Context: an optimization exercise on an open-source flow, tuned for small area, a short achievable clock period and few clock cycles per item. The choices shown serve that exercise and are no tape-out recipe. RTL that was checked went through simulation tests only; none was proved equivalent to the original. The series may have gaps, and a smaller design here may also do less where the tests do not look. For runs 2 to 6 and 10 to 14, only the layout was checked, not whether the RTL still works.

===== flow/run.sh =====
#!/bin/bash
# synth_recipe.tcl (not shown) runs the flow's synth.tcl, then flattens the netlist and writes it again
# the make line also repeats each setting of config.mk as NAME=value (left out here)
make -C /OpenROAD-flow-scripts/flow DESIGN_CONFIG=/design/flow/config.mk WORK_HOME=/design/flow/orfs CLKGATE_MAP_FILE= SYNTH_SCRIPT=/design/flow/synth_recipe.tcl finish

===== flow/config.mk =====
export PLATFORM = sky130hd
export DESIGN_NAME = circ
export DESIGN_NICKNAME = circ
export VERILOG_FILES = /design/flow/design.v
export SDC_FILE = /design/flow/constraint.sdc
export NUM_CORES = 4
export LEC_CHECK = 0
export CAP_MARGIN = 20
export CORE_MARGIN = 2
export CORE_UTILIZATION = 40
export SLEW_MARGIN = 20

===== flow/constraint.sdc =====
create_clock -name core_clock -period 14.0 [get_ports {clk}]
set_input_delay 2.8000 -clock core_clock [delete_from_list [all_inputs] [get_ports {clk}]]
set_output_delay 2.8000 -clock core_clock [all_outputs]
set_load 0.01 [all_outputs]

===== flow/design.v =====
module magnitudeFinder( circuitInput, magnitude);
	input wire [7:0] circuitInput;
	output wire [7:0] magnitude;
	wire [7:0] twosComp;
	assign twosComp = ~circuitInput +1'b1;
	assign magnitude = (circuitInput[7]) ? twosComp : circuitInput[7:0];
endmodule
module negativeBoolModule(clk,signBit0,signBit1, load_Initial, negativeProductFlag);
    input wire clk;
    input wire signBit0;
    input wire signBit1;
    input wire load_Initial;
    output reg negativeProductFlag;
    always @(posedge clk) begin
      if(load_Initial)
        negativeProductFlag <= signBit0  ^ signBit1 ;
    end
endmodule 
module multiplier( clk, inMC, inMP, load_Initial, zeroFlag, product);
    input wire clk;
    input wire [7:0] inMC;
    input wire [7:0] inMP;
    input wire load_Initial;
    output wire zeroFlag;
    output reg [15:0] product;
    reg [15:0] SHLReg;
    reg [7:0] SHRReg;
    reg [15:0] nextp;
    wire LSB_SHRReg;
    always @(posedge clk)
    begin
        if(load_Initial)
        begin
        SHRReg <=inMP;
        SHLReg[15:0] <={8'b0,inMC};
        product <= 16'b0;
        end else
        begin
            SHLReg <= SHLReg <<1;
            SHRReg <= SHRReg >>1;
            if(LSB_SHRReg)
            begin
                product<= SHLReg+product; 
            end
        end
    end
    assign LSB_SHRReg = SHRReg[0];
    assign zeroFlag = ~|SHRReg;
endmodule
module controlUnit(clk,rst,zeroFlag, buttonRight, buttonCenter, buttonLeft, load_Initial, displayControlSignal, calculatingFlag);
    input wire clk;
    input wire rst;
    input wire zeroFlag;
    input wire buttonRight; 
    input wire buttonCenter; 
    input wire buttonLeft;
    output reg load_Initial;
    output wire [1:0] displayControlSignal;
    output reg calculatingFlag;
    reg [1:0] displayNextState;
    reg [1:0] displayState;
    localparam [1:0] right = 2'b01, middle = 2'b10, left = 2'b11;
    always @(*)
    begin
        case(displayState)
            right: if(buttonLeft) displayNextState = middle;
                   else displayNextState = right;
            middle: if(buttonLeft) displayNextState = left;
                    else if(buttonRight) displayNextState = right;
                    else displayNextState = middle;
            left: if(buttonRight) displayNextState = middle;
                  else displayNextState = left;
            default: displayNextState = right;
        endcase
    end
    always @(posedge clk)
    begin
        if(rst | load_Initial)
            displayState <= right;
        else
            displayState <= displayNextState;
    end
    always @(posedge clk)
    begin
        load_Initial <= buttonCenter & ~rst;
    end
    always @(posedge clk)
    begin
            if(rst)
                calculatingFlag <= 0;
            else if(buttonCenter)
            begin
                calculatingFlag <= 1; 
            end
    end
    assign displayControlSignal = (calculatingFlag & zeroFlag & ~load_Initial) ? displayState : 2'b00;
endmodule
module binaryToBCD (binary, BCDOutput);
  input wire [15:0] binary; 
  output wire [19:0] BCDOutput;
  reg [20:0] BCD;
  integer i,j;
  always @(binary) begin
      BCD = 21'b0;
      BCD[15:0] = binary;
      for(i = 0; i <= 12; i = i+1)
        for(j = 0; j <= i/3; j = j+1)
          if (BCD[16-i+4*j -: 4] > 4)
            BCD[16-i+4*j -: 4] = BCD[16-i+4*j -: 4] + 4'd3;
  end
  assign BCDOutput = BCD [19:0];
endmodule
module display( displayControlSignal, bcdProduct, segBCD3, segBCD2, segBCD1);
  input wire [1:0]displayControlSignal;
  input wire [19:0]bcdProduct;
  output reg [3:0] segBCD3;
  output reg [3:0] segBCD2;
  output reg [3:0] segBCD1;
  localparam [1:0] start=2'b00, right=2'b01,middle=2'b10,left=2'b11;
  localparam [3:0] underScore = 4'b1111;
  always @(*)
  begin
    case(displayControlSignal)
      start: begin
        segBCD1 = underScore;
        segBCD2 = underScore;
        segBCD3 = underScore;
      end
      right: begin
        segBCD1 = bcdProduct[3:0];
        segBCD2 = bcdProduct[7:4];
        segBCD3 = bcdProduct[11:8];
      end
      middle: begin
        segBCD1 = bcdProduct[7:4];
        segBCD2 = bcdProduct[11:8];
        segBCD3 = bcdProduct[15:12];
      end
      left: begin
        segBCD1 = bcdProduct[11:8];
        segBCD2 = bcdProduct[15:12];
        segBCD3 = bcdProduct[19:16];
      end
    endcase
  end
endmodule
module counterModN (clk,reset,en,count);
    parameter x=4, n=3;
    input clk;
    input reset;
    input en;
    output reg [x-1:0] count;
    always @(posedge clk) 
    begin
        if (reset)
        begin 
            count <= 0;
        end else if(en) 
        begin
            if(count == n-1)
            begin
                count <= 0;
            end else
            begin 
                count <= count + 1;
            end
        end
    end
endmodule
module SevenSegDisplay(clk,rst,segBCD3,segBCD2,segBCD1,product,negativeProductFlag,anode_active,segments);
    input wire clk;
    input wire rst;
    input wire [3:0] segBCD3;
    input wire [3:0] segBCD2;
    input wire [3:0] segBCD1;
    input wire [15:0] product;
    input wire negativeProductFlag;
    output reg [3:0] anode_active;
    output reg [6:0] segments;
    wire [1:0] toggle;
    wire enOn = 1'b1;
    counterModN #(2,4) binCounter2 (.clk(clk),.reset(rst),.en(enOn), .count(toggle));
    reg [3:0] numToDisplay;
    localparam [3:0]  nothing = 4'b1101, negative =4'b1110, underscore = 4'b1111;
    always @(*)
    begin
      case(toggle)
        0: numToDisplay <= segBCD1;
        1: numToDisplay <= segBCD2;
        2: numToDisplay <= segBCD3;
        3:begin
            if(product==0)numToDisplay <=nothing; 
            else numToDisplay <= negativeProductFlag? negative : nothing;
        end
      endcase 
    end
    always @(*) begin
        case(toggle)
            2'b00: anode_active = 4'b1110;
            2'b01: anode_active = 4'b1101;
            2'b10: anode_active = 4'b1011;
            2'b11: anode_active = 4'b0111;
        endcase
    end
    always @(*) begin
      case(numToDisplay )
        0: segments = 7'b0000001;
        1: segments = 7'b1001111;
        2: segments = 7'b0010010;
        3: segments = 7'b0000110;
        4: segments = 7'b1001100;
        5: segments = 7'b0100100;
        6: segments = 7'b0100000;
        7: segments = 7'b0001111;
        8: segments = 7'b0000000;
        9: segments = 7'b0000100;
        nothing: segments =7'b1111111;
        negative: segments =7'b1111110;
        underscore: segments =7'b1110111;
        default: segments=7'b1110111;
      endcase
    end
endmodule 
module circ(clk,rst,buttonRight,buttonCenter,buttonLeft,inputMultiplier,inputMultiplicand,segments,anode_active,doneFlag);
    input wire clk;
    input wire rst;
    input wire buttonRight;
    input wire buttonCenter;
    input wire buttonLeft;
    input wire [7:0] inputMultiplier; 
    input wire [7:0] inputMultiplicand;
    output wire [6:0] segments;
    output wire [3:0] anode_active;
    output wire doneFlag;
    wire [7:0] magnitudeMP;
    wire [7:0] magnitudeMC;
    magnitudeFinder MPMagnitudeFinder(.circuitInput(inputMultiplier),.magnitude(magnitudeMP));
    magnitudeFinder MCMagnitudeFinder(.circuitInput(inputMultiplicand),.magnitude(magnitudeMC));
    wire negativeProductFlag;
    wire load_Initial;
    negativeBoolModule SignFlagModule(.clk(clk),.signBit0(inputMultiplier[7]),.signBit1(inputMultiplicand[7]), .load_Initial(load_Initial), .negativeProductFlag(negativeProductFlag));
    wire zeroFlag; 
    wire [1:0] displayControlSignal;  
    wire [15:0] product;
    multiplier mult(.clk(clk),.inMP(magnitudeMP),.inMC(magnitudeMC),.load_Initial(load_Initial),.zeroFlag(zeroFlag),.product(product));
    wire calculatingFlag;
    controlUnit CU(.clk(clk),.rst(rst),.zeroFlag(zeroFlag),.buttonRight(buttonRight),.buttonCenter(buttonCenter),.buttonLeft(buttonLeft),.load_Initial(load_Initial),.displayControlSignal(displayControlSignal),.calculatingFlag(calculatingFlag));
    assign doneFlag = calculatingFlag & zeroFlag & ~load_Initial;
    wire [19:0] bcdProduct;
    binaryToBCD binaryToBCDCirc(.binary(product),.BCDOutput(bcdProduct));
    wire [3:0] segBCD3,segBCD2,segBCD1;
    display disp(.displayControlSignal(displayControlSignal),.bcdProduct(bcdProduct), .segBCD3(segBCD3), .segBCD2(segBCD2), .segBCD1(segBCD1));
    SevenSegDisplay BCDtoDisplay(.clk(clk),.rst(rst),.segBCD3(segBCD3),.segBCD2(segBCD2),.segBCD1(segBCD1),.product(product),.negativeProductFlag(negativeProductFlag),.anode_active(anode_active),.segments(segments));
endmodule

run_1/zoom.png
Region (30, 110) to (50, 130) um. Cells in grey, sequential cells in the stronger grey; small squares are vias.
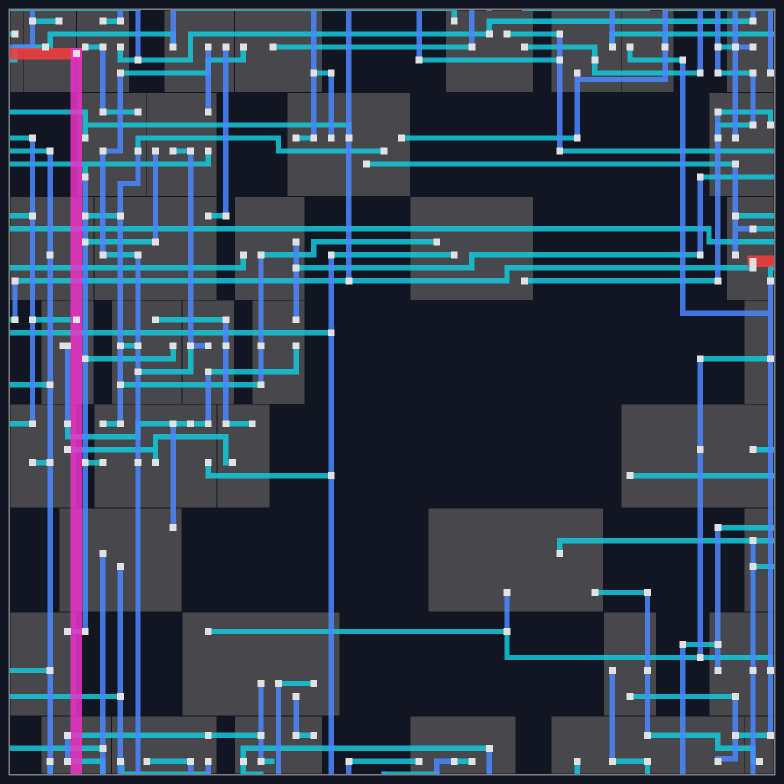
met1: marked cyan. met2: marked blue. met4: marked magenta. met3: marked red.
Most frequent: inv_1 (4), a21oi_1 (4). 33 logic cells have their middle in the window. Sequential cells in the window: 0.

run_1/final_worst_path.png
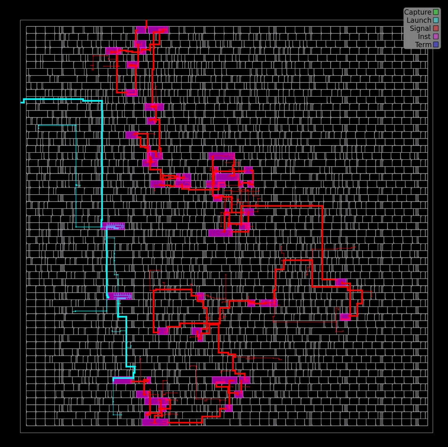
final std cells w/o fill: 1680
slack of the critical path: 467 ps
final setup TNS: 0 ps
crit path time final: 13530 ps

run_1/pdn.png
The bar under the picture is 50 um long. Pins as bars on the die edge.
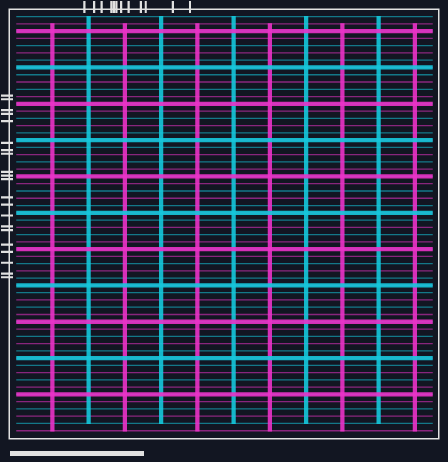
VDD: marked cyan. VSS: marked magenta.
The core has 57 rows. 58 met1 rails follow the rows. 11 straps on met4.
Die Y-Extent: 160 um
Die W: 160 um
core area: 0.0242 mm2

[run 1: worst register-to-register path, stage by stage, from the launching register on]
cell and delay, ps:
dfxtp_1 510, ha_1 300, a21o_1 180, a21o_1 190, a21o_1 180, a21oi_1 220, o21bai_1 90, a21oi_1 230
o21bai_1 90, a21oi_1 220, o21bai_1 100, a21oi_1 230, o21bai_1 90, a21oi_1 230, o21bai_1 100, a21oi_1 170
xnor2_1 150, nand2_1 90, xor2_1 170, nor2_1 50
[run 1: worst min path at each step]
stage / end / from
CTS: mult.SHRReg[3] / mult.SHRReg[4]
finish: mult.SHLReg[10] / mult.SHLReg[9]
global route: mult.SHLReg[12] / mult.SHLReg[11]
global placement: CU.calculatingFlag / CU.calculatingFlag
detailed placement: mult.SHRReg[3] / mult.SHRReg[4]
floorplan: CU.calculatingFlag / CU.calculatingFlag
[run 1: logic make-up after synthesis]
family | Yosys count | synth area share (%)
flops | 47 | 9.74
fa+ha+maj | 71 | 9.17
simple gates | 471 | 24.9
mux | 57 | 6.04
compound gates | 469 | 38.0
xor+xnor | 52 | 5.41
buf+inv | 148 | 6.73
==> impl_results.md, run 1 <==
- Placed insts: 1651
- Footprint of the multi-input gates: 0.00873 mm2
- Met1 Use GR: 27.8%
- Io pins: 33
- Grt total ovfl: 0
- Non-CTS buffers: 112
- Max_cap viols: 0
- Nets: 1448
- Met2 routed WL: 12.7 mm
- Clock buffer cells: 6
- Async set or reset register ratio after synthesis: 0%
- CP startpoint: mult.product[13]
- Post-synthesis sequential area ratio: 9.74%
- Run status: timing/DRC/antenna clean
- CTS clk-pin slew, worst paths: 60 ps
- Non-clock inverters: 70
- Largest class: multi-input gates
- Most used DFF post-synth: dfxtp_1
- Arr. time, crit path: 10730 ps
- M1 WL: 12.8 mm
- Fin crit share: 96.7%
- Syn Area/Cell: 7.43 um2
- Fmax: 73.9 MHz
- Met3 GRT Util: 1.95%
- Drt total wl: 27.5 mm
- Slew Viols, Final: 0
- Top cells by area, synth: dfxtp_1, ha_1, nor2_1
- FF+latch count: 47
- Worst hold margin: 471 ps
- Filler cells: 2346
- Crit. path cell count: 52
- Biggest regs: mult.SHLReg: 16 flops, mult.product: 16 flops, mult.SHRReg: 8 flops
- Worst setup SP type: flop
- WL/cell: 16.3 um
- CP max FO: 13
- Netlist cell types: 130
Testbench counts for the RTL of run 1, summed over its fixed seeds: cycles 64,412, items 8,000.
run_1/registers.png
Other sequential cells in the stronger grey, the rest of the logic in the fainter grey.
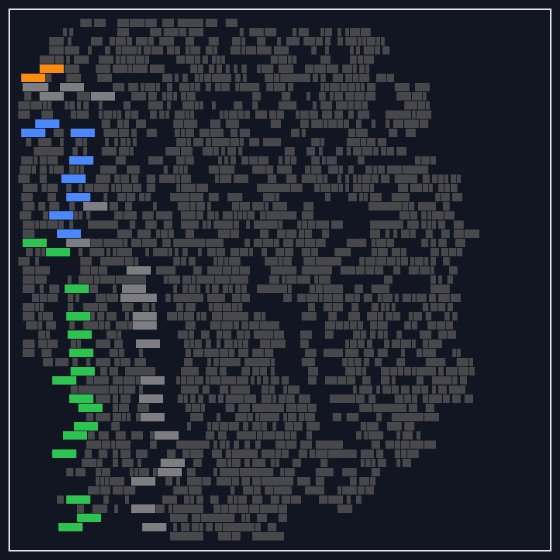

==> run 2, diff against run 1 <==
==> flow/design.v (replaced) <==
module circ(clk,rst,buttonRight,buttonCenter,buttonLeft,inputMultiplier,inputMultiplicand,segments,anode_active,doneFlag);
    input wire clk;
    input wire rst;
    input wire buttonRight;
    input wire buttonCenter;
    input wire buttonLeft;
    input wire [7:0] inputMultiplier;
    input wire [7:0] inputMultiplicand;
    output reg [6:0] segments;
    output wire [3:0] anode_active;
    output wire doneFlag;
    wire sa = inputMultiplier[7];
    wire sb = inputMultiplicand[7];
    wire [6:0] a = inputMultiplier[6:0] ^ {7{sa}};
    wire [6:0] b = inputMultiplicand[6:0] ^ {7{sb}};
    wire [14:0] mag = a * b + (sa ? {8'd0, b} : 15'd0) + (sb ? {8'd0, a} : 15'd0) + {14'd0, sa & sb};
    wire minus = (sa & ~sb & |inputMultiplicand[6:0]) | (sb & ~sa & |inputMultiplier[6:0]);
    reg [14:0] product;
    reg negative;
    reg done;
    reg [1:0] phase;
    reg [1:0] view;
    always @(posedge clk) begin
        if (buttonCenter) begin
            product <= mag;
            negative <= minus;
        end
    end
    always @(posedge clk) done <= ~rst & (done | buttonCenter);
    assign doneFlag = done;
    always @(posedge clk) phase <= rst ? 2'd0 : phase + 2'd1;
    assign anode_active = ~(4'b0001 << phase);
    always @(posedge clk) begin
        if (buttonCenter) view <= 2'd0;
        else case (view)
            2'd0: if (buttonLeft) view <= 2'd1;
            2'd1: if (buttonLeft) view <= 2'd2; else if (buttonRight) view <= 2'd0;
            2'd2: if (buttonRight) view <= 2'd1;
            default: view <= view;
        endcase
    end
    function [3:0] add3;
        input [3:0] x;
        begin
            add3[3] = x[3] | (x[2] & (x[1] | x[0]));
            add3[2] = (x[3] & x[0]) | (x[2] & ~x[1] & ~x[0]);
            add3[1] = (x[1] & (~x[2] | x[0])) | (x[3] & ~x[0]);
            add3[0] = (~x[3] & ~x[2] & x[0]) | (x[2] & x[1] & ~x[0]) | (x[3] & ~x[0]);
        end
    endfunction
    reg [19:0] bcd;
    integer i, j;
    always @(*) begin
        bcd = 20'd0;
        for (i = 14; i >= 0; i = i - 1) begin
            for (j = 0; j < 5; j = j + 1)
                bcd[4*j +: 4] = add3(bcd[4*j +: 4]);
            bcd = {bcd[18:0], product[i]};
        end
    end
    wire [2:0] k = {1'b0, view} + {1'b0, phase};
    reg [3:0] digit;
    always @(*) begin
        case (k)
            3'd0: digit = bcd[3:0];
            3'd1: digit = bcd[7:4];
            3'd2: digit = bcd[11:8];
            3'd3: digit = bcd[15:12];
            default: digit = bcd[19:16];
        endcase
    end
    always @(*) begin
        if (phase == 2'd3) segments = negative ? 7'b1111110 : 7'b1111111;
        else case (digit)
            4'd0: segments = 7'b0000001;
            4'd1: segments = 7'b1001111;
            4'd2: segments = 7'b0010010;
            4'd3: segments = 7'b0000110;
            4'd4: segments = 7'b1001100;
            4'd5: segments = 7'b0100100;
            4'd6: segments = 7'b0100000;
            4'd7: segments = 7'b0001111;
            4'd8: segments = 7'b0000000;
            default: segments = 7'b0000100;
        endcase
    end
endmodule
--- a/flow/config.mk
+++ b/flow/config.mk
@@ -5,7 +5,9 @@
 export SDC_FILE = /design/flow/constraint.sdc
 export NUM_CORES = 4
 export LEC_CHECK = 0
+export ABC_AREA = 1
 export CAP_MARGIN = 20
 export CORE_MARGIN = 2
-export CORE_UTILIZATION = 40
+export CORE_UTILIZATION = 70
+export SETUP_SLACK_MARGIN = 5
 export SLEW_MARGIN = 20
run_2/registers.png
Other sequential cells in the stronger grey, the rest of the logic in the fainter grey.
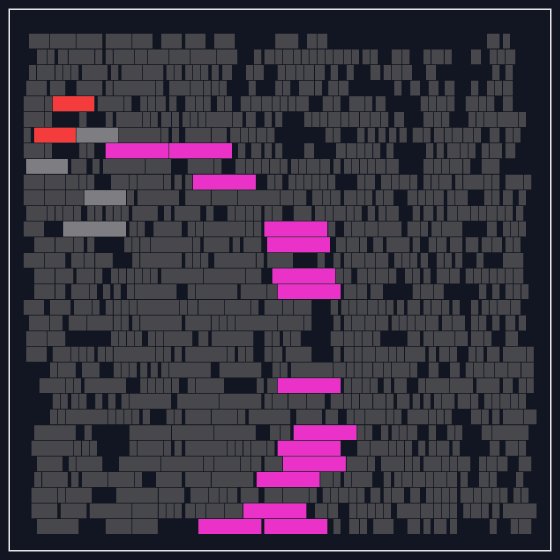
`product`: marked magenta, flops 15. `view`: marked red, flops 2.
Another 4 sequential cells are not coloured.
fin util: 78.9%
register area: 581 um2
fraction of area in registers: 9.48%

==> run 2 against run 1 <==
Wire length decreased by 54%. Synthesized cell count decreased by 33%. Sequential cell count decreased by 26. Global-route usage increased by 11 points. Largest cell class unchanged. Highest routed layer unchanged.
==> impl_results.md, run 2 <==
- Run status: timing/DRC/antenna clean
- Netlist cell types: 40 (-69%)
- Core area: 0.00777 mm2 (-68%)
- Drt total wl: 12.7 mm (-54%)
- Fmax: 118 MHz (+60%)
- DR iter-0 viols: 314
- CP max FO: 15 (+2)
- First drt pass iteration count: 5
- Post-synthesis sequential area ratio: 10.3% (+0.54 points)
- Io pins: 33 (unchanged)
- Clock buffer cells: 3 (-3)
- Arr. time, crit path: 8460 ps (-2270 ps)
- Non-clock inverters: 164 (+130%)
- Slew Viols, Final: 0 (unchanged)
- Slack of the critical path: 5560 ps (+5090 ps)
- Async set or reset register ratio after synthesis: 0% (unchanged)
- Final std cells w/o fill: 1021 (-39%)
- Non-CTS buffers: 32 (-71%)
- Initial antenna violation count: 0
- Type of the most critical hold path: reg -> reg
- Max_cap viols: 0 (unchanged)
- Top cells by area, synth: nand2_1, fa_1, ha_1
- Footprint of the multi-input gates: 0.00444 mm2 (-49%)
- Biggest regs: product: 15 flops, phase: 2 flops, view: 2 flops
- Worst hold margin: 487 ps (+15.6 ps)
- Die Y-Extent: 93.8 um (-41%)
- Worst setup SP type: input port
- Die W: 93.8 um (-41%)
- Final setup TNS: 0 ps (unchanged)
- FF+latch count: 21 (-55%)
- Crit path time final: 8440 ps (-5090 ps)
- Most frequent cells in the layout: nand2_1, inv_1, nand3_1
- Most used DFF post-synth: edfxtp_1
- Layout cells sized above 1: 11.5%
- Filler cells: 548 (-77%)
- Nets: 1030 (-29%)
- Grt total ovfl: 0 (unchanged)
run_2/zoom.png
Region (13, 60) to (33, 80) um. Cells in grey, sequential cells in the stronger grey; small squares are vias.
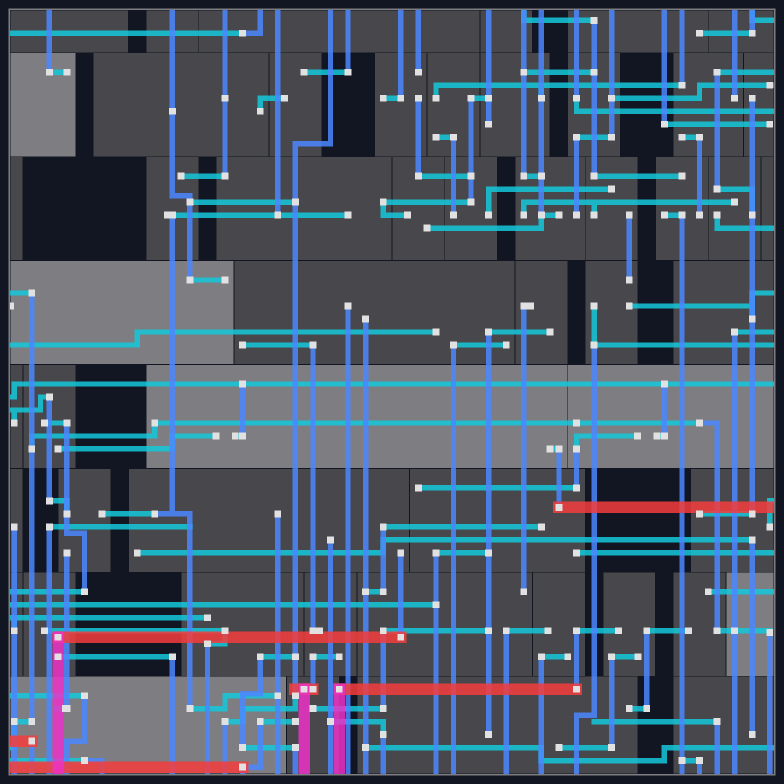
met1: marked cyan. met2: marked blue. met3: marked red. met4: marked magenta.
Sequential cells in the window: 3. Most frequent: inv_1 (10), nand2_1 (8), ha_1 (6). 37 logic cells have their middle in the window. Netlist names of flops here include `phase` (2), `product` (1).

[run 2: layer usage]
| layer | vias up | wire length [um] | track usage [%] |
|---|---|---|---|
| met5 | - | 0 | 0 |
| met3 | 35 | 516 | 2.33 |
| met4 | 0 | 294 | 8.57 |
| met1 | 2561 | 5440 | 37.5 |
| li1 | 2863 | - | - |
| met2 | 159 | 6480 | 58.2 |
[run 2: final timing paths]
check | startpoint | to | slack [ps] | depth (start not counted)
setup reg to reg | view[1] | view[1] | 12550 | 7
hold / removal | done | done | 490 | 2
hold reg to reg | done | done | 490 | 2
setup / recovery | inputMultiplicand[7] | product[14] | 5560 | 24
[run 2: worst max-delay path, delay by kind of cell]
| kind | cells | cell delay [ps] |
|---|---|---|
| buffers and inverters | 6 | 1120 |
| AO/OA/AOI/OAI | 8 | 1070 |
| XOR/XNOR | 2 | 720 |
| adder cells (fa/ha/maj) | 5 | 2220 |
| AND/OR/NAND/NOR | 3 | 500 |
[run 2: kinds of logic after synthesis]
group	share of synthesized area, %
AO/OA/AOI/OAI	8.15
XOR/XNOR	3.72
adder cells (fa/ha/maj)	25.0
buffers and inverters	11.2
flip-flops	10.3
AND/OR/NAND/NOR	41.6
==> run 3, diff against run 2 <==
--- a/flow/config.mk
+++ b/flow/config.mk
@@ -9,5 +9,4 @@
 export CAP_MARGIN = 20
 export CORE_MARGIN = 2
 export CORE_UTILIZATION = 70
-export SETUP_SLACK_MARGIN = 5
 export SLEW_MARGIN = 20
run_3/pdn.png
The bar under the picture is 20 um long. Pins as bars on the die edge.
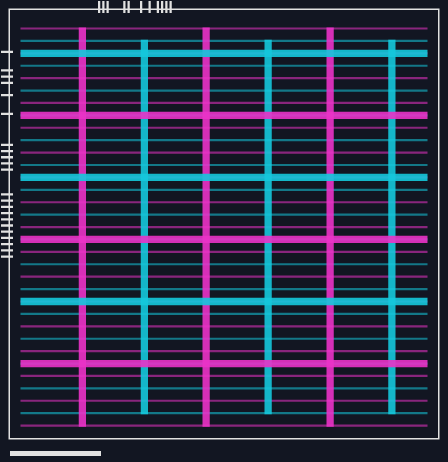
VDD: marked cyan. VSS: marked magenta.
33 signal pins sit on the boundary. 33 met1 rails follow the rows. The core has 32 rows. 6 straps on met5.
Die Y-Extent: 93.8 um
core area: 0.00777 mm2
Die W: 93.8 um

run_3/met4.png
The bar under the picture is 20 um long.
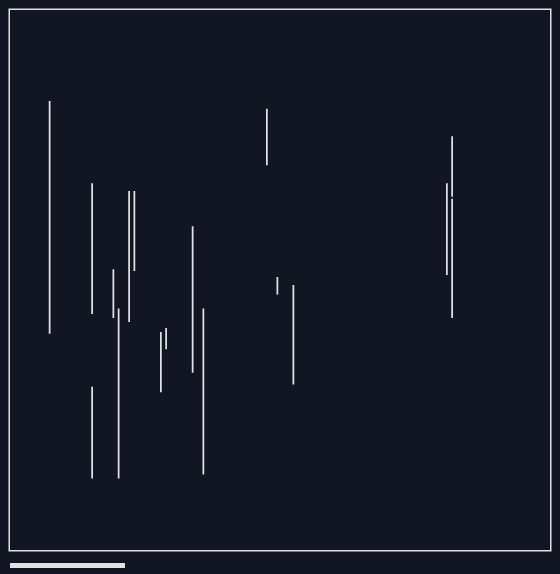
The layer holds 2.3% of the routed length. The wires run mostly vertical. 16 nets have wire on it. The longest straight run is 40.1 um.
drt total wl: 12.7 mm
vias: 5618

==> run 3 against run 2 <==
Critical path depth did not move. Critical endpoint unchanged. Cell count is the same. Global-route usage unchanged. Sequential cell count unchanged. Via count stayed put. Sequential share of layout area unchanged. Still clean on timing, DRC and antenna.
==> impl_results.md, run 3 <==
- Hold Path Sink: done
- Most used DFF post-synth: edfxtp_1
- Relative slew slack: 39.5%
- Post-synthesis compound-gate area fraction: 8.15% (unchanged)
- Type of the most critical hold path: reg -> reg
- Initial antenna violation count: 0 (unchanged)
- Final Wtd Congestion: 0.925
- Uppermost layer routed: met4
- M1 WL: 5.44 mm (unchanged)
- Final setup TNS: 0 ps (unchanged)
- Slack of the critical path: 5560 ps (unchanged)
- Simple-gate portion of the synthesized area: 41.6% (unchanged)
- Met2 routed WL: 6.48 mm (unchanged)
- Grt total ovfl: 0 (unchanged)
- Die footprint: 0.00880 mm2
- Async set or reset register ratio after synthesis: 0% (unchanged)
- Mux cell area share after synthesis: 0% (unchanged)
- Worst hold margin: 487 ps (unchanged)
- GRT Max-Usage Layer: met2
- Met1 Use GR: 37.5% (unchanged)
- Layout cells sized above 1: 11.5% (unchanged)
- Crit path time final: 8440 ps (unchanged)
- Adder-cell area share of the yosys netlist: 25.0% (unchanged)
- Fmax: 118 MHz (unchanged)
- CP required: 14020 ps
- Arr. time, crit path: 8460 ps (about the same)
- Top delay family on crit path: adder cells
- Met3 GRT Util: 2.33% (unchanged)
- Most frequent cells in the layout: nand2_1, inv_1, nand3_1
- Largest family of logic cells by synthesized area: simple AND/OR/NAND/NOR gates
- FF-to-FF Start: view[1]
- Io pins: 33 (unchanged)
- Hold path depth: 2 (unchanged)
- Slew Viols, Final: 0 (unchanged)
- Routed wl met3: 516 um (unchanged)
- Top cells by area, synth: nand2_1, fa_1, ha_1
- Reg2Reg Setup Slack: 12550 ps (about the same)
- Hold Crit Start: done
- Max_cap viols: 0 (unchanged)
- Synth Area in XOR/XNOR: 3.72% (unchanged)
- Biggest regs: product: 15 flops, phase: 2 flops, view: 2 flops
- Run status: timing/DRC/antenna clean
- Fin util: 78.9% (unchanged)
- Fin crit share: 60.3%
- Crit path buf inv count: 6 (unchanged)
- CP max FO: 15 (unchanged)
- Met2 GRT Util: 58.2% (unchanged)
- Reg-to-Reg End: view[1]
- Worst R2R Path Depth: 7 (unchanged)
- Critical path, cell by cell: clkdlybuf4s50_1 -> xnor2_1 -> inv_1 -> nand2_1 -> fa_1 -> fa_1 -> inv_1 -> ha_1 -> inv_1 -> fa_1 -> fa_1 -> nand3b_1 -> and2_1 -> inv_1 -> a21oi_1 -> o21bai_1 -> a21oi_1 -> o21bai_1 -> a21oi_1 -> inv_1 -> a21oi_1 -> o21ai_0 -> a21oi_1 -> xnor2_1
- Netlist cell types: 40 (unchanged)
run 3: cell counts in the layout (fill, tap and decap cells not counted):
No cell type changed its count.
run 3: how the worst max path moves through the flow:
stage | start | to | depth (start not counted)
2_1_floorplan | inputMultiplicand[7] | product[14] | 24
3_3_place_gp | inputMultiplicand[7] | product[14] | 24
3_5_place_dp | inputMultiplicand[7] | product[14] | 24
4_1_cts | inputMultiplicand[7] | product[14] | 24
5_1_grt | product[14] | segments[3] | 39
6_report | inputMultiplicand[7] | product[14] | 24
run 3: area by class of cell:
class | count | area [um2]
Fill cell | 548 | 1640
Multi-Input combinational cell | 698 | 4440
Clock buffer | 3 | 41.3
Tap cell | 102 | 128
Inverter | 164 | 616
Sequential cell | 21 | 581
Clock inverter | 1 | 5.00
Timing Repair Buffer | 32 | 320
==> run 4, diff against run 3 <==
==> flow/flow/run.sh (new file) <==
#!/bin/bash
# Standard layout, with timing repair asked to leave extra setup slack.
set -euo pipefail
export SETUP_SLACK_MARGIN=10
bash standard.sh > standard_flow.log 2>&1
==> flow/standard.sh (new file) <==
#!/bin/bash
# synth_recipe.tcl (not shown) runs the flow's synth.tcl, then flattens the netlist and writes it again
# the make line also repeats each setting of config.mk as NAME=value (left out here)
make -C /OpenROAD-flow-scripts/flow DESIGN_CONFIG=/design/flow/config.mk WORK_HOME=/design/flow/orfs CLKGATE_MAP_FILE= SYNTH_SCRIPT=/design/flow/synth_recipe.tcl "${@:-finish}"
removed: flow/run.sh
==> run 4 against run 3 <==
The flow now stops in clock tree synthesis. Synthesized area stayed put. Synthesized cell count is the same.
==> impl_results.md, run 4 <==
- Htree depth: 1
- Worst Setup Slack post-DPL: 5390 ps
- Clock sink total: 21
- Number of synthesized register bits: 21
- Top cells by count, synth: nand2_1, inv_1, nand3_1
- Post-synth EDFFs: 16
- Synth top area share: 16.2%
- Root buffer cell: clkbuf_8
- Hold buffer count at cts: 0
- Die W: 93.8 um (unchanged)
- Inserted Clock Buffers: 3
- Post-synthesis sequential area ratio: 10.3%
- Io pins: 33 (unchanged)
- Yosys warns: 1
- Async set or reset register ratio after synthesis: 0% (unchanged)
- Die Y-Extent: 93.8 um (unchanged)
- Resize count post-CTS: 307
- Placed insts: 1017
- Post-CTS setup buffer count: 77
- Synthesized cell area: 0.00565 mm2
- Err: [ERROR DPL-0038] Utilization greater than 100%, impossible to legalize
- Most used DFF post-synth: edfxtp_1
- Run status: stopped before the end
- Port bufs: 32
- Top cells by area, synth: nand2_1, fa_1, ha_1
- Final Wtd Congestion: 0.921 (-0.44%)
- Syn nets: 997
- Clock buffer depth: 2
- Netlist cell types: 40 (unchanged)
- Syn Area/Cell: 6.37 um2
- Halt Stage: clock tree synthesis
- HPWL after detailed placement: 11.9 mm
- Cell taking the most area after synthesis: nand2_1
- Initial Util: 72.7%
==> run 4: per-stage QoR <==
stage | utilization [%] | cell area, um2
detailed placement | 82.7 | 6420
floorplan | - | 6070
global placement | 82.7 | 6420
==> run 4: worst max-delay path by stage <==
| stage | start | end | cells after the start |
|---|---|---|---|
| floorplan | inputMultiplicand[7] | product[14] | 24 |
| global placement | inputMultiplicand[7] | product[14] | 23 |
| detailed placement | inputMultiplicand[7] | product[14] | 23 |
==> run 4: cells by family after synthesis <==
logic type      after synthesis  synth area share (%)
compound gates               78                  8.15
xor+xnor                     24                  3.72
fa+ha+maj                    89                  25.0
buf+inv                     168                  11.2
flops                        21                  10.3
simple gates                507                  41.6
==> run 5, diff against run 4 <==
==> flow/flow/run.sh (replaced) <==
#!/bin/bash
# Standard layout, with timing repair asked to leave extra setup slack.
set -euo pipefail
export SETUP_SLACK_MARGIN=8
bash standard.sh > standard_flow.log 2>&1
==> run 5 against run 4 <==
The flow again stops in clock tree synthesis. Synthesized area unchanged. Synthesized cell count unchanged.
==> impl_results.md, run 5 <==
- Synth Area in XOR/XNOR: 3.72% (unchanged)
- Htree depth: 1 (unchanged)
- Post-CTS setup buffer count: 78 (+1.3%)
- Io pins: 33 (unchanged)
- Top cells by count, synth: nand2_1, inv_1, nand3_1
- Die Y-Extent: 93.8 um (unchanged)
- Halt Stage: clock tree synthesis
- Hold buffer count at cts: 0 (unchanged)
- Netlist cell types: 40 (unchanged)
- Worst Setup Slack post-DPL: 5300 ps (-89.9 ps)
- Cell taking the most area after synthesis: nand2_1
- Resize count post-CTS: 286 (-6.8%)
- Placed inst area: 0.00642 mm2 (about the same)
- Inserted Clock Buffers: 3 (unchanged)
- Final Wtd Congestion: 0.919 (-0.21%)
- Synth top area share: 16.2% (unchanged)
- Adder-cell area share of the yosys netlist: 25.0% (unchanged)
- Async set or reset register ratio after synthesis: 0% (unchanged)
- Run status: stopped before the end
- Clock sink total: 21 (unchanged)
- Die W: 93.8 um (unchanged)
- Top cells by area, synth: nand2_1, fa_1, ha_1
- Root buffer cell: clkbuf_8
- Simple-gate portion of the synthesized area: 41.6% (unchanged)
- Most used DFF post-synth: edfxtp_1
- Post-synthesis sequential area ratio: 10.3% (unchanged)
- Number of synthesized register bits: 21 (unchanged)
- Mux cell area share after synthesis: 0% (unchanged)
- Post-synthesis compound-gate area fraction: 8.15% (unchanged)
- Largest family of logic cells by synthesized area: simple AND/OR/NAND/NOR gates
- Port bufs: 32 (unchanged)
- Syn Area/Cell: 6.37 um2 (unchanged)
- HPWL after detailed placement: 11.7 mm (-1.7%)
- Clock buffer depth: 2 (unchanged)
- Err: [ERROR DPL-0038] Utilization greater than 100%, impossible to legalize
- Yosys warns: 1 (unchanged)
- Synthesized cell area: 0.00565 mm2 (unchanged)
- Initial Util: 72.7% (unchanged)
-- run 5: cell counts after synthesis --
No cell type changed its count.
-- run 5: logic make-up after synthesis --
family,after synthesis
simple gates,507
fa+ha+maj,89
compound gates,78
buf+inv,168
flops,21
xor+xnor,24
-- run 5: worst min path at each step --
stage | startpoint | endpoint | depth (start not counted)
floorplan | phase[0] | phase[0] | 1
global placement | done | done | 2
detailed placement | phase[0] | phase[0] | 1
-- run 5: metrics by stage --
stage | std cells | hold slack (ps) | util [%]
after floorplan | 887 | 448 | -
after global placement | 1017 | 449 | 82.7
after detailed placement | 1017 | 484 | 82.7
==> run 6, diff against run 5 <==
==> flow/flow/run.sh (replaced) <==
#!/bin/bash
# Standard layout, with stronger port buffers.
set -euo pipefail
export BUFFER_PORTS_ARGS="-buffer_cell sky130_fd_sc_hd__buf_2"
bash standard.sh > standard_flow.log 2>&1
run_6/final_worst_path.png
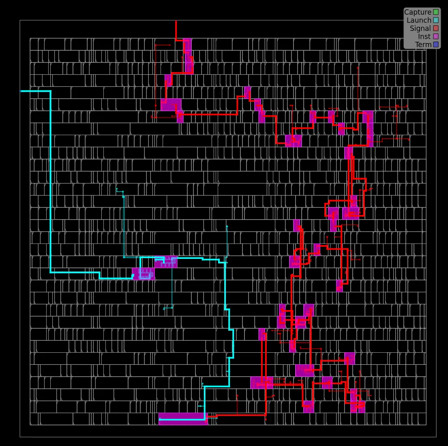
fin util: 76.8%
crit path time final: 7910 ps
final std cells w/o fill: 1021
slack of the critical path: 6090 ps

==> run 6 against run 5 <==
Now clean on timing, DRC and antenna. Synthesized cell count unchanged. Synthesized area unchanged.
==> impl_results.md, run 6 <==
- Io pins: 33 (unchanged)
- Die W: 93.8 um (unchanged)
- Post-synthesis sequential area ratio: 10.3% (unchanged)
- Clock sink total: 21 (unchanged)
- Yosys warns: 1 (unchanged)
- DRC violations left: 0
- Port bufs: 32 (unchanged)
- Top cells by area, synth: nand2_1, fa_1, ha_1
- Post-CTS setup buffer count: 0 (-100%)
- Syn Area/Cell: 6.37 um2 (unchanged)
- Fin crit share: 56.5%
- Clock buffer depth: 2 (unchanged)
- Die Y-Extent: 93.8 um (unchanged)
- Most used DFF post-synth: edfxtp_1
- Inserted Clock Buffers: 3 (unchanged)
- CP required: 11200 ps
- Run status: timing/DRC/antenna clean
- Netlist cell types: 40 (unchanged)
- Biggest regs: product: 15 flops, phase: 2 flops, view: 2 flops
- Synth top area share: 16.2% (unchanged)
- First-pass GRT wire length: 21.5 mm
- Final Wtd Congestion: 0.901 (-2.0%)
- Syn nets: 997
- Cell taking the most area after synthesis: nand2_1
- Top cells by count, synth: nand2_1, inv_1, nand3_1
- Number of synthesized register bits: 21 (unchanged)
- Hold path depth: 2
- Crit-path max cell delay: 510 ps
- Resize count post-CTS: 0 (-100%)
- Synthesized cell area: 0.00565 mm2 (unchanged)
- Initial Util: 72.7% (unchanged)
- Root buffer cell: clkbuf_8
- Crit path buf inv count: 7
- Htree depth: 1 (unchanged)
- Async set or reset register ratio after synthesis: 0% (unchanged)
- Relative slew slack: 61.8%
- Hold buffer count at cts: 0 (unchanged)
- CP max FO: 7
- HPWL after detailed placement: 10.6 mm (-9.8%)
run_6/zoom.png
Region (13, 60) to (33, 80) um. Cells in grey, sequential cells in the stronger grey; small squares are vias.
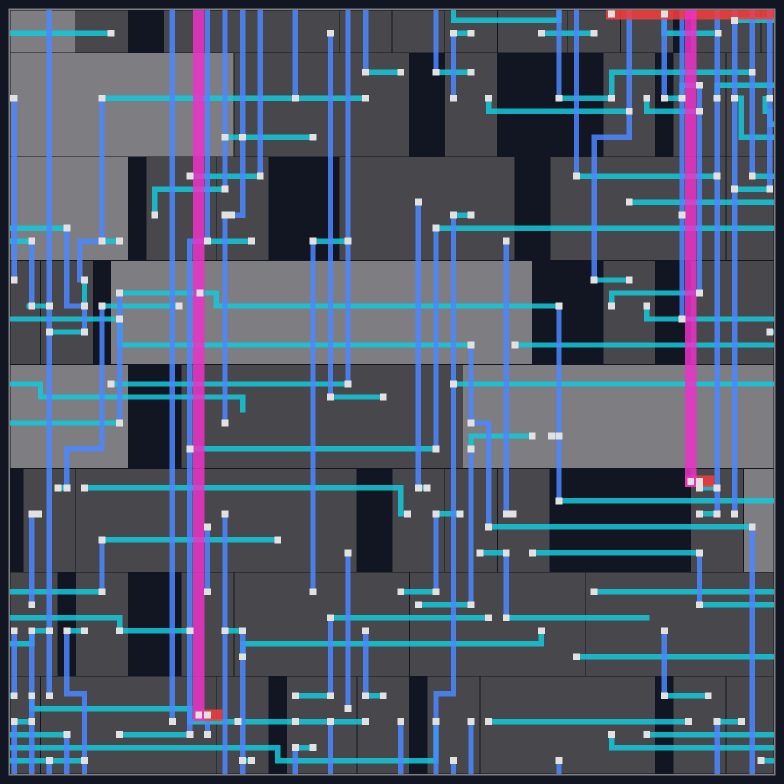

-- run 6: cell counts after synthesis --
No cell type changed its count.
-- run 6: layout make-up --
cell class	count	area share, %
flip-flops and latches	21	9.73
well taps	102	2.14
multi-input cells	698	74.4
inverters	164	10.3
clock buffers	4	0.755
repair buffers	32	2.69
-- run 6: metrics by stage --
stage               instance area [um2]  instances  hold slack (ps)  setup WS, ps
floorplan                          5650        887              448          6280
detailed placement                 5920       1017              458          6060
finish                             5960       1021              484          6090
CTS                                5960       1021              476          6150
global placement                   5920       1017              442          6270
global route                       5960       1021              493          5410
-- run 6: per-layer routing --
metal | part of all wire [%] | GRT usage (%) | vias up
li1 | - | - | 2864
met1 | 45 | 37.5 | 2534
met2 | 49 | 54.0 | 152
met3 | 3.8 | 1.52 | 24
met4 | 1.8 | 7.49 | 0
met5 | 0 | 0 | -
-- run 6: logic make-up after synthesis --
logic type      after synthesis  share of synthesized area, %
compound gates               78                          8.15
xor+xnor                     24                          3.72
fa+ha+maj                    89                          25.0
buf+inv                     168                          11.2
flops                        21                          10.3
simple gates                507                          41.6
run_6/registers.png
Other sequential cells in the stronger grey, the rest of the logic in the fainter grey.
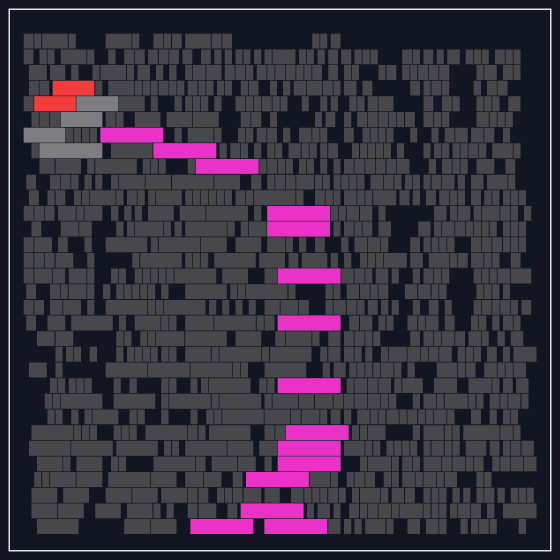

==> run 7, diff against run 6 <==
--- a/flow/design.v
+++ b/flow/design.v
@@ -41,12 +41,14 @@
     end
     function [3:0] add3;
         input [3:0] x;
-        begin
-            add3[3] = x[3] | (x[2] & (x[1] | x[0]));
-            add3[2] = (x[3] & x[0]) | (x[2] & ~x[1] & ~x[0]);
-            add3[1] = (x[1] & (~x[2] | x[0])) | (x[3] & ~x[0]);
-            add3[0] = (~x[3] & ~x[2] & x[0]) | (x[2] & x[1] & ~x[0]) | (x[3] & ~x[0]);
-        end
+        case (x)
+            4'd5: add3 = 4'd8;
+            4'd6: add3 = 4'd9;
+            4'd7: add3 = 4'd10;
+            4'd8: add3 = 4'd11;
+            4'd9: add3 = 4'd12;
+            default: add3 = x;
+        endcase
     endfunction
     reg [19:0] bcd;
     integer i, j;
==> flow/run.sh (new file) <==
#!/bin/bash
# synth_recipe.tcl (not shown) runs the flow's synth.tcl, then flattens the netlist and writes it again
# the make line also repeats each setting of config.mk as NAME=value (left out here)
make -C /OpenROAD-flow-scripts/flow DESIGN_CONFIG=/design/flow/config.mk WORK_HOME=/design/flow/orfs CLKGATE_MAP_FILE= SYNTH_SCRIPT=/design/flow/synth_recipe.tcl finish
--- a/flow/config.mk
+++ b/flow/config.mk
@@ -5,8 +5,7 @@
 export SDC_FILE = /design/flow/constraint.sdc
 export NUM_CORES = 4
 export LEC_CHECK = 0
-export ABC_AREA = 1
 export CAP_MARGIN = 20
 export CORE_MARGIN = 2
-export CORE_UTILIZATION = 70
+export CORE_UTILIZATION = 40
 export SLEW_MARGIN = 20
removed: flow/flow/run.sh
removed: flow/standard.sh
run_7/registers.png
Other sequential cells in the stronger grey, the rest of the logic in the fainter grey.
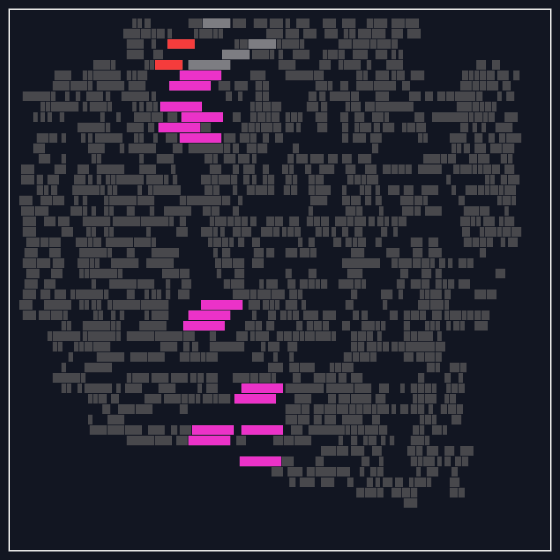
fin util: 42.6%
fraction of area in registers: 7.36%

==> run 7 against run 6 <==
Worst setup slack lost 3000 ps. Wire length is 57% higher. Clock-buffer cell count shrank 1. Design area increased by 32%. Synthesized cell count rose by 15%. Critical path type unchanged. Largest cell class unchanged.
==> impl_results.md, run 7 <==
- Syn Area/Cell: 7.35 um2 (+16%)
- FF+latch count: 21 (unchanged)
- Hold buffer count at cts: 0 (unchanged)
- Clock buffer cells: 3 (-1)
- Post-CTS setup buffer count: 0 (unchanged)
- Die Y-Extent: 141 um (+50%)
- CP max FO: 35 (+28)
- Non-clock inverters: 85 (-48%)
- Multi-input combinational area share: 79.2% (+4.9 points)
- Port bufs: 32 (unchanged)
- Biggest regs: product: 15 flops, phase: 2 flops, view: 2 flops
- Number of synthesized register bits: 21 (unchanged)
- First-pass GRT wire length: 32.4 mm (+50%)
- Largest class: multi-input gates
- Async set or reset register ratio after synthesis: 0% (unchanged)
- Crit path buf inv count: 2 (-5)
- Post-synthesis compound-gate area fraction: 30.7% (+23 points)
- Worst hold margin: 468 ps (-15.1 ps)
- Resize count post-CTS: 0 (unchanged)
- Placed insts: 1220 (+20%)
- Syn nets: 1128 (+13%)
- Mux cell area share after synthesis: 2.47% (+2.5 points)
- Synthesized cell area: 0.00749 mm2 (+33%)
- Yosys warns: 1 (unchanged)
- Final Wtd Congestion: 0.858 (-4.8%)
- Largest family of logic cells by synthesized area: compound AO/OA/AOI/OAI gates
- Slack of the critical path: 3100 ps (-2990 ps)
- Post-synthesis sequential area ratio: 7.76% (-2.5 points)
- Clock sink total: 21 (unchanged)
- ClkCell Share: 1.02% (+0.26 points)
- Synth Area in XOR/XNOR: 5.26% (+1.5 points)
- Fin crit share: 77.9% (+21 points)
- Hold path depth: 2 (unchanged)
- Die W: 141 um (+50%)
- DRC violations left: 0 (unchanged)
- Initial Util: 40.4% (-32 points)
- Run status: timing/DRC/antenna clean
- Multi-input gates: 842 (+21%)
- Adder-cell area share of the yosys netlist: 19.5% (-5.6 points)
- Most used DFF post-synth: edfxtp_1
- Relative slew slack: 30.3% (-31 points)
- Clock buffer depth: 2 (unchanged)
- Io pins: 33 (unchanged)
- Top cells by area, synth: fa_1, ha_1, edfxtp_1
- Simple-gate portion of the synthesized area: 25.5% (-16 points)
Testbench counts for the RTL of run 7, summed over its fixed seeds: cycles 8,000, items 8,000.
run_7/drive_strength.png
The bar under the picture is 50 um long.
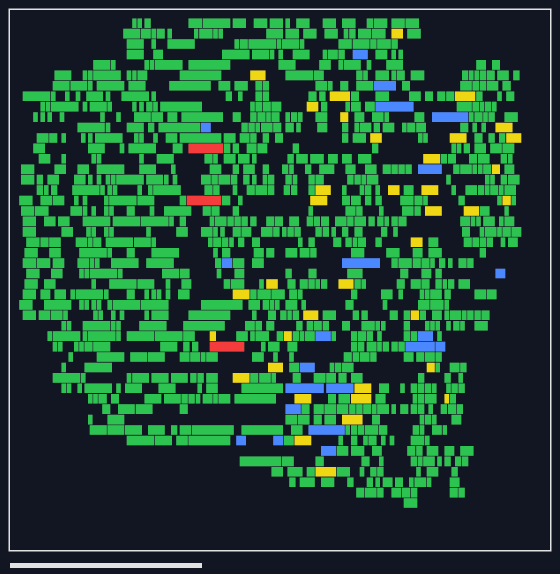
drive 2: marked yellow, cells 37, share 3.7%. drive 6 and up: marked red, cells 3, share 0.30%. drive 1 or less: marked green, cells 929, share 94%. drive 3 to 4: marked blue, cells 21, share 2.1%.

## run 7: changes by cell type after synthesis, moves of 15 or more
cell and change:
nand2_1 -139, inv_1 -61, nand3_1 -45, nand2_2 -39, a21oi_1 +33, clkbuf_1 +31, o21ai_0 +30, nor3_1 +28
buf_2 +21, inv_2 -19, a31oi_1 +16, and2_1 +15
## run 7: routing by layer
| metal | part of all wire [%] | wire (um) | GRT usage (%) | vias up |
|---|---|---|---|---|
| met5 | 0 | 0 | 0 | - |
| met4 | 1.0 | 195 | 3.00 | 0 |
| met3 | 3.8 | 715 | 0.577 | 13 |
| met2 | 48 | 8990 | 31.6 | 188 |
| met1 | 48 | 9000 | 27.9 | 3466 |
| li1 | - | - | - | 3664 |
## run 7: stage by stage
stage | area, um2 | utilization (%)
2_1_floorplan | 7490 | -
3_3_place_gp | 7810 | 42.2
3_5_place_dp | 7810 | 42.2
4_1_cts | 7890 | 42.6
5_1_grt | 7890 | 42.6
6_report | 7890 | 42.6
## run 7: logic make-up after synthesis
family,Yosys count
fa+ha+maj,93
buf+inv,155
mux,18
compound gates,309
simple gates,377
xor+xnor,45
flops,21
run_7/zoom.png
Region (25, 96) to (45, 116) um. Cells in grey, sequential cells in the stronger grey; small squares are vias.
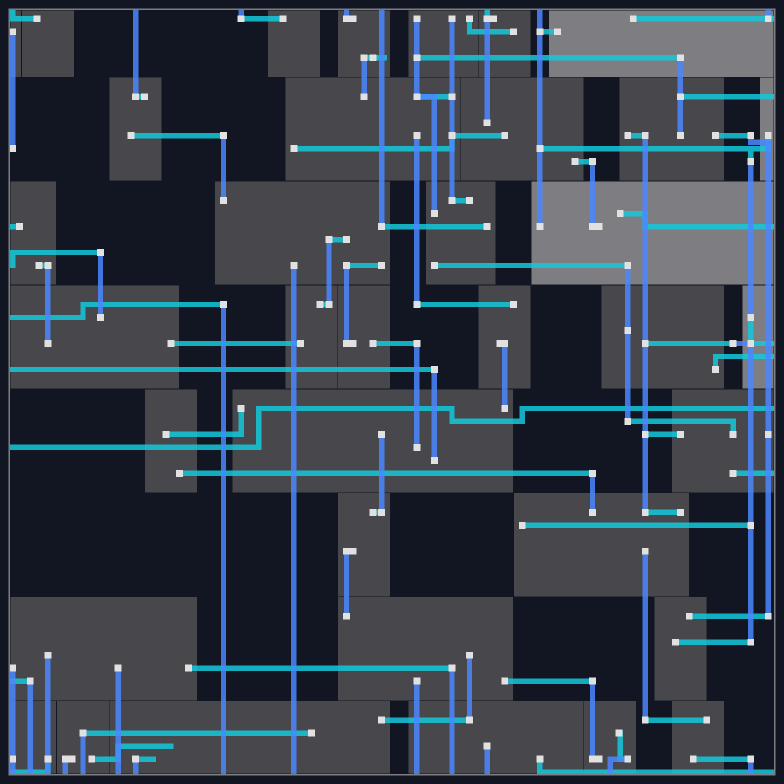

--- run 8 (changed files replaced; the others as in run 7) ---
==> flow/design.v <==
module circ(clk,rst,buttonRight,buttonCenter,buttonLeft,inputMultiplier,inputMultiplicand,segments,anode_active,doneFlag);
    input wire clk;
    input wire rst;
    input wire buttonRight;
    input wire buttonCenter;
    input wire buttonLeft;
    input wire [7:0] inputMultiplier;
    input wire [7:0] inputMultiplicand;
    output reg [6:0] segments;
    output wire [3:0] anode_active;
    output wire doneFlag;
    wire sa = inputMultiplier[7];
    wire sb = inputMultiplicand[7];
    wire [6:0] a = inputMultiplier[6:0] ^ {7{sa}};
    wire [6:0] b = inputMultiplicand[6:0] ^ {7{sb}};
    wire minus = (sa & ~sb & |inputMultiplicand[6:0]) | (sb & ~sa & |inputMultiplier[6:0]);
    wire [48:0] pp;
    genvar gi, gj;
    generate for (gi = 0; gi < 7; gi = gi + 1) begin : g_pp
        for (gj = 0; gj < 7; gj = gj + 1) begin : g_ppj
            assign pp[gi*7+gj] = a[gi] & b[gj];
        end
    end endgenerate
    wire [6:0] ca = b & {7{sa}};
    wire [6:0] cb = a & {7{sb}};
    wire sab = sa & sb;
    wire t1 = pp[4] ^ pp[10];
    wire t2 = pp[4] & pp[10];
    wire t3 = pp[5] ^ pp[11] ^ pp[17];
    wire t4 = (pp[5] & pp[11]) | (pp[5] & pp[17]) | (pp[11] & pp[17]);
    wire t5 = pp[23] ^ pp[29];
    wire t6 = pp[23] & pp[29];
    wire t7 = pp[6] ^ pp[12] ^ pp[18];
    wire t8 = (pp[6] & pp[12]) | (pp[6] & pp[18]) | (pp[12] & pp[18]);
    wire t9 = pp[24] ^ pp[30] ^ pp[36];
    wire t10 = (pp[24] & pp[30]) | (pp[24] & pp[36]) | (pp[30] & pp[36]);
    wire t11 = pp[42] ^ ca[6];
    wire t12 = pp[42] & ca[6];
    wire t13 = pp[13] ^ pp[19] ^ pp[25];
    wire t14 = (pp[13] & pp[19]) | (pp[13] & pp[25]) | (pp[19] & pp[25]);
    wire t15 = pp[31] ^ pp[37];
    wire t16 = pp[31] & pp[37];
    wire t17 = pp[20] ^ pp[26];
    wire t18 = pp[20] & pp[26];
    wire t19 = pp[2] ^ pp[8];
    wire t20 = pp[2] & pp[8];
    wire t21 = pp[3] ^ pp[9] ^ pp[15];
    wire t22 = (pp[3] & pp[9]) | (pp[3] & pp[15]) | (pp[9] & pp[15]);
    wire t23 = pp[21] ^ ca[3];
    wire t24 = pp[21] & ca[3];
    wire t25 = pp[16] ^ pp[22] ^ pp[28];
    wire t26 = (pp[16] & pp[22]) | (pp[16] & pp[28]) | (pp[22] & pp[28]);
    wire t27 = ca[4] ^ cb[4] ^ t1;
    wire t28 = (ca[4] & cb[4]) | (ca[4] & t1) | (cb[4] & t1);
    wire t29 = pp[35] ^ ca[5] ^ cb[5];
    wire t30 = (pp[35] & ca[5]) | (pp[35] & cb[5]) | (ca[5] & cb[5]);
    wire t31 = t3 ^ t5 ^ t2;
    wire t32 = (t3 & t5) | (t3 & t2) | (t5 & t2);
    wire t33 = cb[6] ^ t7 ^ t9;
    wire t34 = (cb[6] & t7) | (cb[6] & t9) | (t7 & t9);
    wire t35 = t11 ^ t4 ^ t6;
    wire t36 = (t11 & t4) | (t11 & t6) | (t4 & t6);
    wire t37 = pp[43] ^ t13 ^ t15;
    wire t38 = (pp[43] & t13) | (pp[43] & t15) | (t13 & t15);
    wire t39 = t8 ^ t10 ^ t12;
    wire t40 = (t8 & t10) | (t8 & t12) | (t10 & t12);
    wire t41 = pp[32] ^ pp[38] ^ pp[44];
    wire t42 = (pp[32] & pp[38]) | (pp[32] & pp[44]) | (pp[38] & pp[44]);
    wire t43 = t17 ^ t14 ^ t16;
    wire t44 = (t17 & t14) | (t17 & t16) | (t14 & t16);
    wire t45 = pp[27] ^ pp[33] ^ pp[39];
    wire t46 = (pp[27] & pp[33]) | (pp[27] & pp[39]) | (pp[33] & pp[39]);
    wire t47 = pp[45] ^ t18;
    wire t48 = pp[45] & t18;
    wire t49 = pp[34] ^ pp[40];
    wire t50 = pp[34] & pp[40];
    wire t51 = pp[0] ^ ca[0];
    wire t52 = pp[0] & ca[0];
    wire t53 = pp[1] ^ pp[7] ^ ca[1];
    wire t54 = (pp[1] & pp[7]) | (pp[1] & ca[1]) | (pp[7] & ca[1]);
    wire t55 = pp[14] ^ ca[2] ^ cb[2];
    wire t56 = (pp[14] & ca[2]) | (pp[14] & cb[2]) | (ca[2] & cb[2]);
    wire t57 = cb[3] ^ t21 ^ t23;
    wire t58 = (cb[3] & t21) | (cb[3] & t23) | (t21 & t23);
    wire t59 = t25 ^ t27 ^ t22;
    wire t60 = (t25 & t27) | (t25 & t22) | (t27 & t22);
    wire t61 = t29 ^ t31 ^ t26;
    wire t62 = (t29 & t31) | (t29 & t26) | (t31 & t26);
    wire t63 = t33 ^ t35 ^ t30;
    wire t64 = (t33 & t35) | (t33 & t30) | (t35 & t30);
    wire t65 = t37 ^ t39 ^ t34;
    wire t66 = (t37 & t39) | (t37 & t34) | (t39 & t34);
    wire t67 = t41 ^ t43 ^ t38;
    wire t68 = (t41 & t43) | (t41 & t38) | (t43 & t38);
    wire t69 = t45 ^ t47 ^ t42;
    wire t70 = (t45 & t47) | (t45 & t42) | (t47 & t42);
    wire t71 = pp[46] ^ t49 ^ t46;
    wire t72 = (pp[46] & t49) | (pp[46] & t46) | (t49 & t46);
    wire t73 = pp[41] ^ pp[47];
    wire t74 = pp[41] & pp[47];
    wire t75 = cb[0] ^ sab;
    wire t76 = cb[0] & sab;
    wire t77 = cb[1] ^ t53 ^ t52;
    wire t78 = (cb[1] & t53) | (cb[1] & t52) | (t53 & t52);
    wire t79 = t19 ^ t55 ^ t54;
    wire t80 = (t19 & t55) | (t19 & t54) | (t55 & t54);
    wire t81 = t20 ^ t57 ^ t56;
    wire t82 = (t20 & t57) | (t20 & t56) | (t57 & t56);
    wire t83 = t24 ^ t59 ^ t58;
    wire t84 = (t24 & t59) | (t24 & t58) | (t59 & t58);
    wire t85 = t28 ^ t61 ^ t60;
    wire t86 = (t28 & t61) | (t28 & t60) | (t61 & t60);
    wire t87 = t32 ^ t63 ^ t62;
    wire t88 = (t32 & t63) | (t32 & t62) | (t63 & t62);
    wire t89 = t36 ^ t65 ^ t64;
    wire t90 = (t36 & t65) | (t36 & t64) | (t65 & t64);
    wire t91 = t40 ^ t67 ^ t66;
    wire t92 = (t40 & t67) | (t40 & t66) | (t67 & t66);
    wire t93 = t44 ^ t69 ^ t68;
    wire t94 = (t44 & t69) | (t44 & t68) | (t69 & t68);
    wire t95 = t48 ^ t71 ^ t70;
    wire t96 = (t48 & t71) | (t48 & t70) | (t71 & t70);
    wire t97 = t50 ^ t73 ^ t72;
    wire t98 = (t50 & t73) | (t50 & t72) | (t73 & t72);
    wire t99 = pp[48] ^ t74;
    wire t100 = pp[48] & t74;
    wire [13:0] ra = {t100, t99, t97, t95, t93, t91, t89, t87, t85, t83, t81, t79, t77, t51};
    wire [13:0] rb = {1'b0, t98, t96, t94, t92, t90, t88, t86, t84, t82, t80, t78, t76, t75};
    wire [14:0] mag = ra + rb;
    reg [14:0] product;
    reg negative;
    reg done;
    reg [1:0] phase;
    reg [1:0] view;
    always @(posedge clk) begin
        if (buttonCenter) begin
            product <= mag;
            negative <= minus;
        end
    end
    always @(posedge clk) done <= ~rst & (done | buttonCenter);
    assign doneFlag = done;
    always @(posedge clk) phase <= rst ? 2'd0 : phase + 2'd1;
    assign anode_active = ~(4'b0001 << phase);
    always @(posedge clk) begin
        if (buttonCenter) view <= 2'd0;
        else case (view)
            2'd0: if (buttonLeft) view <= 2'd1;
            2'd1: if (buttonLeft) view <= 2'd2; else if (buttonRight) view <= 2'd0;
            2'd2: if (buttonRight) view <= 2'd1;
            default: view <= view;
        endcase
    end
    function [3:0] add3;
        input [3:0] x;
        begin
            add3[3] = x[3] | (x[2] & (x[1] | x[0]));
            add3[2] = (x[3] & x[0]) | (x[2] & ~x[1] & ~x[0]);
            add3[1] = (x[1] & (~x[2] | x[0])) | (x[3] & ~x[0]);
            add3[0] = (~x[3] & ~x[2] & x[0]) | (x[2] & x[1] & ~x[0]) | (x[3] & ~x[0]);
        end
    endfunction
    reg [19:0] bcd14;
    integer i, j;
    always @(*) begin
        bcd14 = 20'd0;
        for (i = 13; i >= 0; i = i - 1) begin
            for (j = 0; j < 5; j = j + 1)
                bcd14[4*j +: 4] = add3(bcd14[4*j +: 4]);
            bcd14 = {bcd14[18:0], product[i]};
        end
    end
    wire [19:0] bcd = bcd14 | (product[14] ? 20'h16384 : 20'h0);
    wire [2:0] k = {1'b0, view} + {1'b0, phase};
    reg [3:0] digit;
    always @(*) begin
        case (k)
            3'd0: digit = bcd[3:0];
            3'd1: digit = bcd[7:4];
            3'd2: digit = bcd[11:8];
            3'd3: digit = bcd[15:12];
            default: digit = bcd[19:16];
        endcase
    end
    always @(*) begin
        if (phase == 2'd3) segments = negative ? 7'b1111110 : 7'b1111111;
        else case (digit)
            4'd0: segments = 7'b0000001;
            4'd1: segments = 7'b1001111;
            4'd2: segments = 7'b0010010;
            4'd3: segments = 7'b0000110;
            4'd4: segments = 7'b1001100;
            4'd5: segments = 7'b0100100;
            4'd6: segments = 7'b0100000;
            4'd7: segments = 7'b0001111;
            4'd8: segments = 7'b0000000;
            default: segments = 7'b0000100;
        endcase
    end
endmodule
==> flow/config.mk <==
export PLATFORM = sky130hd
export DESIGN_NAME = circ
export DESIGN_NICKNAME = circ
export VERILOG_FILES = /design/flow/design.v
export SDC_FILE = /design/flow/constraint.sdc
export NUM_CORES = 4
export LEC_CHECK = 0
export ABC_AREA = 1
export CAP_MARGIN = 20
export CORE_MARGIN = 2
export CORE_UTILIZATION = 70
export SLEW_MARGIN = 20
run_8/zoom.png
Region (12, 57) to (32, 77) um. Cells in grey, sequential cells in the stronger grey; small squares are vias.
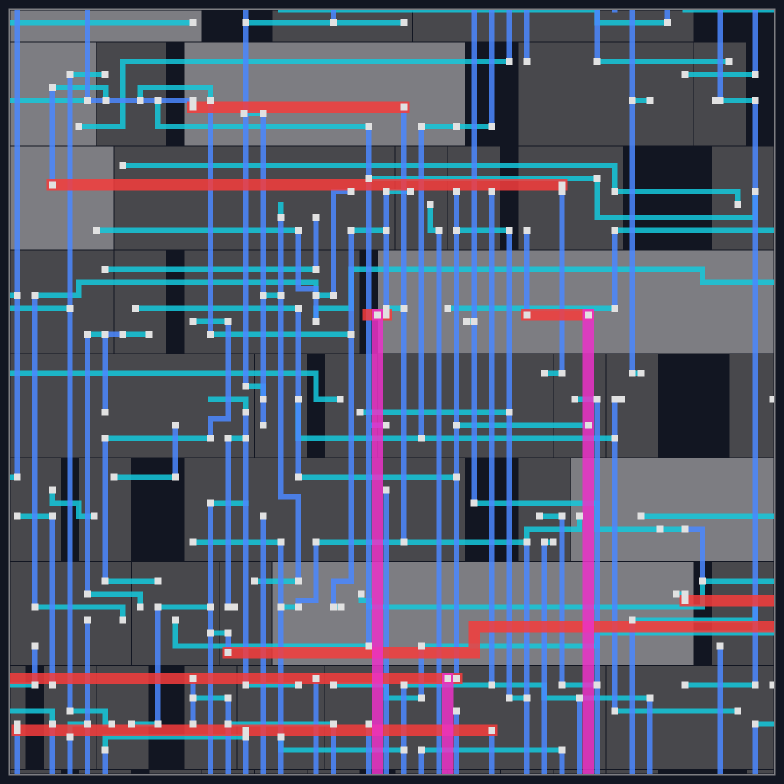

==> run 8 against run 7 <==
Critical path depth down 2. Via count fell by 33%. Worst setup slack better by 2800 ps. Design area is 29% lower. Clock skew about the same. Maximum frequency rose by 34%. Synthesized cell count fell by 25%. Sequential cell count stayed put.
==> impl_results.md, run 8 <==
- Port bufs: 32 (unchanged)
- CP max FO: 9 (-74%)
- Non-clock inverters: 122 (+44%)
- Fin crit share: 58.0% (-20 points)
- Multi-input combinational area share: 72.8% (-6.4 points)
- Syn nets: 866 (-23%)
- Number of synthesized register bits: 21 (unchanged)
- Clock sink total: 21 (unchanged)
- Synth Area in XOR/XNOR: 4.43% (-0.84 points)
- Largest family of logic cells by synthesized area: simple AND/OR/NAND/NOR gates
- Mux cell area share after synthesis: 0% (-2.5 points)
- Fraction of area in registers: 10.3% (+3.0 points)
- Run status: timing/DRC/antenna clean
- Crit path buf inv count: 4 (+2)
- Simple-gate portion of the synthesized area: 40.8% (+15 points)
- Drt total wl: 11.3 mm
- Synthesized cell area: 0.00514 mm2 (-31%)
- Relative slew slack: 39.8% (+9.5 points)
- Slack of the critical path: 5870 ps (+2780 ps)
- Largest class: multi-input gates
- Async set or reset register ratio after synthesis: 0% (unchanged)
- Post-synthesis sequential area ratio: 11.3% (+3.5 points)
- Placed inst area: 0.00558 mm2 (-29%)
- Final Wtd Congestion: 0.910 (+6.0%)
- Adder-cell area share of the yosys netlist: 24.4% (+5.0 points)
- Most used DFF post-synth: edfxtp_1
- ClkCell Share: 0.801% (-0.21 points)
- Clock buffer depth: 2 (unchanged)
- Top cells by area, synth: fa_1, nand2_1, edfxtp_1
- Hold buffer count at cts: 0 (unchanged)
- First-pass GRT wire length: 20.0 mm (-38%)
- Worst hold margin: 479 ps (+10.4 ps)
- DRC violations left: 0 (unchanged)
- Multi-input gates: 623 (-26%)
- Clock buffer cells: 4 (+1)
- Io pins: 33 (unchanged)
Testbench counts for the RTL of run 8, summed over its fixed seeds: cycles 8,000, items 8,000.
run_8/pdn.png
The bar under the picture is 20 um long. Pins as bars on the die edge.
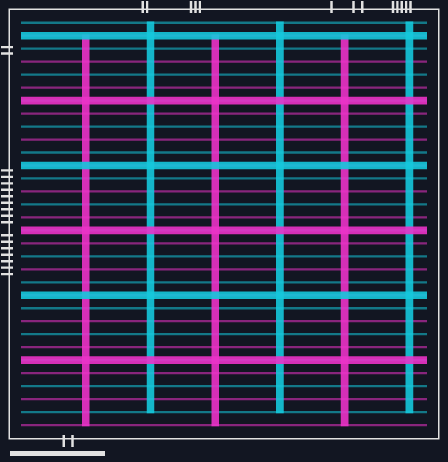
VDD: marked cyan. VSS: marked magenta.
32 met1 rails follow the rows. 6 straps on met5. The core has 31 rows.
Die W: 89.7 um
core area: 0.00718 mm2
Die Y-Extent: 89.7 um

-- run 8: cell types whose count changed after synthesis, sizes merged, moves of 25 or more --
cell,before,now
nand2,106,208
inv,84,122
buf,36,0
nand3,36,70
clkbuf,34,2
o21ai,61,29
nor2,90,121
nor3,36,6
a21oi,66,41
-- run 8: worst reg2reg max path, stage by stage (launching register included) --
cell and delay [ps]:
dfxtp_1 430, inv_1 100, ha_1 290, o221ai_1 280, nor2_1 100, a22oi_1 150
nor2_1 50
-- run 8: final timing paths --
check                     start     endpoint  slack [ps]  cells after the start
max          inputMultiplier[7]  product[14]        5870                     20
min reg2reg                done         done         480                      2
max reg2reg             view[1]      view[1]       12480                      6
min                        done         done         480                      2
-- run 8: routing by layer --
metal	share of wire, %	GRT usage, %	wire length [um]
met5	0	0	0
met4	2.1	7.82	240
met3	3.1	1.68	349
met2	51	55.2	5750
met1	44	34.6	4980
-- run 8: stage by stage --
| step | instances |
|---|---|
| 6_report | 901 |
| 5_1_grt | 901 |
| 4_1_cts | 901 |
| 3_5_place_dp | 897 |
| 3_3_place_gp | 897 |
| 2_1_floorplan | 768 |
run_8/final_worst_path.png
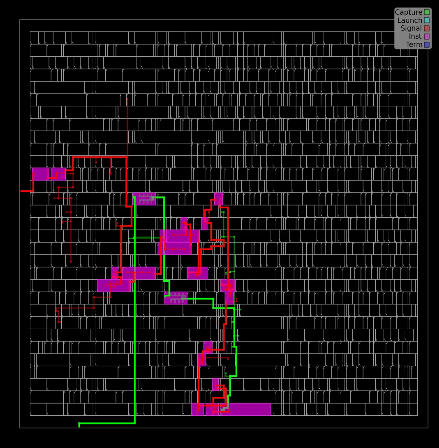

==> run 9, diff against run 8 <==
==> flow/flow/run.sh (new file) <==
#!/bin/bash
# Standard layout, with stronger port buffers.
set -euo pipefail
export BUFFER_PORTS_ARGS="-buffer_cell sky130_fd_sc_hd__buf_2"
bash standard.sh > standard_flow.log 2>&1
==> flow/standard.sh (new file) <==
#!/bin/bash
# synth_recipe.tcl (not shown) runs the flow's synth.tcl, then flattens the netlist and writes it again
# the make line also repeats each setting of config.mk as NAME=value (left out here)
make -C /OpenROAD-flow-scripts/flow DESIGN_CONFIG=/design/flow/config.mk WORK_HOME=/design/flow/orfs CLKGATE_MAP_FILE= SYNTH_SCRIPT=/design/flow/synth_recipe.tcl "${@:-finish}"
removed: flow/run.sh
run_9/final_worst_path.png
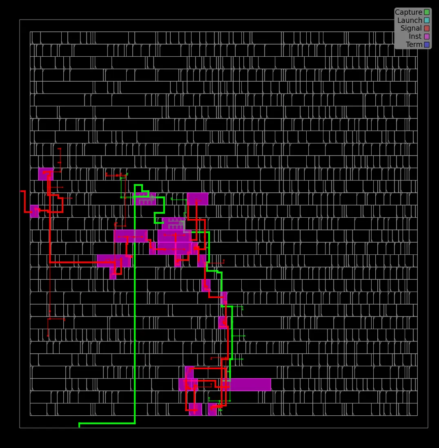
slack of the critical path: 6400 ps
fin util: 76.1%

run_9/zoom.png
Region (12, 57) to (32, 77) um. Cells in grey, sequential cells in the stronger grey; small squares are vias.
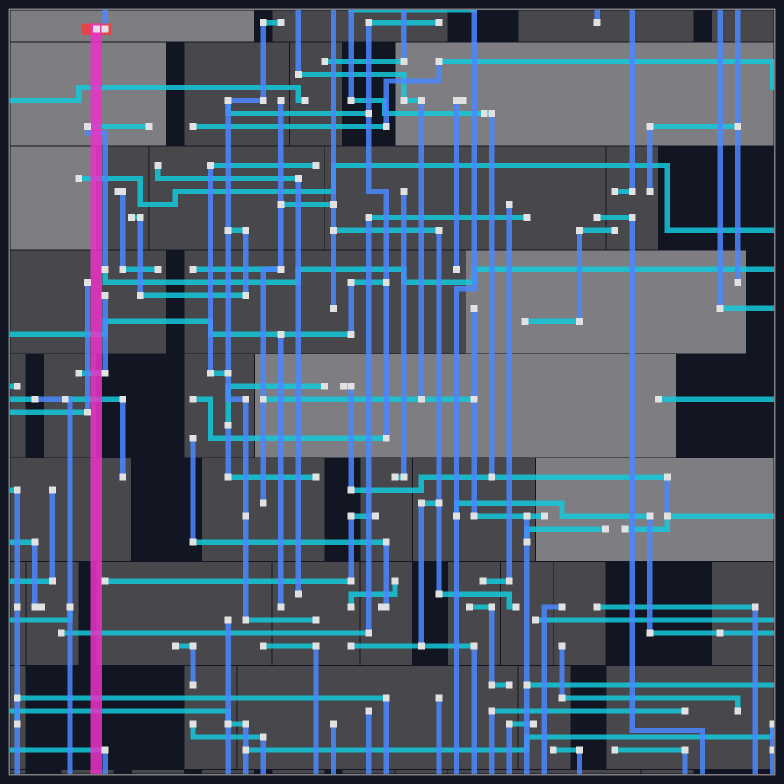
met1: marked cyan. met2: marked blue. met3: marked red. met4: marked magenta.
Most frequent: inv_1 (9), fa_1 (4). Netlist names of flops here include `product` (3), `phase` (1). 28 logic cells have their middle in the window. Sequential cells in the window: 4.

==> run 9 against run 8 <==
Still clean on timing, DRC and antenna. Synthesized cell count unchanged. Die area is the same. Sequential share of layout area rose by 0.30 points. Synthesized area unchanged. Register-to-register slack about the same. Critical path depth unchanged. Clock skew rose by 0.59 ps. Critical endpoint unchanged. Largest cell class unchanged.
==> impl_results.md, run 9 <==
- Synth top area share: 15.2%
- Setup crit end: product[14]
- Met3 GRT Util: 1.17% (-0.50 points)
- Hold buffer count at cts: 0 (unchanged)
- Final Wtd Congestion: 0.899 (-1.2%)
- Post-synthesis sequential area ratio: 11.3% (unchanged)
- Inserted Clock Buffers: 3
- Hold Path Sink: done
- Syn nets: 866 (unchanged)
- CP startpoint: inputMultiplier[7]
- Met2 GRT Util: 55.8% (+0.63 points)
- Reg2Reg Setup Slack: 12490 ps (about the same)
- Worst-Margin Slew: 811 ps
- Worst hold margin: 482 ps (+3.57 ps)
- First-pass GRT wire length: 20.2 mm (+1.3%)
- FF-to-FF Start: view[1]
- Worst R2R Path Depth: 6 (unchanged)
- Number of synthesized register bits: 21 (unchanged)
- DRC violations left: 0 (unchanged)
- Relative slew slack: 45.6% (+5.8 points)
- Io pins: 33 (unchanged)
- Most frequent cells in the layout: nand2_1, inv_1, nor2_1
- Hold path depth: 2 (unchanged)
- Hold Crit Start: done
- Reg-to-Reg End: view[1]
- Async set or reset register ratio after synthesis: 0% (unchanged)
- M1 WL: 4.98 mm (about the same)
- Most used DFF post-synth: edfxtp_1
- Met2 routed WL: 5.75 mm (about the same)
- Core area: 0.00718 mm2 (unchanged)
- Die Y-Extent: 89.7 um (unchanged)
- Port bufs: 32 (unchanged)
- Uppermost layer routed: met4
- Clock sink total: 21 (unchanged)
- Area growth syn-to-layout: 6.25%
- Run status: timing/DRC/antenna clean
- Met1 Use GR: 35.8% (+1.3 points)
- Synthesized cell area: 0.00514 mm2 (unchanged)
- CP max FO: 9 (unchanged)
- Drt total wl: 11.4 mm (+0.34%)
- Biggest regs: product: 15 flops, phase: 2 flops, view: 2 flops
- Top cells by area, synth: fa_1, nand2_1, edfxtp_1
- Clock buffer depth: 2 (unchanged)
- Arr. time, crit path: 7700 ps
run 9: cell type report:
class | instances | share of cell area (%)
clock buffer | 4 | 0.824
inverter | 122 | 8.38
multi-input combinational | 623 | 75.0
sequential | 21 | 10.6
tap | 99 | 2.27
timing repair buffer | 32 | 2.93
run 9: critical path, stage by stage:
cell and delay (ps):
buf_2 170, xnor2_1 600, nor2_1 140, fa_1 490
fa_1 540, inv_1 50, fa_1 500, inv_1 50
fa_1 460, ha_1 360, nand2_1 60, o21ai_0 270
a21oi_1 110, inv_1 70, a21oi_1 90, o21ai_0 340
a21oi_1 120, o21bai_1 210, nand2_1 70, a21boi_0 180
run 9: through the flow:
stage | utilization (%) | cells | cell area (um2)
2_1_floorplan | - | 768 | 5140
3_3_place_gp | 75.5 | 897 | 5420
3_5_place_dp | 75.5 | 897 | 5420
4_1_cts | 76.1 | 901 | 5460
5_1_grt | 76.1 | 901 | 5460
6_report | 76.1 | 901 | 5460
run 9: cell families (layout without fill, tap and decap cells):
group	Yosys count	after routing	share of synthesized area, %
simple gates	437	437	40.8
buf+inv	124	158	9.05
compound gates	83	83	9.98
fa+ha+maj	77	77	24.4
xor+xnor	26	26	4.43
flops	21	21	11.3
run_9/met4.png
The bar under the picture is 20 um long.
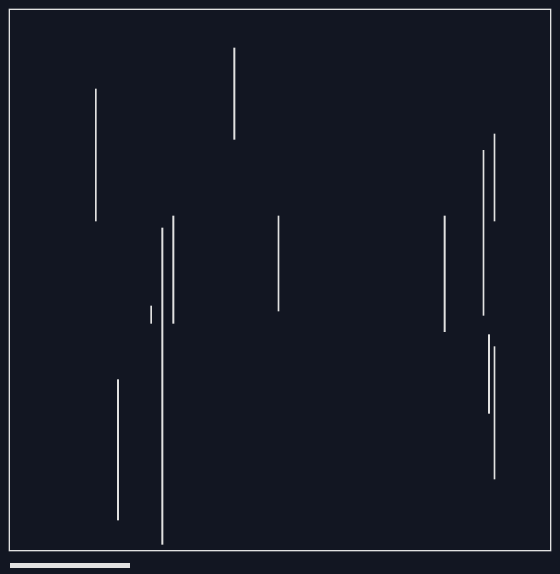

==> run 10, diff against run 9 <==
--- a/flow/design.v
+++ b/flow/design.v
@@ -126,7 +126,60 @@
     wire t100 = pp[48] & t74;
     wire [13:0] ra = {t100, t99, t97, t95, t93, t91, t89, t87, t85, t83, t81, t79, t77, t51};
     wire [13:0] rb = {1'b0, t98, t96, t94, t92, t90, t88, t86, t84, t82, t80, t78, t76, t75};
-    wire [14:0] mag = ra + rb;
+    wire [14:0] mag;
+    wire [13:0] cg0 = ra & rb;
+    wire [13:0] cp0 = ra ^ rb;
+    wire cg1_1 = cg0[1] | (cp0[1] & cg0[0]);
+    wire cp1_1 = cp0[1] & cp0[0];
+    wire cg1_3 = cg0[3] | (cp0[3] & cg0[2]);
+    wire cp1_3 = cp0[3] & cp0[2];
+    wire cg1_5 = cg0[5] | (cp0[5] & cg0[4]);
+    wire cp1_5 = cp0[5] & cp0[4];
+    wire cg1_7 = cg0[7] | (cp0[7] & cg0[6]);
+    wire cp1_7 = cp0[7] & cp0[6];
+    wire cg1_9 = cg0[9] | (cp0[9] & cg0[8]);
+    wire cp1_9 = cp0[9] & cp0[8];
+    wire cg1_11 = cg0[11] | (cp0[11] & cg0[10]);
+    wire cp1_11 = cp0[11] & cp0[10];
+    wire cg1_13 = cg0[13] | (cp0[13] & cg0[12]);
+    wire cp1_13 = cp0[13] & cp0[12];
+    wire cg2_2 = cg0[2] | (cp0[2] & cg1_1);
+    wire cp2_2 = cp0[2] & cp1_1;
+    wire cg2_3 = cg1_3 | (cp1_3 & cg1_1);
+    wire cp2_3 = cp1_3 & cp1_1;
+    wire cg2_6 = cg0[6] | (cp0[6] & cg1_5);
+    wire cp2_6 = cp0[6] & cp1_5;
+    wire cg2_7 = cg1_7 | (cp1_7 & cg1_5);
+    wire cp2_7 = cp1_7 & cp1_5;
+    wire cg2_10 = cg0[10] | (cp0[10] & cg1_9);
+    wire cp2_10 = cp0[10] & cp1_9;
+    wire cg2_11 = cg1_11 | (cp1_11 & cg1_9);
+    wire cp2_11 = cp1_11 & cp1_9;
+    wire cg3_4 = cg0[4] | (cp0[4] & cg2_3);
+    wire cp3_4 = cp0[4] & cp2_3;
+    wire cg3_5 = cg1_5 | (cp1_5 & cg2_3);
+    wire cp3_5 = cp1_5 & cp2_3;
+    wire cg3_6 = cg2_6 | (cp2_6 & cg2_3);
+    wire cp3_6 = cp2_6 & cp2_3;
+    wire cg3_7 = cg2_7 | (cp2_7 & cg2_3);
+    wire cp3_7 = cp2_7 & cp2_3;
+    wire cg3_12 = cg0[12] | (cp0[12] & cg2_11);
+    wire cp3_12 = cp0[12] & cp2_11;
+    wire cg3_13 = cg1_13 | (cp1_13 & cg2_11);
+    wire cp3_13 = cp1_13 & cp2_11;
+    wire cg4_8 = cg0[8] | (cp0[8] & cg3_7);
+    wire cp4_8 = cp0[8] & cp3_7;
+    wire cg4_9 = cg1_9 | (cp1_9 & cg3_7);
+    wire cp4_9 = cp1_9 & cp3_7;
+    wire cg4_10 = cg2_10 | (cp2_10 & cg3_7);
+    wire cp4_10 = cp2_10 & cp3_7;
+    wire cg4_11 = cg2_11 | (cp2_11 & cg3_7);
+    wire cp4_11 = cp2_11 & cp3_7;
+    wire cg4_12 = cg3_12 | (cp3_12 & cg3_7);
+    wire cp4_12 = cp3_12 & cp3_7;
+    wire cg4_13 = cg3_13 | (cp3_13 & cg3_7);
+    wire cp4_13 = cp3_13 & cp3_7;
+    assign mag = {cg4_13, cp0[13] ^ cg4_12, cp0[12] ^ cg4_11, cp0[11] ^ cg4_10, cp0[10] ^ cg4_9, cp0[9] ^ cg4_8, cp0[8] ^ cg3_7, cp0[7] ^ cg3_6, cp0[6] ^ cg3_5, cp0[5] ^ cg3_4, cp0[4] ^ cg2_3, cp0[3] ^ cg2_2, cp0[2] ^ cg1_1, cp0[1] ^ cg0[0], cp0[0]};
     reg [14:0] product;
     reg negative;
     reg done;
==> flow/flow/run.sh (replaced) <==
#!/bin/bash
# Standard layout with three changes: stronger port buffers, full adders left
# to ABC instead of fixed adder cells, and an ABC mapping script with a real
# delay target (the ORFS area script has none).
set -euo pipefail
cp -r "$FLOW_HOME/scripts" scripts_abc
cat > scripts_abc/abc_area.script <<'EOS'
strash
dc2
dch
map -D 4000
topo
stime -c
buffer -c
upsize -c -D 4000
dnsize -c -D 4000
EOS
export SCRIPTS_DIR="$PWD/scripts_abc"
export ADDER_MAP_FILE=
export BUFFER_PORTS_ARGS="-buffer_cell sky130_fd_sc_hd__buf_2"
bash standard.sh > standard_flow.log 2>&1
run_10/met4.png
The bar under the picture is 20 um long.
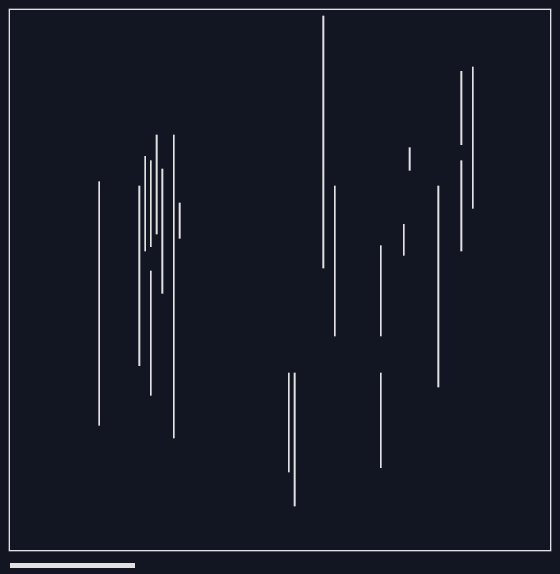
The longest straight run is 48.3 um. The layer holds 3.7% of the routed length. 21 nets have wire on it. The layer carries 423 um of wire. The wires run mostly vertical.
drt total wl: 11.4 mm
vias: 5419

==> run 10 against run 9 <==
First-iteration DRC count grew 17%. Cell count grew 7.8%. Global-route usage grew 1.7 points. Design area shrank 7.9%. Sequential share of layout area grew 0.91 points. Register-to-register slack gained 430 ps. Synthesized cell count grew 12%. Critical path type is now reg -> out.
==> impl_results.md, run 10 <==
- Worst R2R Path Depth: 5 (-1)
- Most used DFF post-synth: edfxtp_1
- Hold Path Sink: done
- Clock buffer depth: 2 (unchanged)
- Die Y-Extent: 86.4 um (-3.7%)
- Biggest regs: product: 15 flops, phase: 2 flops, view: 2 flops
- Hold buffer count at cts: 0 (unchanged)
- Clock sink total: 21 (unchanged)
- Mux cell area share after synthesis: 0% (unchanged)
- Io pins: 33 (unchanged)
- Synthesized cell area: 0.00475 mm2 (-7.6%)
- Top cells by area, synth: nand2_1, nor2_1, inv_1
- Area growth syn-to-layout: 5.90%
- Syn nets: 880 (+1.6%)
- Post-route cell area: 0.00503 mm2 (-7.9%)
- Largest family of logic cells by synthesized area: simple AND/OR/NAND/NOR gates
- Kind of critical path: reg -> out
- Placed inst area: 0.00499 mm2 (-7.9%)
- Arr. time, crit path: 5280 ps (-2420 ps)
- Run status: timing/DRC/antenna clean
- Final Wtd Congestion: 0.950 (+5.7%)
- CP startpoint: product[11]
- Worst-Margin Slew: 613 ps (-198 ps)
- Relative slew slack: 59.0% (+13 points)
- Most frequent cells in the layout: nand2_1, nor2_1, inv_1
- Worst path slowest cell: o311ai_2
- Post-synth EDFFs: 16
- Post-synthesis sequential area ratio: 12.2% (+0.92 points)
- Synth Area in XOR/XNOR: 10.5% (+6.1 points)
- DRC violations left: 0 (unchanged)
- Synth top area share: 16.4% (+1.2 points)
- Reg-to-Reg End: view[0]
- CP max FO: 4 (-5)
- Hold Crit Start: done
- Number of synthesized register bits: 21 (unchanged)
- Core area: 0.00668 mm2 (-6.9%)
- Async set or reset register ratio after synthesis: 0% (unchanged)
- Critical path's most frequent cell: nor2_1
- Inserted Clock Buffers: 3 (unchanged)
- Crit-path max cell delay: 470 ps (-130 ps)
- Hold path depth: 2 (unchanged)
- Max_cap viols: 0
- Adder-cell area share of the yosys netlist: 0% (-24 points)
- Crit. path cell count: 32 (+60%)
- Post-synthesis compound-gate area fraction: 23.6% (+14 points)
- FF-to-FF Start: view[0]
run_10/final_worst_path.png
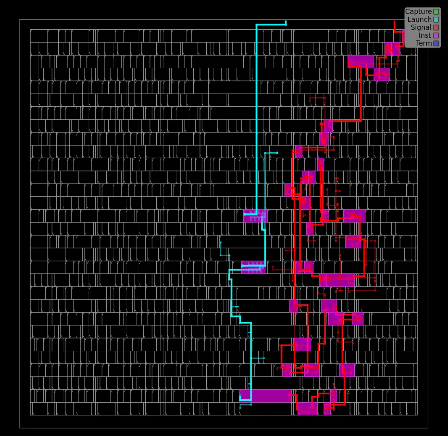
final std cells w/o fill: 971
slack of the critical path: 5920 ps
crit path time final: 8080 ps
fin util: 75.3%

run 10: cell types whose count changed after synthesis, sizes merged, moves of 12 or more:
cell	previous run	this run
nor2	121	158
fa	39	0
nand3	70	34
o21ai	29	65
or2	8	23
nand4	18	6
inv	122	154
ha	38	0
xor2	8	47
run 10: final cells by class:
type                    count  area, um2
inverters                 158        593
flip-flops and latches     21        581
well taps                  80        100
fillers                   577       1650
multi-input cells         676       3550
clock buffers               4       45.0
repair buffers             32        160
run 10: tightest hold or removal path, stage by stage, from the launching register on:
cell     delay, ps
dfxtp_1        320
nor2_1          80
nor2_1          40
run 10: worst max-delay path by stage:
stage | slack, ps | end
after global placement | 6630 | product[13]
final | 5920 | segments[6]
after detailed placement | 6310 | segments[6]
after floorplan | 6990 | segments[3]
after global routing | 5280 | segments[5]
after CTS | 6010 | segments[6]
run 10: per-stage QoR:
stage	hold slack [ps]	utilization, %	std cells
CTS	478	75.3	971
global route	531	75.3	971
finish	478	75.3	971
global placement	443	74.7	967
floorplan	437	-	859
detailed placement	463	74.7	967
run 10: per-layer routing:
layer / track usage (%) / wire length [um]
met5: 0 / 0
met4: 12.8 / 422
met3: 2.19 / 492
met2: 60.9 / 5860
met1: 33.3 / 4680
==> run 11, diff against run 10 <==
--- a/flow/flow/run.sh
+++ b/flow/flow/run.sh
@@ -17,5 +17,6 @@
 EOS
 export SCRIPTS_DIR="$PWD/scripts_abc"
 export ADDER_MAP_FILE=
+export SETUP_SLACK_MARGIN=7
 export BUFFER_PORTS_ARGS="-buffer_cell sky130_fd_sc_hd__buf_2"
 bash standard.sh > standard_flow.log 2>&1
==> run 11 against run 10 <==
Synthesized cell count is the same. The run now fails in global routing. Synthesized area is the same.
==> impl_results.md, run 11 <==
- Most used DFF post-synth: edfxtp_1
- Syn nets: 880 (unchanged)
- Die Y-Extent: 86.4 um (unchanged)
- Netlist cell types: 57
- Crit. endpoint post-GRT repair: segments[3]
- Clock buffer depth: 2 (unchanged)
- Worst endpoint type: output port
- Inserted Clock Buffers: 3 (unchanged)
- Cell taking the most area after synthesis: nand2_1
- Synth Instances: 859
- Clock sink total: 21 (unchanged)
- Async set or reset register ratio after synthesis: 0% (unchanged)
- Largest family of logic cells by synthesized area: simple AND/OR/NAND/NOR gates
- Final Wtd Congestion: 0.950 (unchanged)
- Root buffer cell: clkbuf_8
- Synth Area in XOR/XNOR: 10.5% (unchanged)
- Hold buffer count at cts: 0 (unchanged)
- Synth top area share: 16.4% (unchanged)
- Port bufs: 32
- Most common cell in the netlist: nand2_1
- Err: [ERROR GRT-0232] Routing congestion too high. Check the congestion heatmap in the GUI.
- Post-synthesis compound-gate area fraction: 23.6% (unchanged)
- Grt total ovfl: 877
- Number of synthesized register bits: 21 (unchanged)
- Initial Util: 71.1%
- Halt Stage: global routing
- Synthesized cell area: 0.00475 mm2 (unchanged)
- All-layer global routing usage: 103%
- Io pins: 33 (unchanged)
- Syn Area/Cell: 5.53 um2
- Htree depth: 1
- Mux cell area share after synthesis: 0% (unchanged)
- Top cells by count, synth: nand2_1, nor2_1, inv_1
- Post-synthesis sequential area ratio: 12.2% (unchanged)
- Run status: stopped before the end
- Placed inst area: 0.00499 mm2 (unchanged)
- Post-synth EDFFs: 16 (unchanged)
- HPWL after detailed placement: 9.82 mm
- Largest net degree at the start of global routing: 20
- Top cells by area, synth: nand2_1, nor2_1, inv_1
- Adder-cell area share of the yosys netlist: 0% (unchanged)
-- run 11: metrics by stage --
stage | std cells | setup WS, ps | utilization [%] | hold WS (ps)
after floorplan | 859 | 6990 | - | 437
after global placement | 967 | 6630 | 74.7 | 443
after detailed placement | 967 | 6310 | 74.7 | 463
after CTS | 990 | 6210 | 81.5 | 478
-- run 11: routing by layer --
metal / GRT overflow / global-route usage [%]
met5: 0 / 24.5
met4: 173 / 120
met3: 3 / 67.0
met2: 697 / 148
met1: 4 / 87.8
-- run 11: repair_timing --
item	CTS
endpoints found under the setup margin	11
pin swaps	23
resized for setup	69
hold endpoints to repair	0
buffers inserted	19
-- run 11: worst max path at each step --
stage | startpoint | to | slack, ps
4_1_cts | product[13] | segments[6] | 6210
3_3_place_gp | inputMultiplicand[7] | product[13] | 6630
2_1_floorplan | product[13] | segments[3] | 6990
3_5_place_dp | product[11] | segments[6] | 6310
==> run 12, diff against run 11 <==
--- a/flow/flow/run.sh
+++ b/flow/flow/run.sh
@@ -17,6 +17,6 @@
 EOS
 export SCRIPTS_DIR="$PWD/scripts_abc"
 export ADDER_MAP_FILE=
-export SETUP_SLACK_MARGIN=7
+export SETUP_SLACK_MARGIN=6.5
 export BUFFER_PORTS_ARGS="-buffer_cell sky130_fd_sc_hd__buf_2"
 bash standard.sh > standard_flow.log 2>&1
==> run 12 against run 11 <==
Synthesized area unchanged. Synthesized cell count is the same. The flow again stops in global routing.
==> impl_results.md, run 12 <==
- Most used DFF post-synth: edfxtp_1
- Halt Stage: global routing
- Netlist cell types: 57 (unchanged)
- Die Y-Extent: 86.4 um (unchanged)
- Met2 GRT Util: 92.7%
- Largest net degree at the start of global routing: 20
- Syn Area/Cell: 5.53 um2 (unchanged)
- Number of synthesized register bits: 21 (unchanged)
- All-layer global routing usage: 76.7%
- Crit. endpoint post-GRT repair: segments[5]
- Root buffer cell: clkbuf_8
- Cell taking the most area after synthesis: nand2_1
- Synth Instances: 859 (unchanged)
- Err: [ERROR GRT-0232] Routing congestion too high. Check the congestion heatmap in the GUI.
- Final Wtd Congestion: 0.950 (unchanged)
- Hold buffer count at cts: 0 (unchanged)
- Io pins: 33 (unchanged)
- Synthesized cell area: 0.00475 mm2 (unchanged)
- Htree depth: 1 (unchanged)
- Clock sink total: 21 (unchanged)
- Inserted Clock Buffers: 3 (unchanged)
- Top cells by count, synth: nand2_1, nor2_1, inv_1
- Syn nets: 880 (unchanged)
- Post-synthesis sequential area ratio: 12.2% (unchanged)
- HPWL after detailed placement: 9.82 mm (unchanged)
- Met3 GRT Util: 64.1%
- Top cells by area, synth: nand2_1, nor2_1, inv_1
- Run status: stopped before the end
- Async set or reset register ratio after synthesis: 0% (unchanged)
- Initial Util: 71.1% (unchanged)
- Port bufs: 32 (unchanged)
- GRT Max-Usage Layer: met2
==> run 12: cell families after synthesis <==
group	count (synthesis)	synth area share (%)
AND/OR/NAND/NOR	453	40.7
buffers and inverters	162	13.0
flip-flops	21	12.2
XOR/XNOR	57	10.5
AO/OA/AOI/OAI	166	23.6
==> run 12: through the flow <==
step / area [um2] / cells / hold WS, ps / setup WS, ps
after floorplan: 4750 / 859 / 437 / 6990
after global placement: 4990 / 967 / 443 / 6630
after CTS: 5350 / 984 / 478 / 6210
after detailed placement: 4990 / 967 / 463 / 6310
==> run 12: how the worst max path moves through the flow <==
stage                                    start          end  slack (ps)  depth (start not counted)
after floorplan                    product[13]  segments[3]        6990                         32
after global placement    inputMultiplicand[7]  product[13]        6630                         29
after detailed placement           product[11]  segments[6]        6310                         29
after CTS                          product[13]  segments[6]        6210                         36
==> run 12: what timing repair did <==
action	CTS
gates cloned	0
gates resized for setup	54
pin swaps	21
endpoints found under the setup margin	7
setup buffers	13
==> run 13, diff against run 12 <==
--- a/flow/flow/run.sh
+++ b/flow/flow/run.sh
@@ -8,15 +8,14 @@
 strash
 dc2
 dch
-map -D 4000
+map -D 3000
 topo
 stime -c
 buffer -c
-upsize -c -D 4000
-dnsize -c -D 4000
+upsize -c -D 3000
+dnsize -c -D 3000
 EOS
 export SCRIPTS_DIR="$PWD/scripts_abc"
 export ADDER_MAP_FILE=
-export SETUP_SLACK_MARGIN=6.5
 export BUFFER_PORTS_ARGS="-buffer_cell sky130_fd_sc_hd__buf_2"
 bash standard.sh > standard_flow.log 2>&1
run_13/registers.png
Other sequential cells in the stronger grey, the rest of the logic in the fainter grey.
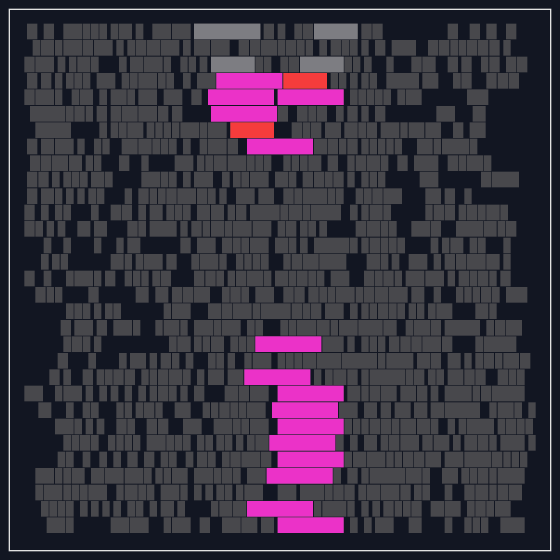
fraction of area in registers: 10.8%
fin util: 75.4%

==> run 13 against run 12 <==
Now clean on timing, DRC and antenna. Synthesized cell count rose by 1.6%. Synthesized area rose by 6.9%.
==> impl_results.md, run 13 <==
- Run status: timing/DRC/antenna clean
- Most used DFF post-synth: edfxtp_1
- Post-route cell area: 0.00538 mm2
- Arr. time, crit path: 5040 ps
- Number of synthesized register bits: 21 (unchanged)
- Clock sink total: 21 (unchanged)
- Initial Util: 71.2% (+0.088 points)
- Synthesized cell area: 0.00508 mm2 (+6.9%)
- Placed inst area: 0.00534 mm2 (+7.0%)
- Largest register FFs: 15
- Syn Area/Cell: 5.82 um2 (+5.2%)
- CTS tree: yes
- Syn nets: 894 (+1.6%)
- Mux cell area share after synthesis: 0% (unchanged)
- Largest net degree at the start of global routing: 20
- Crit path time final: 7840 ps
- Post-synthesis compound-gate area fraction: 25.3% (+1.7 points)
- Worst Setup Slack post-DPL: 6600 ps (+292 ps)
- Final hold vios: 0
- Synth Instances: 873 (+1.6%)
- Placed insts: 999 (+3.3%)
- Synth Area in XOR/XNOR: 11.1% (+0.65 points)
- Hold buffer count at cts: 0 (unchanged)
- Post-route ant nets: 0
- Fmax: 128 MHz
- Resize count post-CTS: 0 (-100%)
- Type of the most critical hold path: reg -> reg
- Synth top area share: 20.2%
- Async set or reset register ratio after synthesis: 0% (unchanged)
- Area growth syn-to-layout: 5.91%
- Largest family of logic cells by synthesized area: simple AND/OR/NAND/NOR gates
- Non-CTS buffers: 32
- Setup violators final: 0
- Die Y-Extent: 89.2 um (+3.3%)
- Post-synthesis sequential area ratio: 11.4% (-0.79 points)
- Footprint of the multi-input gates: 0.00411 mm2
- Layout Skew: 0.701 ps
- Top cells by count, synth: nand2_1, inv_1, nor2_1
- Cell taking the most area after synthesis: nand2_1
- Top cells by area, synth: nand2_1, edfxtp_1, nand3_1
- Htree depth: 1 (unchanged)
- Simple-gate portion of the synthesized area: 44.4% (+3.7 points)
- Io pins: 33 (unchanged)
- Root buffer cell: clkbuf_8
- Inserted Clock Buffers: 3 (unchanged)
- Vias: 5999
- ClkCell Share: 0.837%
- Adder-cell area share of the yosys netlist: 0% (unchanged)
- CP Capture Type: primary output
- Netlist cell types: 60 (+5.3%)
- Final Wtd Congestion: 1.03 (+7.9%)
- Port bufs: 32 (unchanged)
- HPWL after detailed placement: 10.9 mm (+11%)
- Post-CTS setup buffer count: 0 (-13)
- All-layer global routing usage: 33.0%
run_13/met4.png
The bar under the picture is 20 um long.
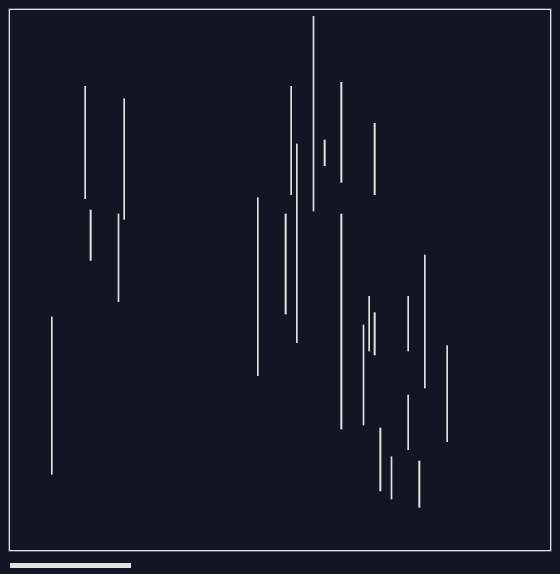
The layer holds 3.0% of the routed length. The longest straight run is 35.4 um. 23 nets have wire on it. The layer carries 393 um of wire. The wires run mostly vertical.

[run 13: cell count changes after synthesis, moves of 7 or more]
cell / delta
xor2_1: -12
nand3_1: +40
nand2_1: +66
a21oi_1: -7
o21ai_0: -9
xnor2_1: +16
nor2_1: -62
a22oi_1: +9
inv_1: -42
nand4_1: +15
inv_2: -18
[run 13: routing by layer]
metal | wire length [um] | share of wire, % | global-route usage (%) | vias to the layer above
met5 | 0 | 0 | 0 | -
met4 | 393 | 3.0 | 14.5 | 0
met3 | 610 | 4.6 | 2.49 | 49
met2 | 6870 | 52 | 63.6 | 233
met1 | 5340 | 40 | 36.7 | 2712
li1 | - | - | - | 3005
[run 13: worst max-delay path: cells and delay by family, from the launching register on]
kind	cells	cell delay, ps
simple gates	16	2320
buf+inv	2	260
compound gates	11	1760
flops	1	440
[run 13: worst paths after layout]
kind / startpoint / endpoint / slack [ps] / cells past startpoint
setup / recovery: product[13] / segments[0] / 6160 / 29
hold / removal: done / done / 470 / 2
setup reg to reg: view[0] / view[0] / 12910 / 5
hold reg to reg: done / done / 470 / 2
run_13/zoom.png
Region (12, 57) to (32, 77) um. Cells in grey, sequential cells in the stronger grey; small squares are vias.
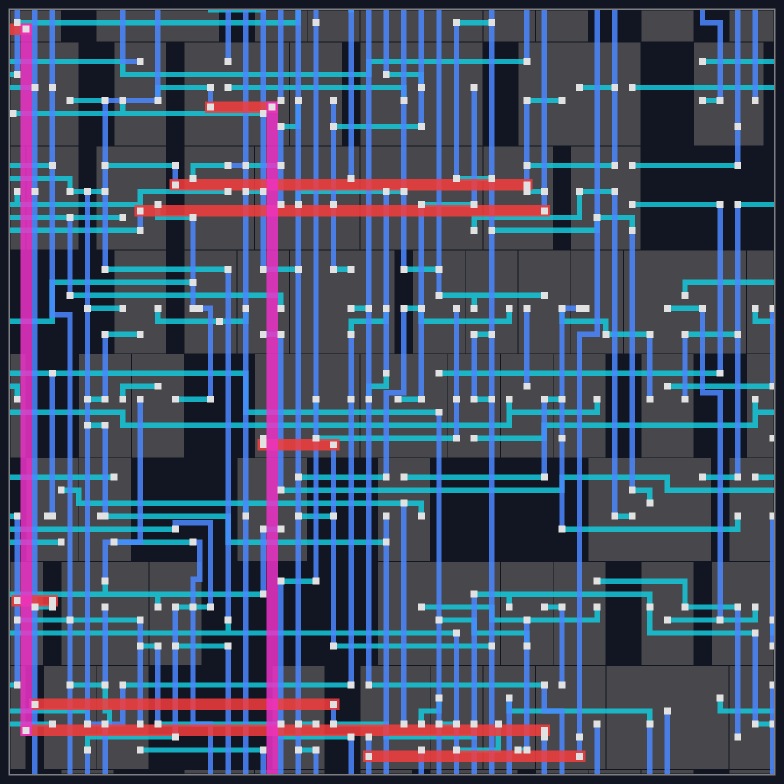

==> run 14, diff against run 13 <==
--- a/flow/design.v
+++ b/flow/design.v
@@ -180,14 +180,44 @@
     wire cg4_13 = cg3_13 | (cp3_13 & cg3_7);
     wire cp4_13 = cp3_13 & cp3_7;
     assign mag = {cg4_13, cp0[13] ^ cg4_12, cp0[12] ^ cg4_11, cp0[11] ^ cg4_10, cp0[10] ^ cg4_9, cp0[9] ^ cg4_8, cp0[8] ^ cg3_7, cp0[7] ^ cg3_6, cp0[6] ^ cg3_5, cp0[5] ^ cg3_4, cp0[4] ^ cg2_3, cp0[3] ^ cg2_2, cp0[2] ^ cg1_1, cp0[1] ^ cg0[0], cp0[0]};
-    reg [14:0] product;
+    wire dd1_0 = (mag[11] & ~mag[13]) | (~mag[11] & mag[12] & mag[13]);
+    wire dd1_1 = (mag[11] & mag[12]) | (mag[12] & ~mag[13]);
+    wire dd1_2 = (~mag[11] & ~mag[12] & mag[13]);
+    wire dd1_3 = (mag[11] & mag[13]) | (mag[12] & mag[13]);
+    wire dd2_0 = (mag[10] & ~dd1_1 & ~dd1_2) | (~mag[10] & dd1_2) | (~mag[10] & dd1_0 & dd1_1);
+    wire dd2_1 = (dd1_0 & ~dd1_1) | (~mag[10] & dd1_2) | (mag[10] & dd1_0);
+    wire dd2_2 = (mag[10] & dd1_2) | (~mag[10] & ~dd1_0 & dd1_1);
+    wire dd2_3 = (dd1_2) | (mag[10] & dd1_1) | (dd1_0 & dd1_1);
+    wire dd3_0 = (mag[9] & ~dd2_1 & ~dd2_2) | (~mag[9] & dd2_2) | (~mag[9] & dd2_0 & dd2_1);
+    wire dd3_1 = (dd2_0 & ~dd2_1) | (~mag[9] & dd2_2) | (mag[9] & dd2_0);
+    wire dd3_2 = (mag[9] & dd2_2) | (~mag[9] & ~dd2_0 & dd2_1);
+    wire dd3_3 = (dd2_2) | (mag[9] & dd2_1) | (dd2_0 & dd2_1);
+    wire dd4_0 = (mag[8] & ~dd3_1 & ~dd3_2) | (~mag[8] & dd3_2) | (~mag[8] & dd3_0 & dd3_1);
+    wire dd4_1 = (dd3_0 & ~dd3_1) | (~mag[8] & dd3_2) | (mag[8] & dd3_0);
+    wire dd4_2 = (mag[8] & dd3_2) | (~mag[8] & ~dd3_0 & dd3_1);
+    wire dd4_3 = (dd3_2) | (mag[8] & dd3_1) | (dd3_0 & dd3_1);
+    wire dd5_0 = (dd3_3 & ~dd1_3) | (dd2_3 & dd1_3);
+    wire dd5_1 = (dd2_3 & ~dd1_3);
+    wire dd5_2 = (~dd3_3 & ~dd2_3 & dd1_3);
+    wire dd5_3 = (dd3_3 & dd1_3) | (dd2_3 & dd1_3);
+    wire dd6_0 = (mag[7] & ~dd4_1 & ~dd4_2) | (~mag[7] & dd4_2) | (~mag[7] & dd4_0 & dd4_1);
+    wire dd6_1 = (dd4_0 & ~dd4_1) | (~mag[7] & dd4_2) | (mag[7] & dd4_0);
+    wire dd6_2 = (mag[7] & dd4_2) | (~mag[7] & ~dd4_0 & dd4_1);
+    wire dd6_3 = (dd4_2) | (mag[7] & dd4_1) | (dd4_0 & dd4_1);
+    wire dd7_0 = (dd4_3 & ~dd5_1 & ~dd5_2) | (~dd4_3 & dd5_2) | (~dd4_3 & dd5_0 & dd5_1);
+    wire dd7_1 = (dd5_0 & ~dd5_1) | (~dd4_3 & dd5_2) | (dd4_3 & dd5_0);
+    wire dd7_2 = (dd4_3 & dd5_2) | (~dd4_3 & ~dd5_0 & dd5_1);
+    wire dd7_3 = (dd5_2) | (dd4_3 & dd5_1) | (dd5_0 & dd5_1);
+    wire [9:0] mid_d = {dd5_3, dd7_3, dd7_2, dd7_1, dd7_0, dd6_3, dd6_2, dd6_1, dd6_0, mag[6]};
+    wire [16:0] held = {mag[14], mid_d, mag[5:0]};
+    reg [16:0] product;
     reg negative;
     reg done;
     reg [1:0] phase;
     reg [1:0] view;
     always @(posedge clk) begin
         if (buttonCenter) begin
-            product <= mag;
+            product <= held;
             negative <= minus;
         end
     end
@@ -204,26 +234,80 @@
             default: view <= view;
         endcase
     end
-    function [3:0] add3;
-        input [3:0] x;
-        begin
-            add3[3] = x[3] | (x[2] & (x[1] | x[0]));
-            add3[2] = (x[3] & x[0]) | (x[2] & ~x[1] & ~x[0]);
-            add3[1] = (x[1] & (~x[2] | x[0])) | (x[3] & ~x[0]);
-            add3[0] = (~x[3] & ~x[2] & x[0]) | (x[2] & x[1] & ~x[0]) | (x[3] & ~x[0]);
-        end
-    endfunction
-    reg [19:0] bcd14;
-    integer i, j;
-    always @(*) begin
-        bcd14 = 20'd0;
-        for (i = 13; i >= 0; i = i - 1) begin
-            for (j = 0; j < 5; j = j + 1)
-                bcd14[4*j +: 4] = add3(bcd14[4*j +: 4]);
-            bcd14 = {bcd14[18:0], product[i]};
-        end
-    end
-    wire [19:0] bcd = bcd14 | (product[14] ? 20'h16384 : 20'h0);
+    wire dd8_0 = (product[6] & ~product[8] & ~product[9]) | (~product[6] & product[9]) | (~product[6] & product[7] & product[8]);
+    wire dd8_1 = (product[7] & ~product[8]) | (~product[6] & product[9]) | (product[6] & product[7]);
+    wire dd8_2 = (product[6] & product[9]) | (~product[6] & ~product[7] & product[8]);
+    wire dd8_3 = (product[9]) | (product[6] & product[8]) | (product[7] & product[8]);
+    wire dd9_0 = (product[10] & ~product[12] & ~product[13]) | (~product[10] & product[13]) | (~product[10] & product[11] & product[12]);
+    wire dd9_1 = (product[11] & ~product[12]) | (~product[10] & product[13]) | (product[10] & product[11]);
+    wire dd9_2 = (product[10] & product[13]) | (~product[10] & ~product[11] & product[12]);
+    wire dd9_3 = (product[13]) | (product[10] & product[12]) | (product[11] & product[12]);
+    wire dd10_0 = (product[5] & ~dd8_1 & ~dd8_2) | (~product[5] & dd8_2) | (~product[5] & dd8_0 & dd8_1);
+    wire dd10_1 = (dd8_0 & ~dd8_1) | (~product[5] & dd8_2) | (product[5] & dd8_0);
+    wire dd10_2 = (product[5] & dd8_2) | (~product[5] & ~dd8_0 & dd8_1);
+    wire dd10_3 = (dd8_2) | (product[5] & dd8_1) | (dd8_0 & dd8_1);
+    wire dd11_0 = (dd8_3 & ~dd9_1 & ~dd9_2) | (~dd8_3 & dd9_2) | (~dd8_3 & dd9_0 & dd9_1);
+    wire dd11_1 = (dd9_0 & ~dd9_1) | (~dd8_3 & dd9_2) | (dd8_3 & dd9_0);
+    wire dd11_2 = (dd8_3 & dd9_2) | (~dd8_3 & ~dd9_0 & dd9_1);
+    wire dd11_3 = (dd9_2) | (dd8_3 & dd9_1) | (dd9_0 & dd9_1);
+    wire dd12_0 = (dd9_3 & ~product[15]);
+    wire dd12_1 = (product[14]);
+    wire dd12_2 = (~dd9_3 & product[15]);
+    wire dd12_3 = (dd9_3 & product[15]);
+    wire dd13_0 = (product[4] & ~dd10_1 & ~dd10_2) | (~product[4] & dd10_2) | (~product[4] & dd10_0 & dd10_1);
+    wire dd13_1 = (dd10_0 & ~dd10_1) | (~product[4] & dd10_2) | (product[4] & dd10_0);
+    wire dd13_2 = (product[4] & dd10_2) | (~product[4] & ~dd10_0 & dd10_1);
+    wire dd13_3 = (dd10_2) | (product[4] & dd10_1) | (dd10_0 & dd10_1);
+    wire dd14_0 = (dd10_3 & ~dd11_1 & ~dd11_2) | (~dd10_3 & dd11_2) | (~dd10_3 & dd11_0 & dd11_1);
+    wire dd14_1 = (dd11_0 & ~dd11_1) | (~dd10_3 & dd11_2) | (dd10_3 & dd11_0);
+    wire dd14_2 = (dd10_3 & dd11_2) | (~dd10_3 & ~dd11_0 & dd11_1);
+    wire dd14_3 = (dd11_2) | (dd10_3 & dd11_1) | (dd11_0 & dd11_1);
+    wire dd15_0 = (dd11_3 & ~dd12_1 & ~dd12_2) | (~dd11_3 & dd12_2) | (~dd11_3 & dd12_0 & dd12_1);
+    wire dd15_1 = (dd12_0 & ~dd12_1) | (~dd11_3 & dd12_2) | (dd11_3 & dd12_0);
+    wire dd15_2 = (dd11_3 & dd12_2) | (~dd11_3 & ~dd12_0 & dd12_1);
+    wire dd15_3 = (dd12_2) | (dd11_3 & dd12_1) | (dd12_0 & dd12_1);
+    wire dd16_0 = (product[3] & ~dd13_1 & ~dd13_2) | (~product[3] & dd13_2) | (~product[3] & dd13_0 & dd13_1);
+    wire dd16_1 = (dd13_0 & ~dd13_1) | (~product[3] & dd13_2) | (product[3] & dd13_0);
+    wire dd16_2 = (product[3] & dd13_2) | (~product[3] & ~dd13_0 & dd13_1);
+    wire dd16_3 = (dd13_2) | (product[3] & dd13_1) | (dd13_0 & dd13_1);
+    wire dd17_0 = (dd13_3 & ~dd14_1 & ~dd14_2) | (~dd13_3 & dd14_2) | (~dd13_3 & dd14_0 & dd14_1);
+    wire dd17_1 = (dd14_0 & ~dd14_1) | (~dd13_3 & dd14_2) | (dd13_3 & dd14_0);
+    wire dd17_2 = (dd13_3 & dd14_2) | (~dd13_3 & ~dd14_0 & dd14_1);
+    wire dd17_3 = (dd14_2) | (dd13_3 & dd14_1) | (dd14_0 & dd14_1);
+    wire dd18_0 = (dd14_3 & ~dd15_1 & ~dd15_2) | (~dd14_3 & dd15_2) | (~dd14_3 & dd15_0 & dd15_1);
+    wire dd18_1 = (dd15_0 & ~dd15_1) | (~dd14_3 & dd15_2) | (dd14_3 & dd15_0);
+    wire dd18_2 = (dd14_3 & dd15_2) | (~dd14_3 & ~dd15_0 & dd15_1);
+    wire dd18_3 = (dd15_2) | (dd14_3 & dd15_1) | (dd15_0 & dd15_1);
+    wire dd19_0 = (product[2] & ~dd16_1 & ~dd16_2) | (~product[2] & dd16_2) | (~product[2] & dd16_0 & dd16_1);
+    wire dd19_1 = (dd16_0 & ~dd16_1) | (~product[2] & dd16_2) | (product[2] & dd16_0);
+    wire dd19_2 = (product[2] & dd16_2) | (~product[2] & ~dd16_0 & dd16_1);
+    wire dd19_3 = (dd16_2) | (product[2] & dd16_1) | (dd16_0 & dd16_1);
+    wire dd20_0 = (dd16_3 & ~dd17_1 & ~dd17_2) | (~dd16_3 & dd17_2) | (~dd16_3 & dd17_0 & dd17_1);
+    wire dd20_1 = (dd17_0 & ~dd17_1) | (~dd16_3 & dd17_2) | (dd16_3 & dd17_0);
+    wire dd20_2 = (dd16_3 & dd17_2) | (~dd16_3 & ~dd17_0 & dd17_1);
+    wire dd20_3 = (dd17_2) | (dd16_3 & dd17_1) | (dd17_0 & dd17_1);
+    wire dd21_0 = (dd17_3 & ~dd18_1 & ~dd18_2) | (~dd17_3 & dd18_2) | (~dd17_3 & dd18_0 & dd18_1);
+    wire dd21_1 = (dd18_0 & ~dd18_1) | (~dd17_3 & dd18_2) | (dd17_3 & dd18_0);
+    wire dd21_2 = (dd17_3 & dd18_2) | (~dd17_3 & ~dd18_0 & dd18_1);
+    wire dd21_3 = (dd18_2) | (dd17_3 & dd18_1) | (dd18_0 & dd18_1);
+    wire dd22_0 = (product[1] & ~dd19_1 & ~dd19_2) | (~product[1] & dd19_2) | (~product[1] & dd19_0 & dd19_1);
+    wire dd22_1 = (dd19_0 & ~dd19_1) | (~product[1] & dd19_2) | (product[1] & dd19_0);
+    wire dd22_2 = (product[1] & dd19_2) | (~product[1] & ~dd19_0 & dd19_1);
+    wire dd22_3 = (dd19_2) | (product[1] & dd19_1) | (dd19_0 & dd19_1);
+    wire dd23_0 = (dd19_3 & ~dd20_1 & ~dd20_2) | (~dd19_3 & dd20_2) | (~dd19_3 & dd20_0 & dd20_1);
+    wire dd23_1 = (dd20_0 & ~dd20_1) | (~dd19_3 & dd20_2) | (dd19_3 & dd20_0);
+    wire dd23_2 = (dd19_3 & dd20_2) | (~dd19_3 & ~dd20_0 & dd20_1);
+    wire dd23_3 = (dd20_2) | (dd19_3 & dd20_1) | (dd20_0 & dd20_1);
+    wire dd24_0 = (dd20_3 & ~dd21_1 & ~dd21_2) | (~dd20_3 & dd21_2) | (~dd20_3 & dd21_0 & dd21_1);
+    wire dd24_1 = (dd21_0 & ~dd21_1) | (~dd20_3 & dd21_2) | (dd20_3 & dd21_0);
+    wire dd24_2 = (dd20_3 & dd21_2) | (~dd20_3 & ~dd21_0 & dd21_1);
+    wire dd24_3 = (dd21_2) | (dd20_3 & dd21_1) | (dd21_0 & dd21_1);
+    wire dd25_0 = (dd21_3 & ~dd15_3) | (dd12_3) | (~dd21_3 & dd18_3 & dd15_3);
+    wire dd25_1 = (dd21_3 & dd18_3) | (dd12_3) | (dd18_3 & ~dd15_3);
+    wire dd25_2 = (~dd21_3 & ~dd18_3 & dd15_3);
+    wire dd25_3 = (dd21_3 & dd15_3) | (dd12_3) | (dd18_3 & dd15_3);
+    wire [19:0] bcd14 = {1'b0, 1'b0, 1'b0, dd25_3, dd25_2, dd25_1, dd25_0, dd24_3, dd24_2, dd24_1, dd24_0, dd23_3, dd23_2, dd23_1, dd23_0, dd22_3, dd22_2, dd22_1, dd22_0, product[0]};
+    wire [19:0] bcd = bcd14 | (product[16] ? 20'h16384 : 20'h0);
     wire [2:0] k = {1'b0, view} + {1'b0, phase};
     reg [3:0] digit;
     always @(*) begin
==> flow/flow/run.sh (replaced) <==
#!/bin/bash
# Standard layout with three changes: stronger port buffers, full adders left
# to ABC instead of fixed adder cells, and an ABC mapping script with a real
# delay target (the ORFS area script has none); the post-CTS timing repair
# aims for extra setup slack.
set -euo pipefail
cp -r "$FLOW_HOME/scripts" scripts_abc
cat > scripts_abc/abc_area.script <<'EOS'
strash
dc2
dch
map -D 4000
topo
stime -c
buffer -c
upsize -c -D 4000
dnsize -c -D 4000
EOS
export SCRIPTS_DIR="$PWD/scripts_abc"
export ADDER_MAP_FILE=
export BUFFER_PORTS_ARGS="-buffer_cell sky130_fd_sc_hd__buf_2"
# timing repair after clock-tree synthesis aims for 6.4 ns of extra setup slack
SETUP_SLACK_MARGIN=6.4 bash standard.sh cts > standard_flow_to_cts.log 2>&1
bash standard.sh > standard_flow.log 2>&1
run_14/zoom.png
Region (12, 57) to (32, 77) um. Cells in grey, sequential cells in the stronger grey; small squares are vias.
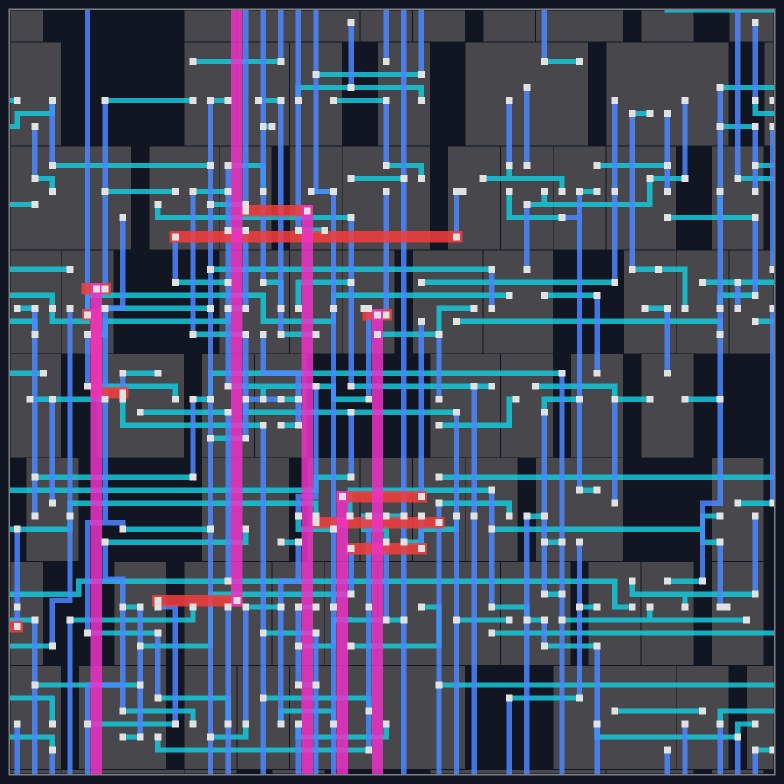
met1: marked cyan. met2: marked blue. met3: marked red. met4: marked magenta.
Sequential cells in the window: 0. Most frequent: nand2_1 (20), nor2_1 (14), inv_1 (8). 61 logic cells have their middle in the window.

==> run 14 against run 13 <==
Design area rose by 4.0%. Synthesized area decreased by 0.62%. Non-clock buffer count is 11 higher. Worst hold slack better by 2.6 ps. Sequential cell count increased by 2. Largest cell class unchanged.
==> impl_results.md, run 14 <==
- Hold buffer count at cts: 0 (unchanged)
- Worst R2R Path Depth: 5 (unchanged)
- Crit path time final: 7780 ps (-58.6 ps)
- Simple-gate portion of the synthesized area: 41.8% (-2.6 points)
- Post-CTS setup buffer count: 11 (+11)
- Arr. time, crit path: 7810 ps (+2770 ps)
- Post-synthesis sequential area ratio: 12.7% (+1.3 points)
- Hold path depth: 2 (unchanged)
- Mux cell area share after synthesis: 0% (unchanged)
- Final Wtd Congestion: 1.08 (+5.8%)
- Synthesized cell area: 0.00505 mm2 (-0.62%)
- Synth top area share: 16.7% (-3.5 points)
- Largest net degree at the start of global routing: 22 (+10%)
- Run status: timing/DRC/antenna clean
- Max_cap viols: 0
- Largest register FFs: 17 (+2)
- Post-synthesis compound-gate area fraction: 21.9% (-3.4 points)
- Async set or reset register ratio after synthesis: 0% (unchanged)
- Worst Setup Slack post-DPL: 5630 ps (-975 ps)
- Cell taking the most area after synthesis: nand2_1
- Top cells by area, synth: nand2_1, edfxtp_1, inv_1
- Number of synthesized register bits: 23 (+9.5%)
- First-pass GRT wire length: 23.2 mm
- Htree depth: 1 (unchanged)
- DRC violations left: 0
- Layout Skew: 1.40 ps (+0.704 ps)
- Root buffer cell: clkbuf_8
- Post-route ant nets: 0 (unchanged)
- Slack of the critical path: 6220 ps
- Synth Instances: 871 (-0.23%)
- Largest family of logic cells by synthesized area: simple AND/OR/NAND/NOR gates
- Syn Area/Cell: 5.80 um2 (-0.39%)
- Inserted Clock Buffers: 3 (unchanged)
- Clock sink total: 23 (+9.5%)
- Synth Area in XOR/XNOR: 11.6% (+0.47 points)
- Port bufs: 32 (unchanged)
- Yosys warns: 1
- Area growth syn-to-layout: 10.8%
- Vias: 6085 (+1.4%)
- Fmax: 129 MHz (+0.75%)
- CTS tree: yes
- Final hold vios: 0 (unchanged)
- Io pins: 33 (unchanged)
- Fin util: 81.1% (+5.6 points)
- Post-route cell area: 0.00560 mm2 (+4.0%)
- CP Capture Type: flop
- Netlist cell types: 67 (+12%)
- Setup violators final: 0 (unchanged)
- Adder-cell area share of the yosys netlist: 0% (unchanged)
- Worst hold margin: 473 ps
- Placed insts: 991 (-0.80%)
- All-layer global routing usage: 35.9% (+2.9 points)
- Top cells by count, synth: nand2_1, inv_1, nor2_1
- Type of the most critical hold path: reg -> reg
- Placed inst area: 0.00527 mm2 (-1.4%)
- Initial Util: 73.2% (+1.9 points)
run_14/pdn.png
The bar under the picture is 20 um long. Pins as bars on the die edge.
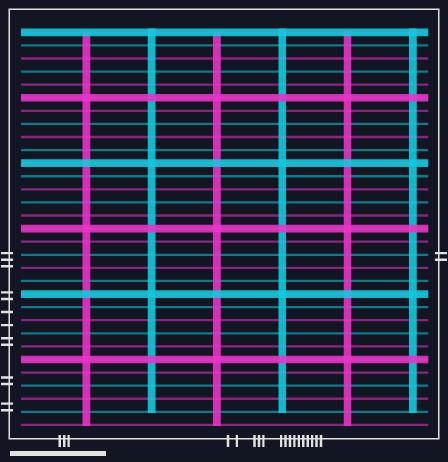
core area: 0.00691 mm2
Die W: 89.0 um
Die Y-Extent: 89.0 um

## run 14: changes by cell type after synthesis, sizes merged, moves of 9 or more
cell | before | now
nor2 | 92 | 115
nand4 | 24 | 15
o21ai | 61 | 48
nand2 | 280 | 232
nand3 | 75 | 63
or2 | 11 | 20
a21oi | 44 | 53
inv | 94 | 140
## run 14: final timing paths
check,slack [ps],to,startpoint
min reg2reg,470,done,done
max reg2reg,12970,view[0],view[0]
min,470,done,done
max,6220,product[8],inputMultiplicand[7]
## run 14: area by class of cell
cell class / instances / area (um2)
clock buffer: 4 / 45.0
fill: 530 / 1310
inverter: 142 / 546
multi-input combinational: 698 / 3970
sequential: 23 / 641
tap: 96 / 120
timing repair buffer: 43 / 277
## run 14: worst max-delay path, delay by kind of cell
family                 cells  cell delay [ps]
AO/OA/AOI/OAI              8             1260
XOR/XNOR                   4              690
buffers and inverters      2              280
AND/OR/NAND/NOR           22             2790
## run 14: routing by layer
layer / GRT usage, % / vias up / wire (um)
met5: 0 / - / 0
met3: 4.16 / 83 / 896
met2: 69.2 / 337 / 7260
met4: 21.0 / 0 / 715
met1: 37.0 / 2711 / 5430
li1: - / 2954 / -

==> screenshots <==
Metal 4.
The bar under the picture is 20 um long.
image #1
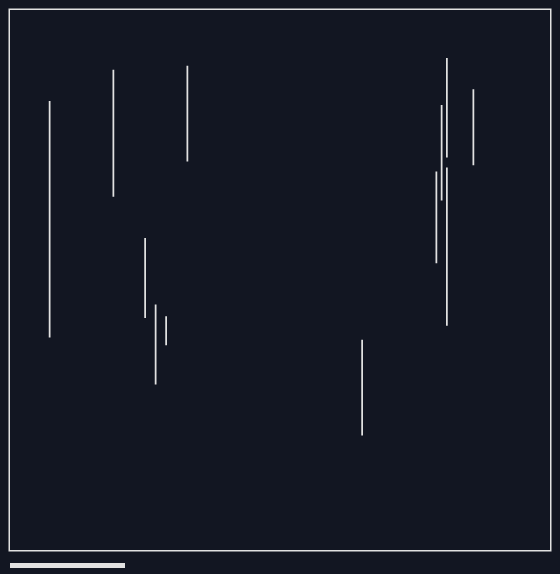
image #2
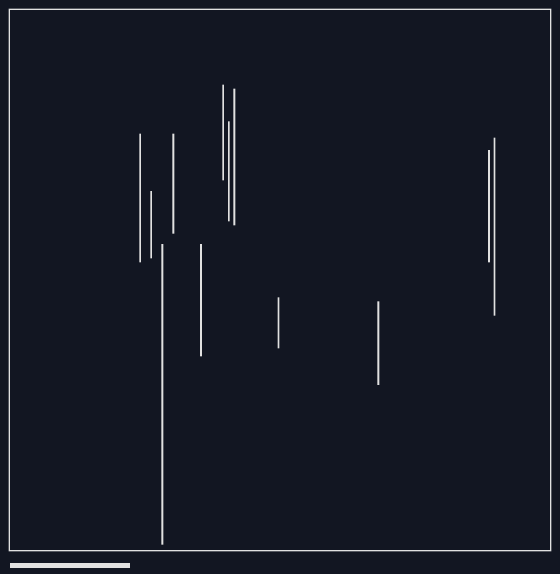
image #3
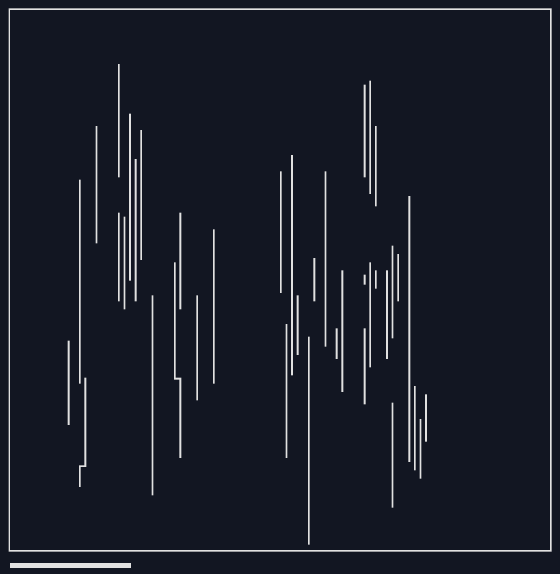
image #2 -> run 8
image #3 -> run 14
image #1 -> run 6


==> notes/layouts.md <==
Pictures saved along the way, in no particular order.

PDN straps and rails.
Plate I
The bar under the picture is 20 um long. Pins as bars on the die edge.
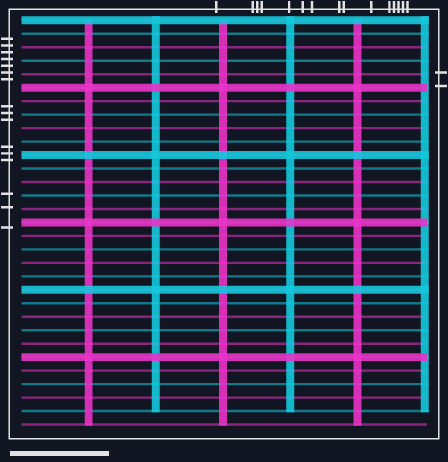
Plate II
The bar under the picture is 50 um long. Pins as bars on the die edge.
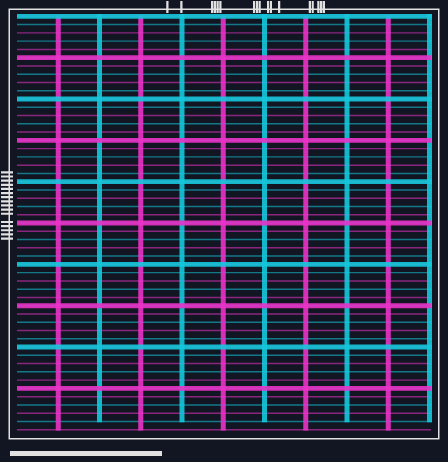
Plate II comes from run 7.
Plate I comes from run 10.

Key to Plate I:
VSS: marked magenta. VDD: marked cyan.
The core has 30 rows. 6 straps on met5. 31 met1 rails follow the rows. 33 signal pins sit on the boundary. 6 straps on met4.

## what the ideal ports hide
The flow's constraints put no driver on any port. The routed layouts listed below were extracted and timed again, unchanged, in two steps. Step 1, drivers: a clkbuf_16 drives clk and a buf_2 each remaining input, both assumed. Step 2 adds t to the input delays and takes it off the output delays; t is the mean of the earliest and latest rising clock arrival at the registers after step 1. Input paths then give back, and output paths get back, about the clock's delay inside the block. Slacks: ideal ports / drivers / drivers and shift; pairs: ideal ports / drivers.
| run | shift t [ns] | slack for setup (ns) | worst register clock-pin slew, ns | worst slew at a driven data input, ns |
|---|---|---|---|---|
| run 1 | 0.325 | 0.467 / 0.428 / 0.753 | 0.06 / 0.06 | 0.03 |
| run 2 | 0.292 | 5.558 / 5.567 / 5.274 | 0.08 / 0.08 | 0.03 |
| run 3 | 0.292 | 5.558 / 5.567 / 5.274 | 0.08 / 0.08 | 0.03 |
| run 6 | 0.290 | 6.091 / 6.062 / 6.080 | 0.07 / 0.07 | 0.03 |
| run 7 | 0.289 | 3.096 / 3.062 / 3.351 | 0.05 / 0.05 | 0.03 |
| run 8 | 0.287 | 5.874 / 5.879 / 5.592 | 0.08 / 0.08 | 0.04 |
| run 9 | 0.285 | 6.395 / 6.405 / 6.120 | 0.08 / 0.08 | 0.03 |
| run 10 | 0.283 | 5.915 / 5.889 / 6.172 | 0.08 / 0.08 | 0.04 |
| run 13 | 0.282 | 6.161 / 6.136 / 6.418 | 0.07 / 0.07 | 0.03 |
| run 14 | 0.298 | 6.219 / 6.215 / 5.916 | 0.09 / 0.09 | 0.06 |
After both steps every run listed still meets setup and hold. The setup slack of run 14, which loses most, moves by -0.004 ns with the drivers and by -0.303 ns with both steps.
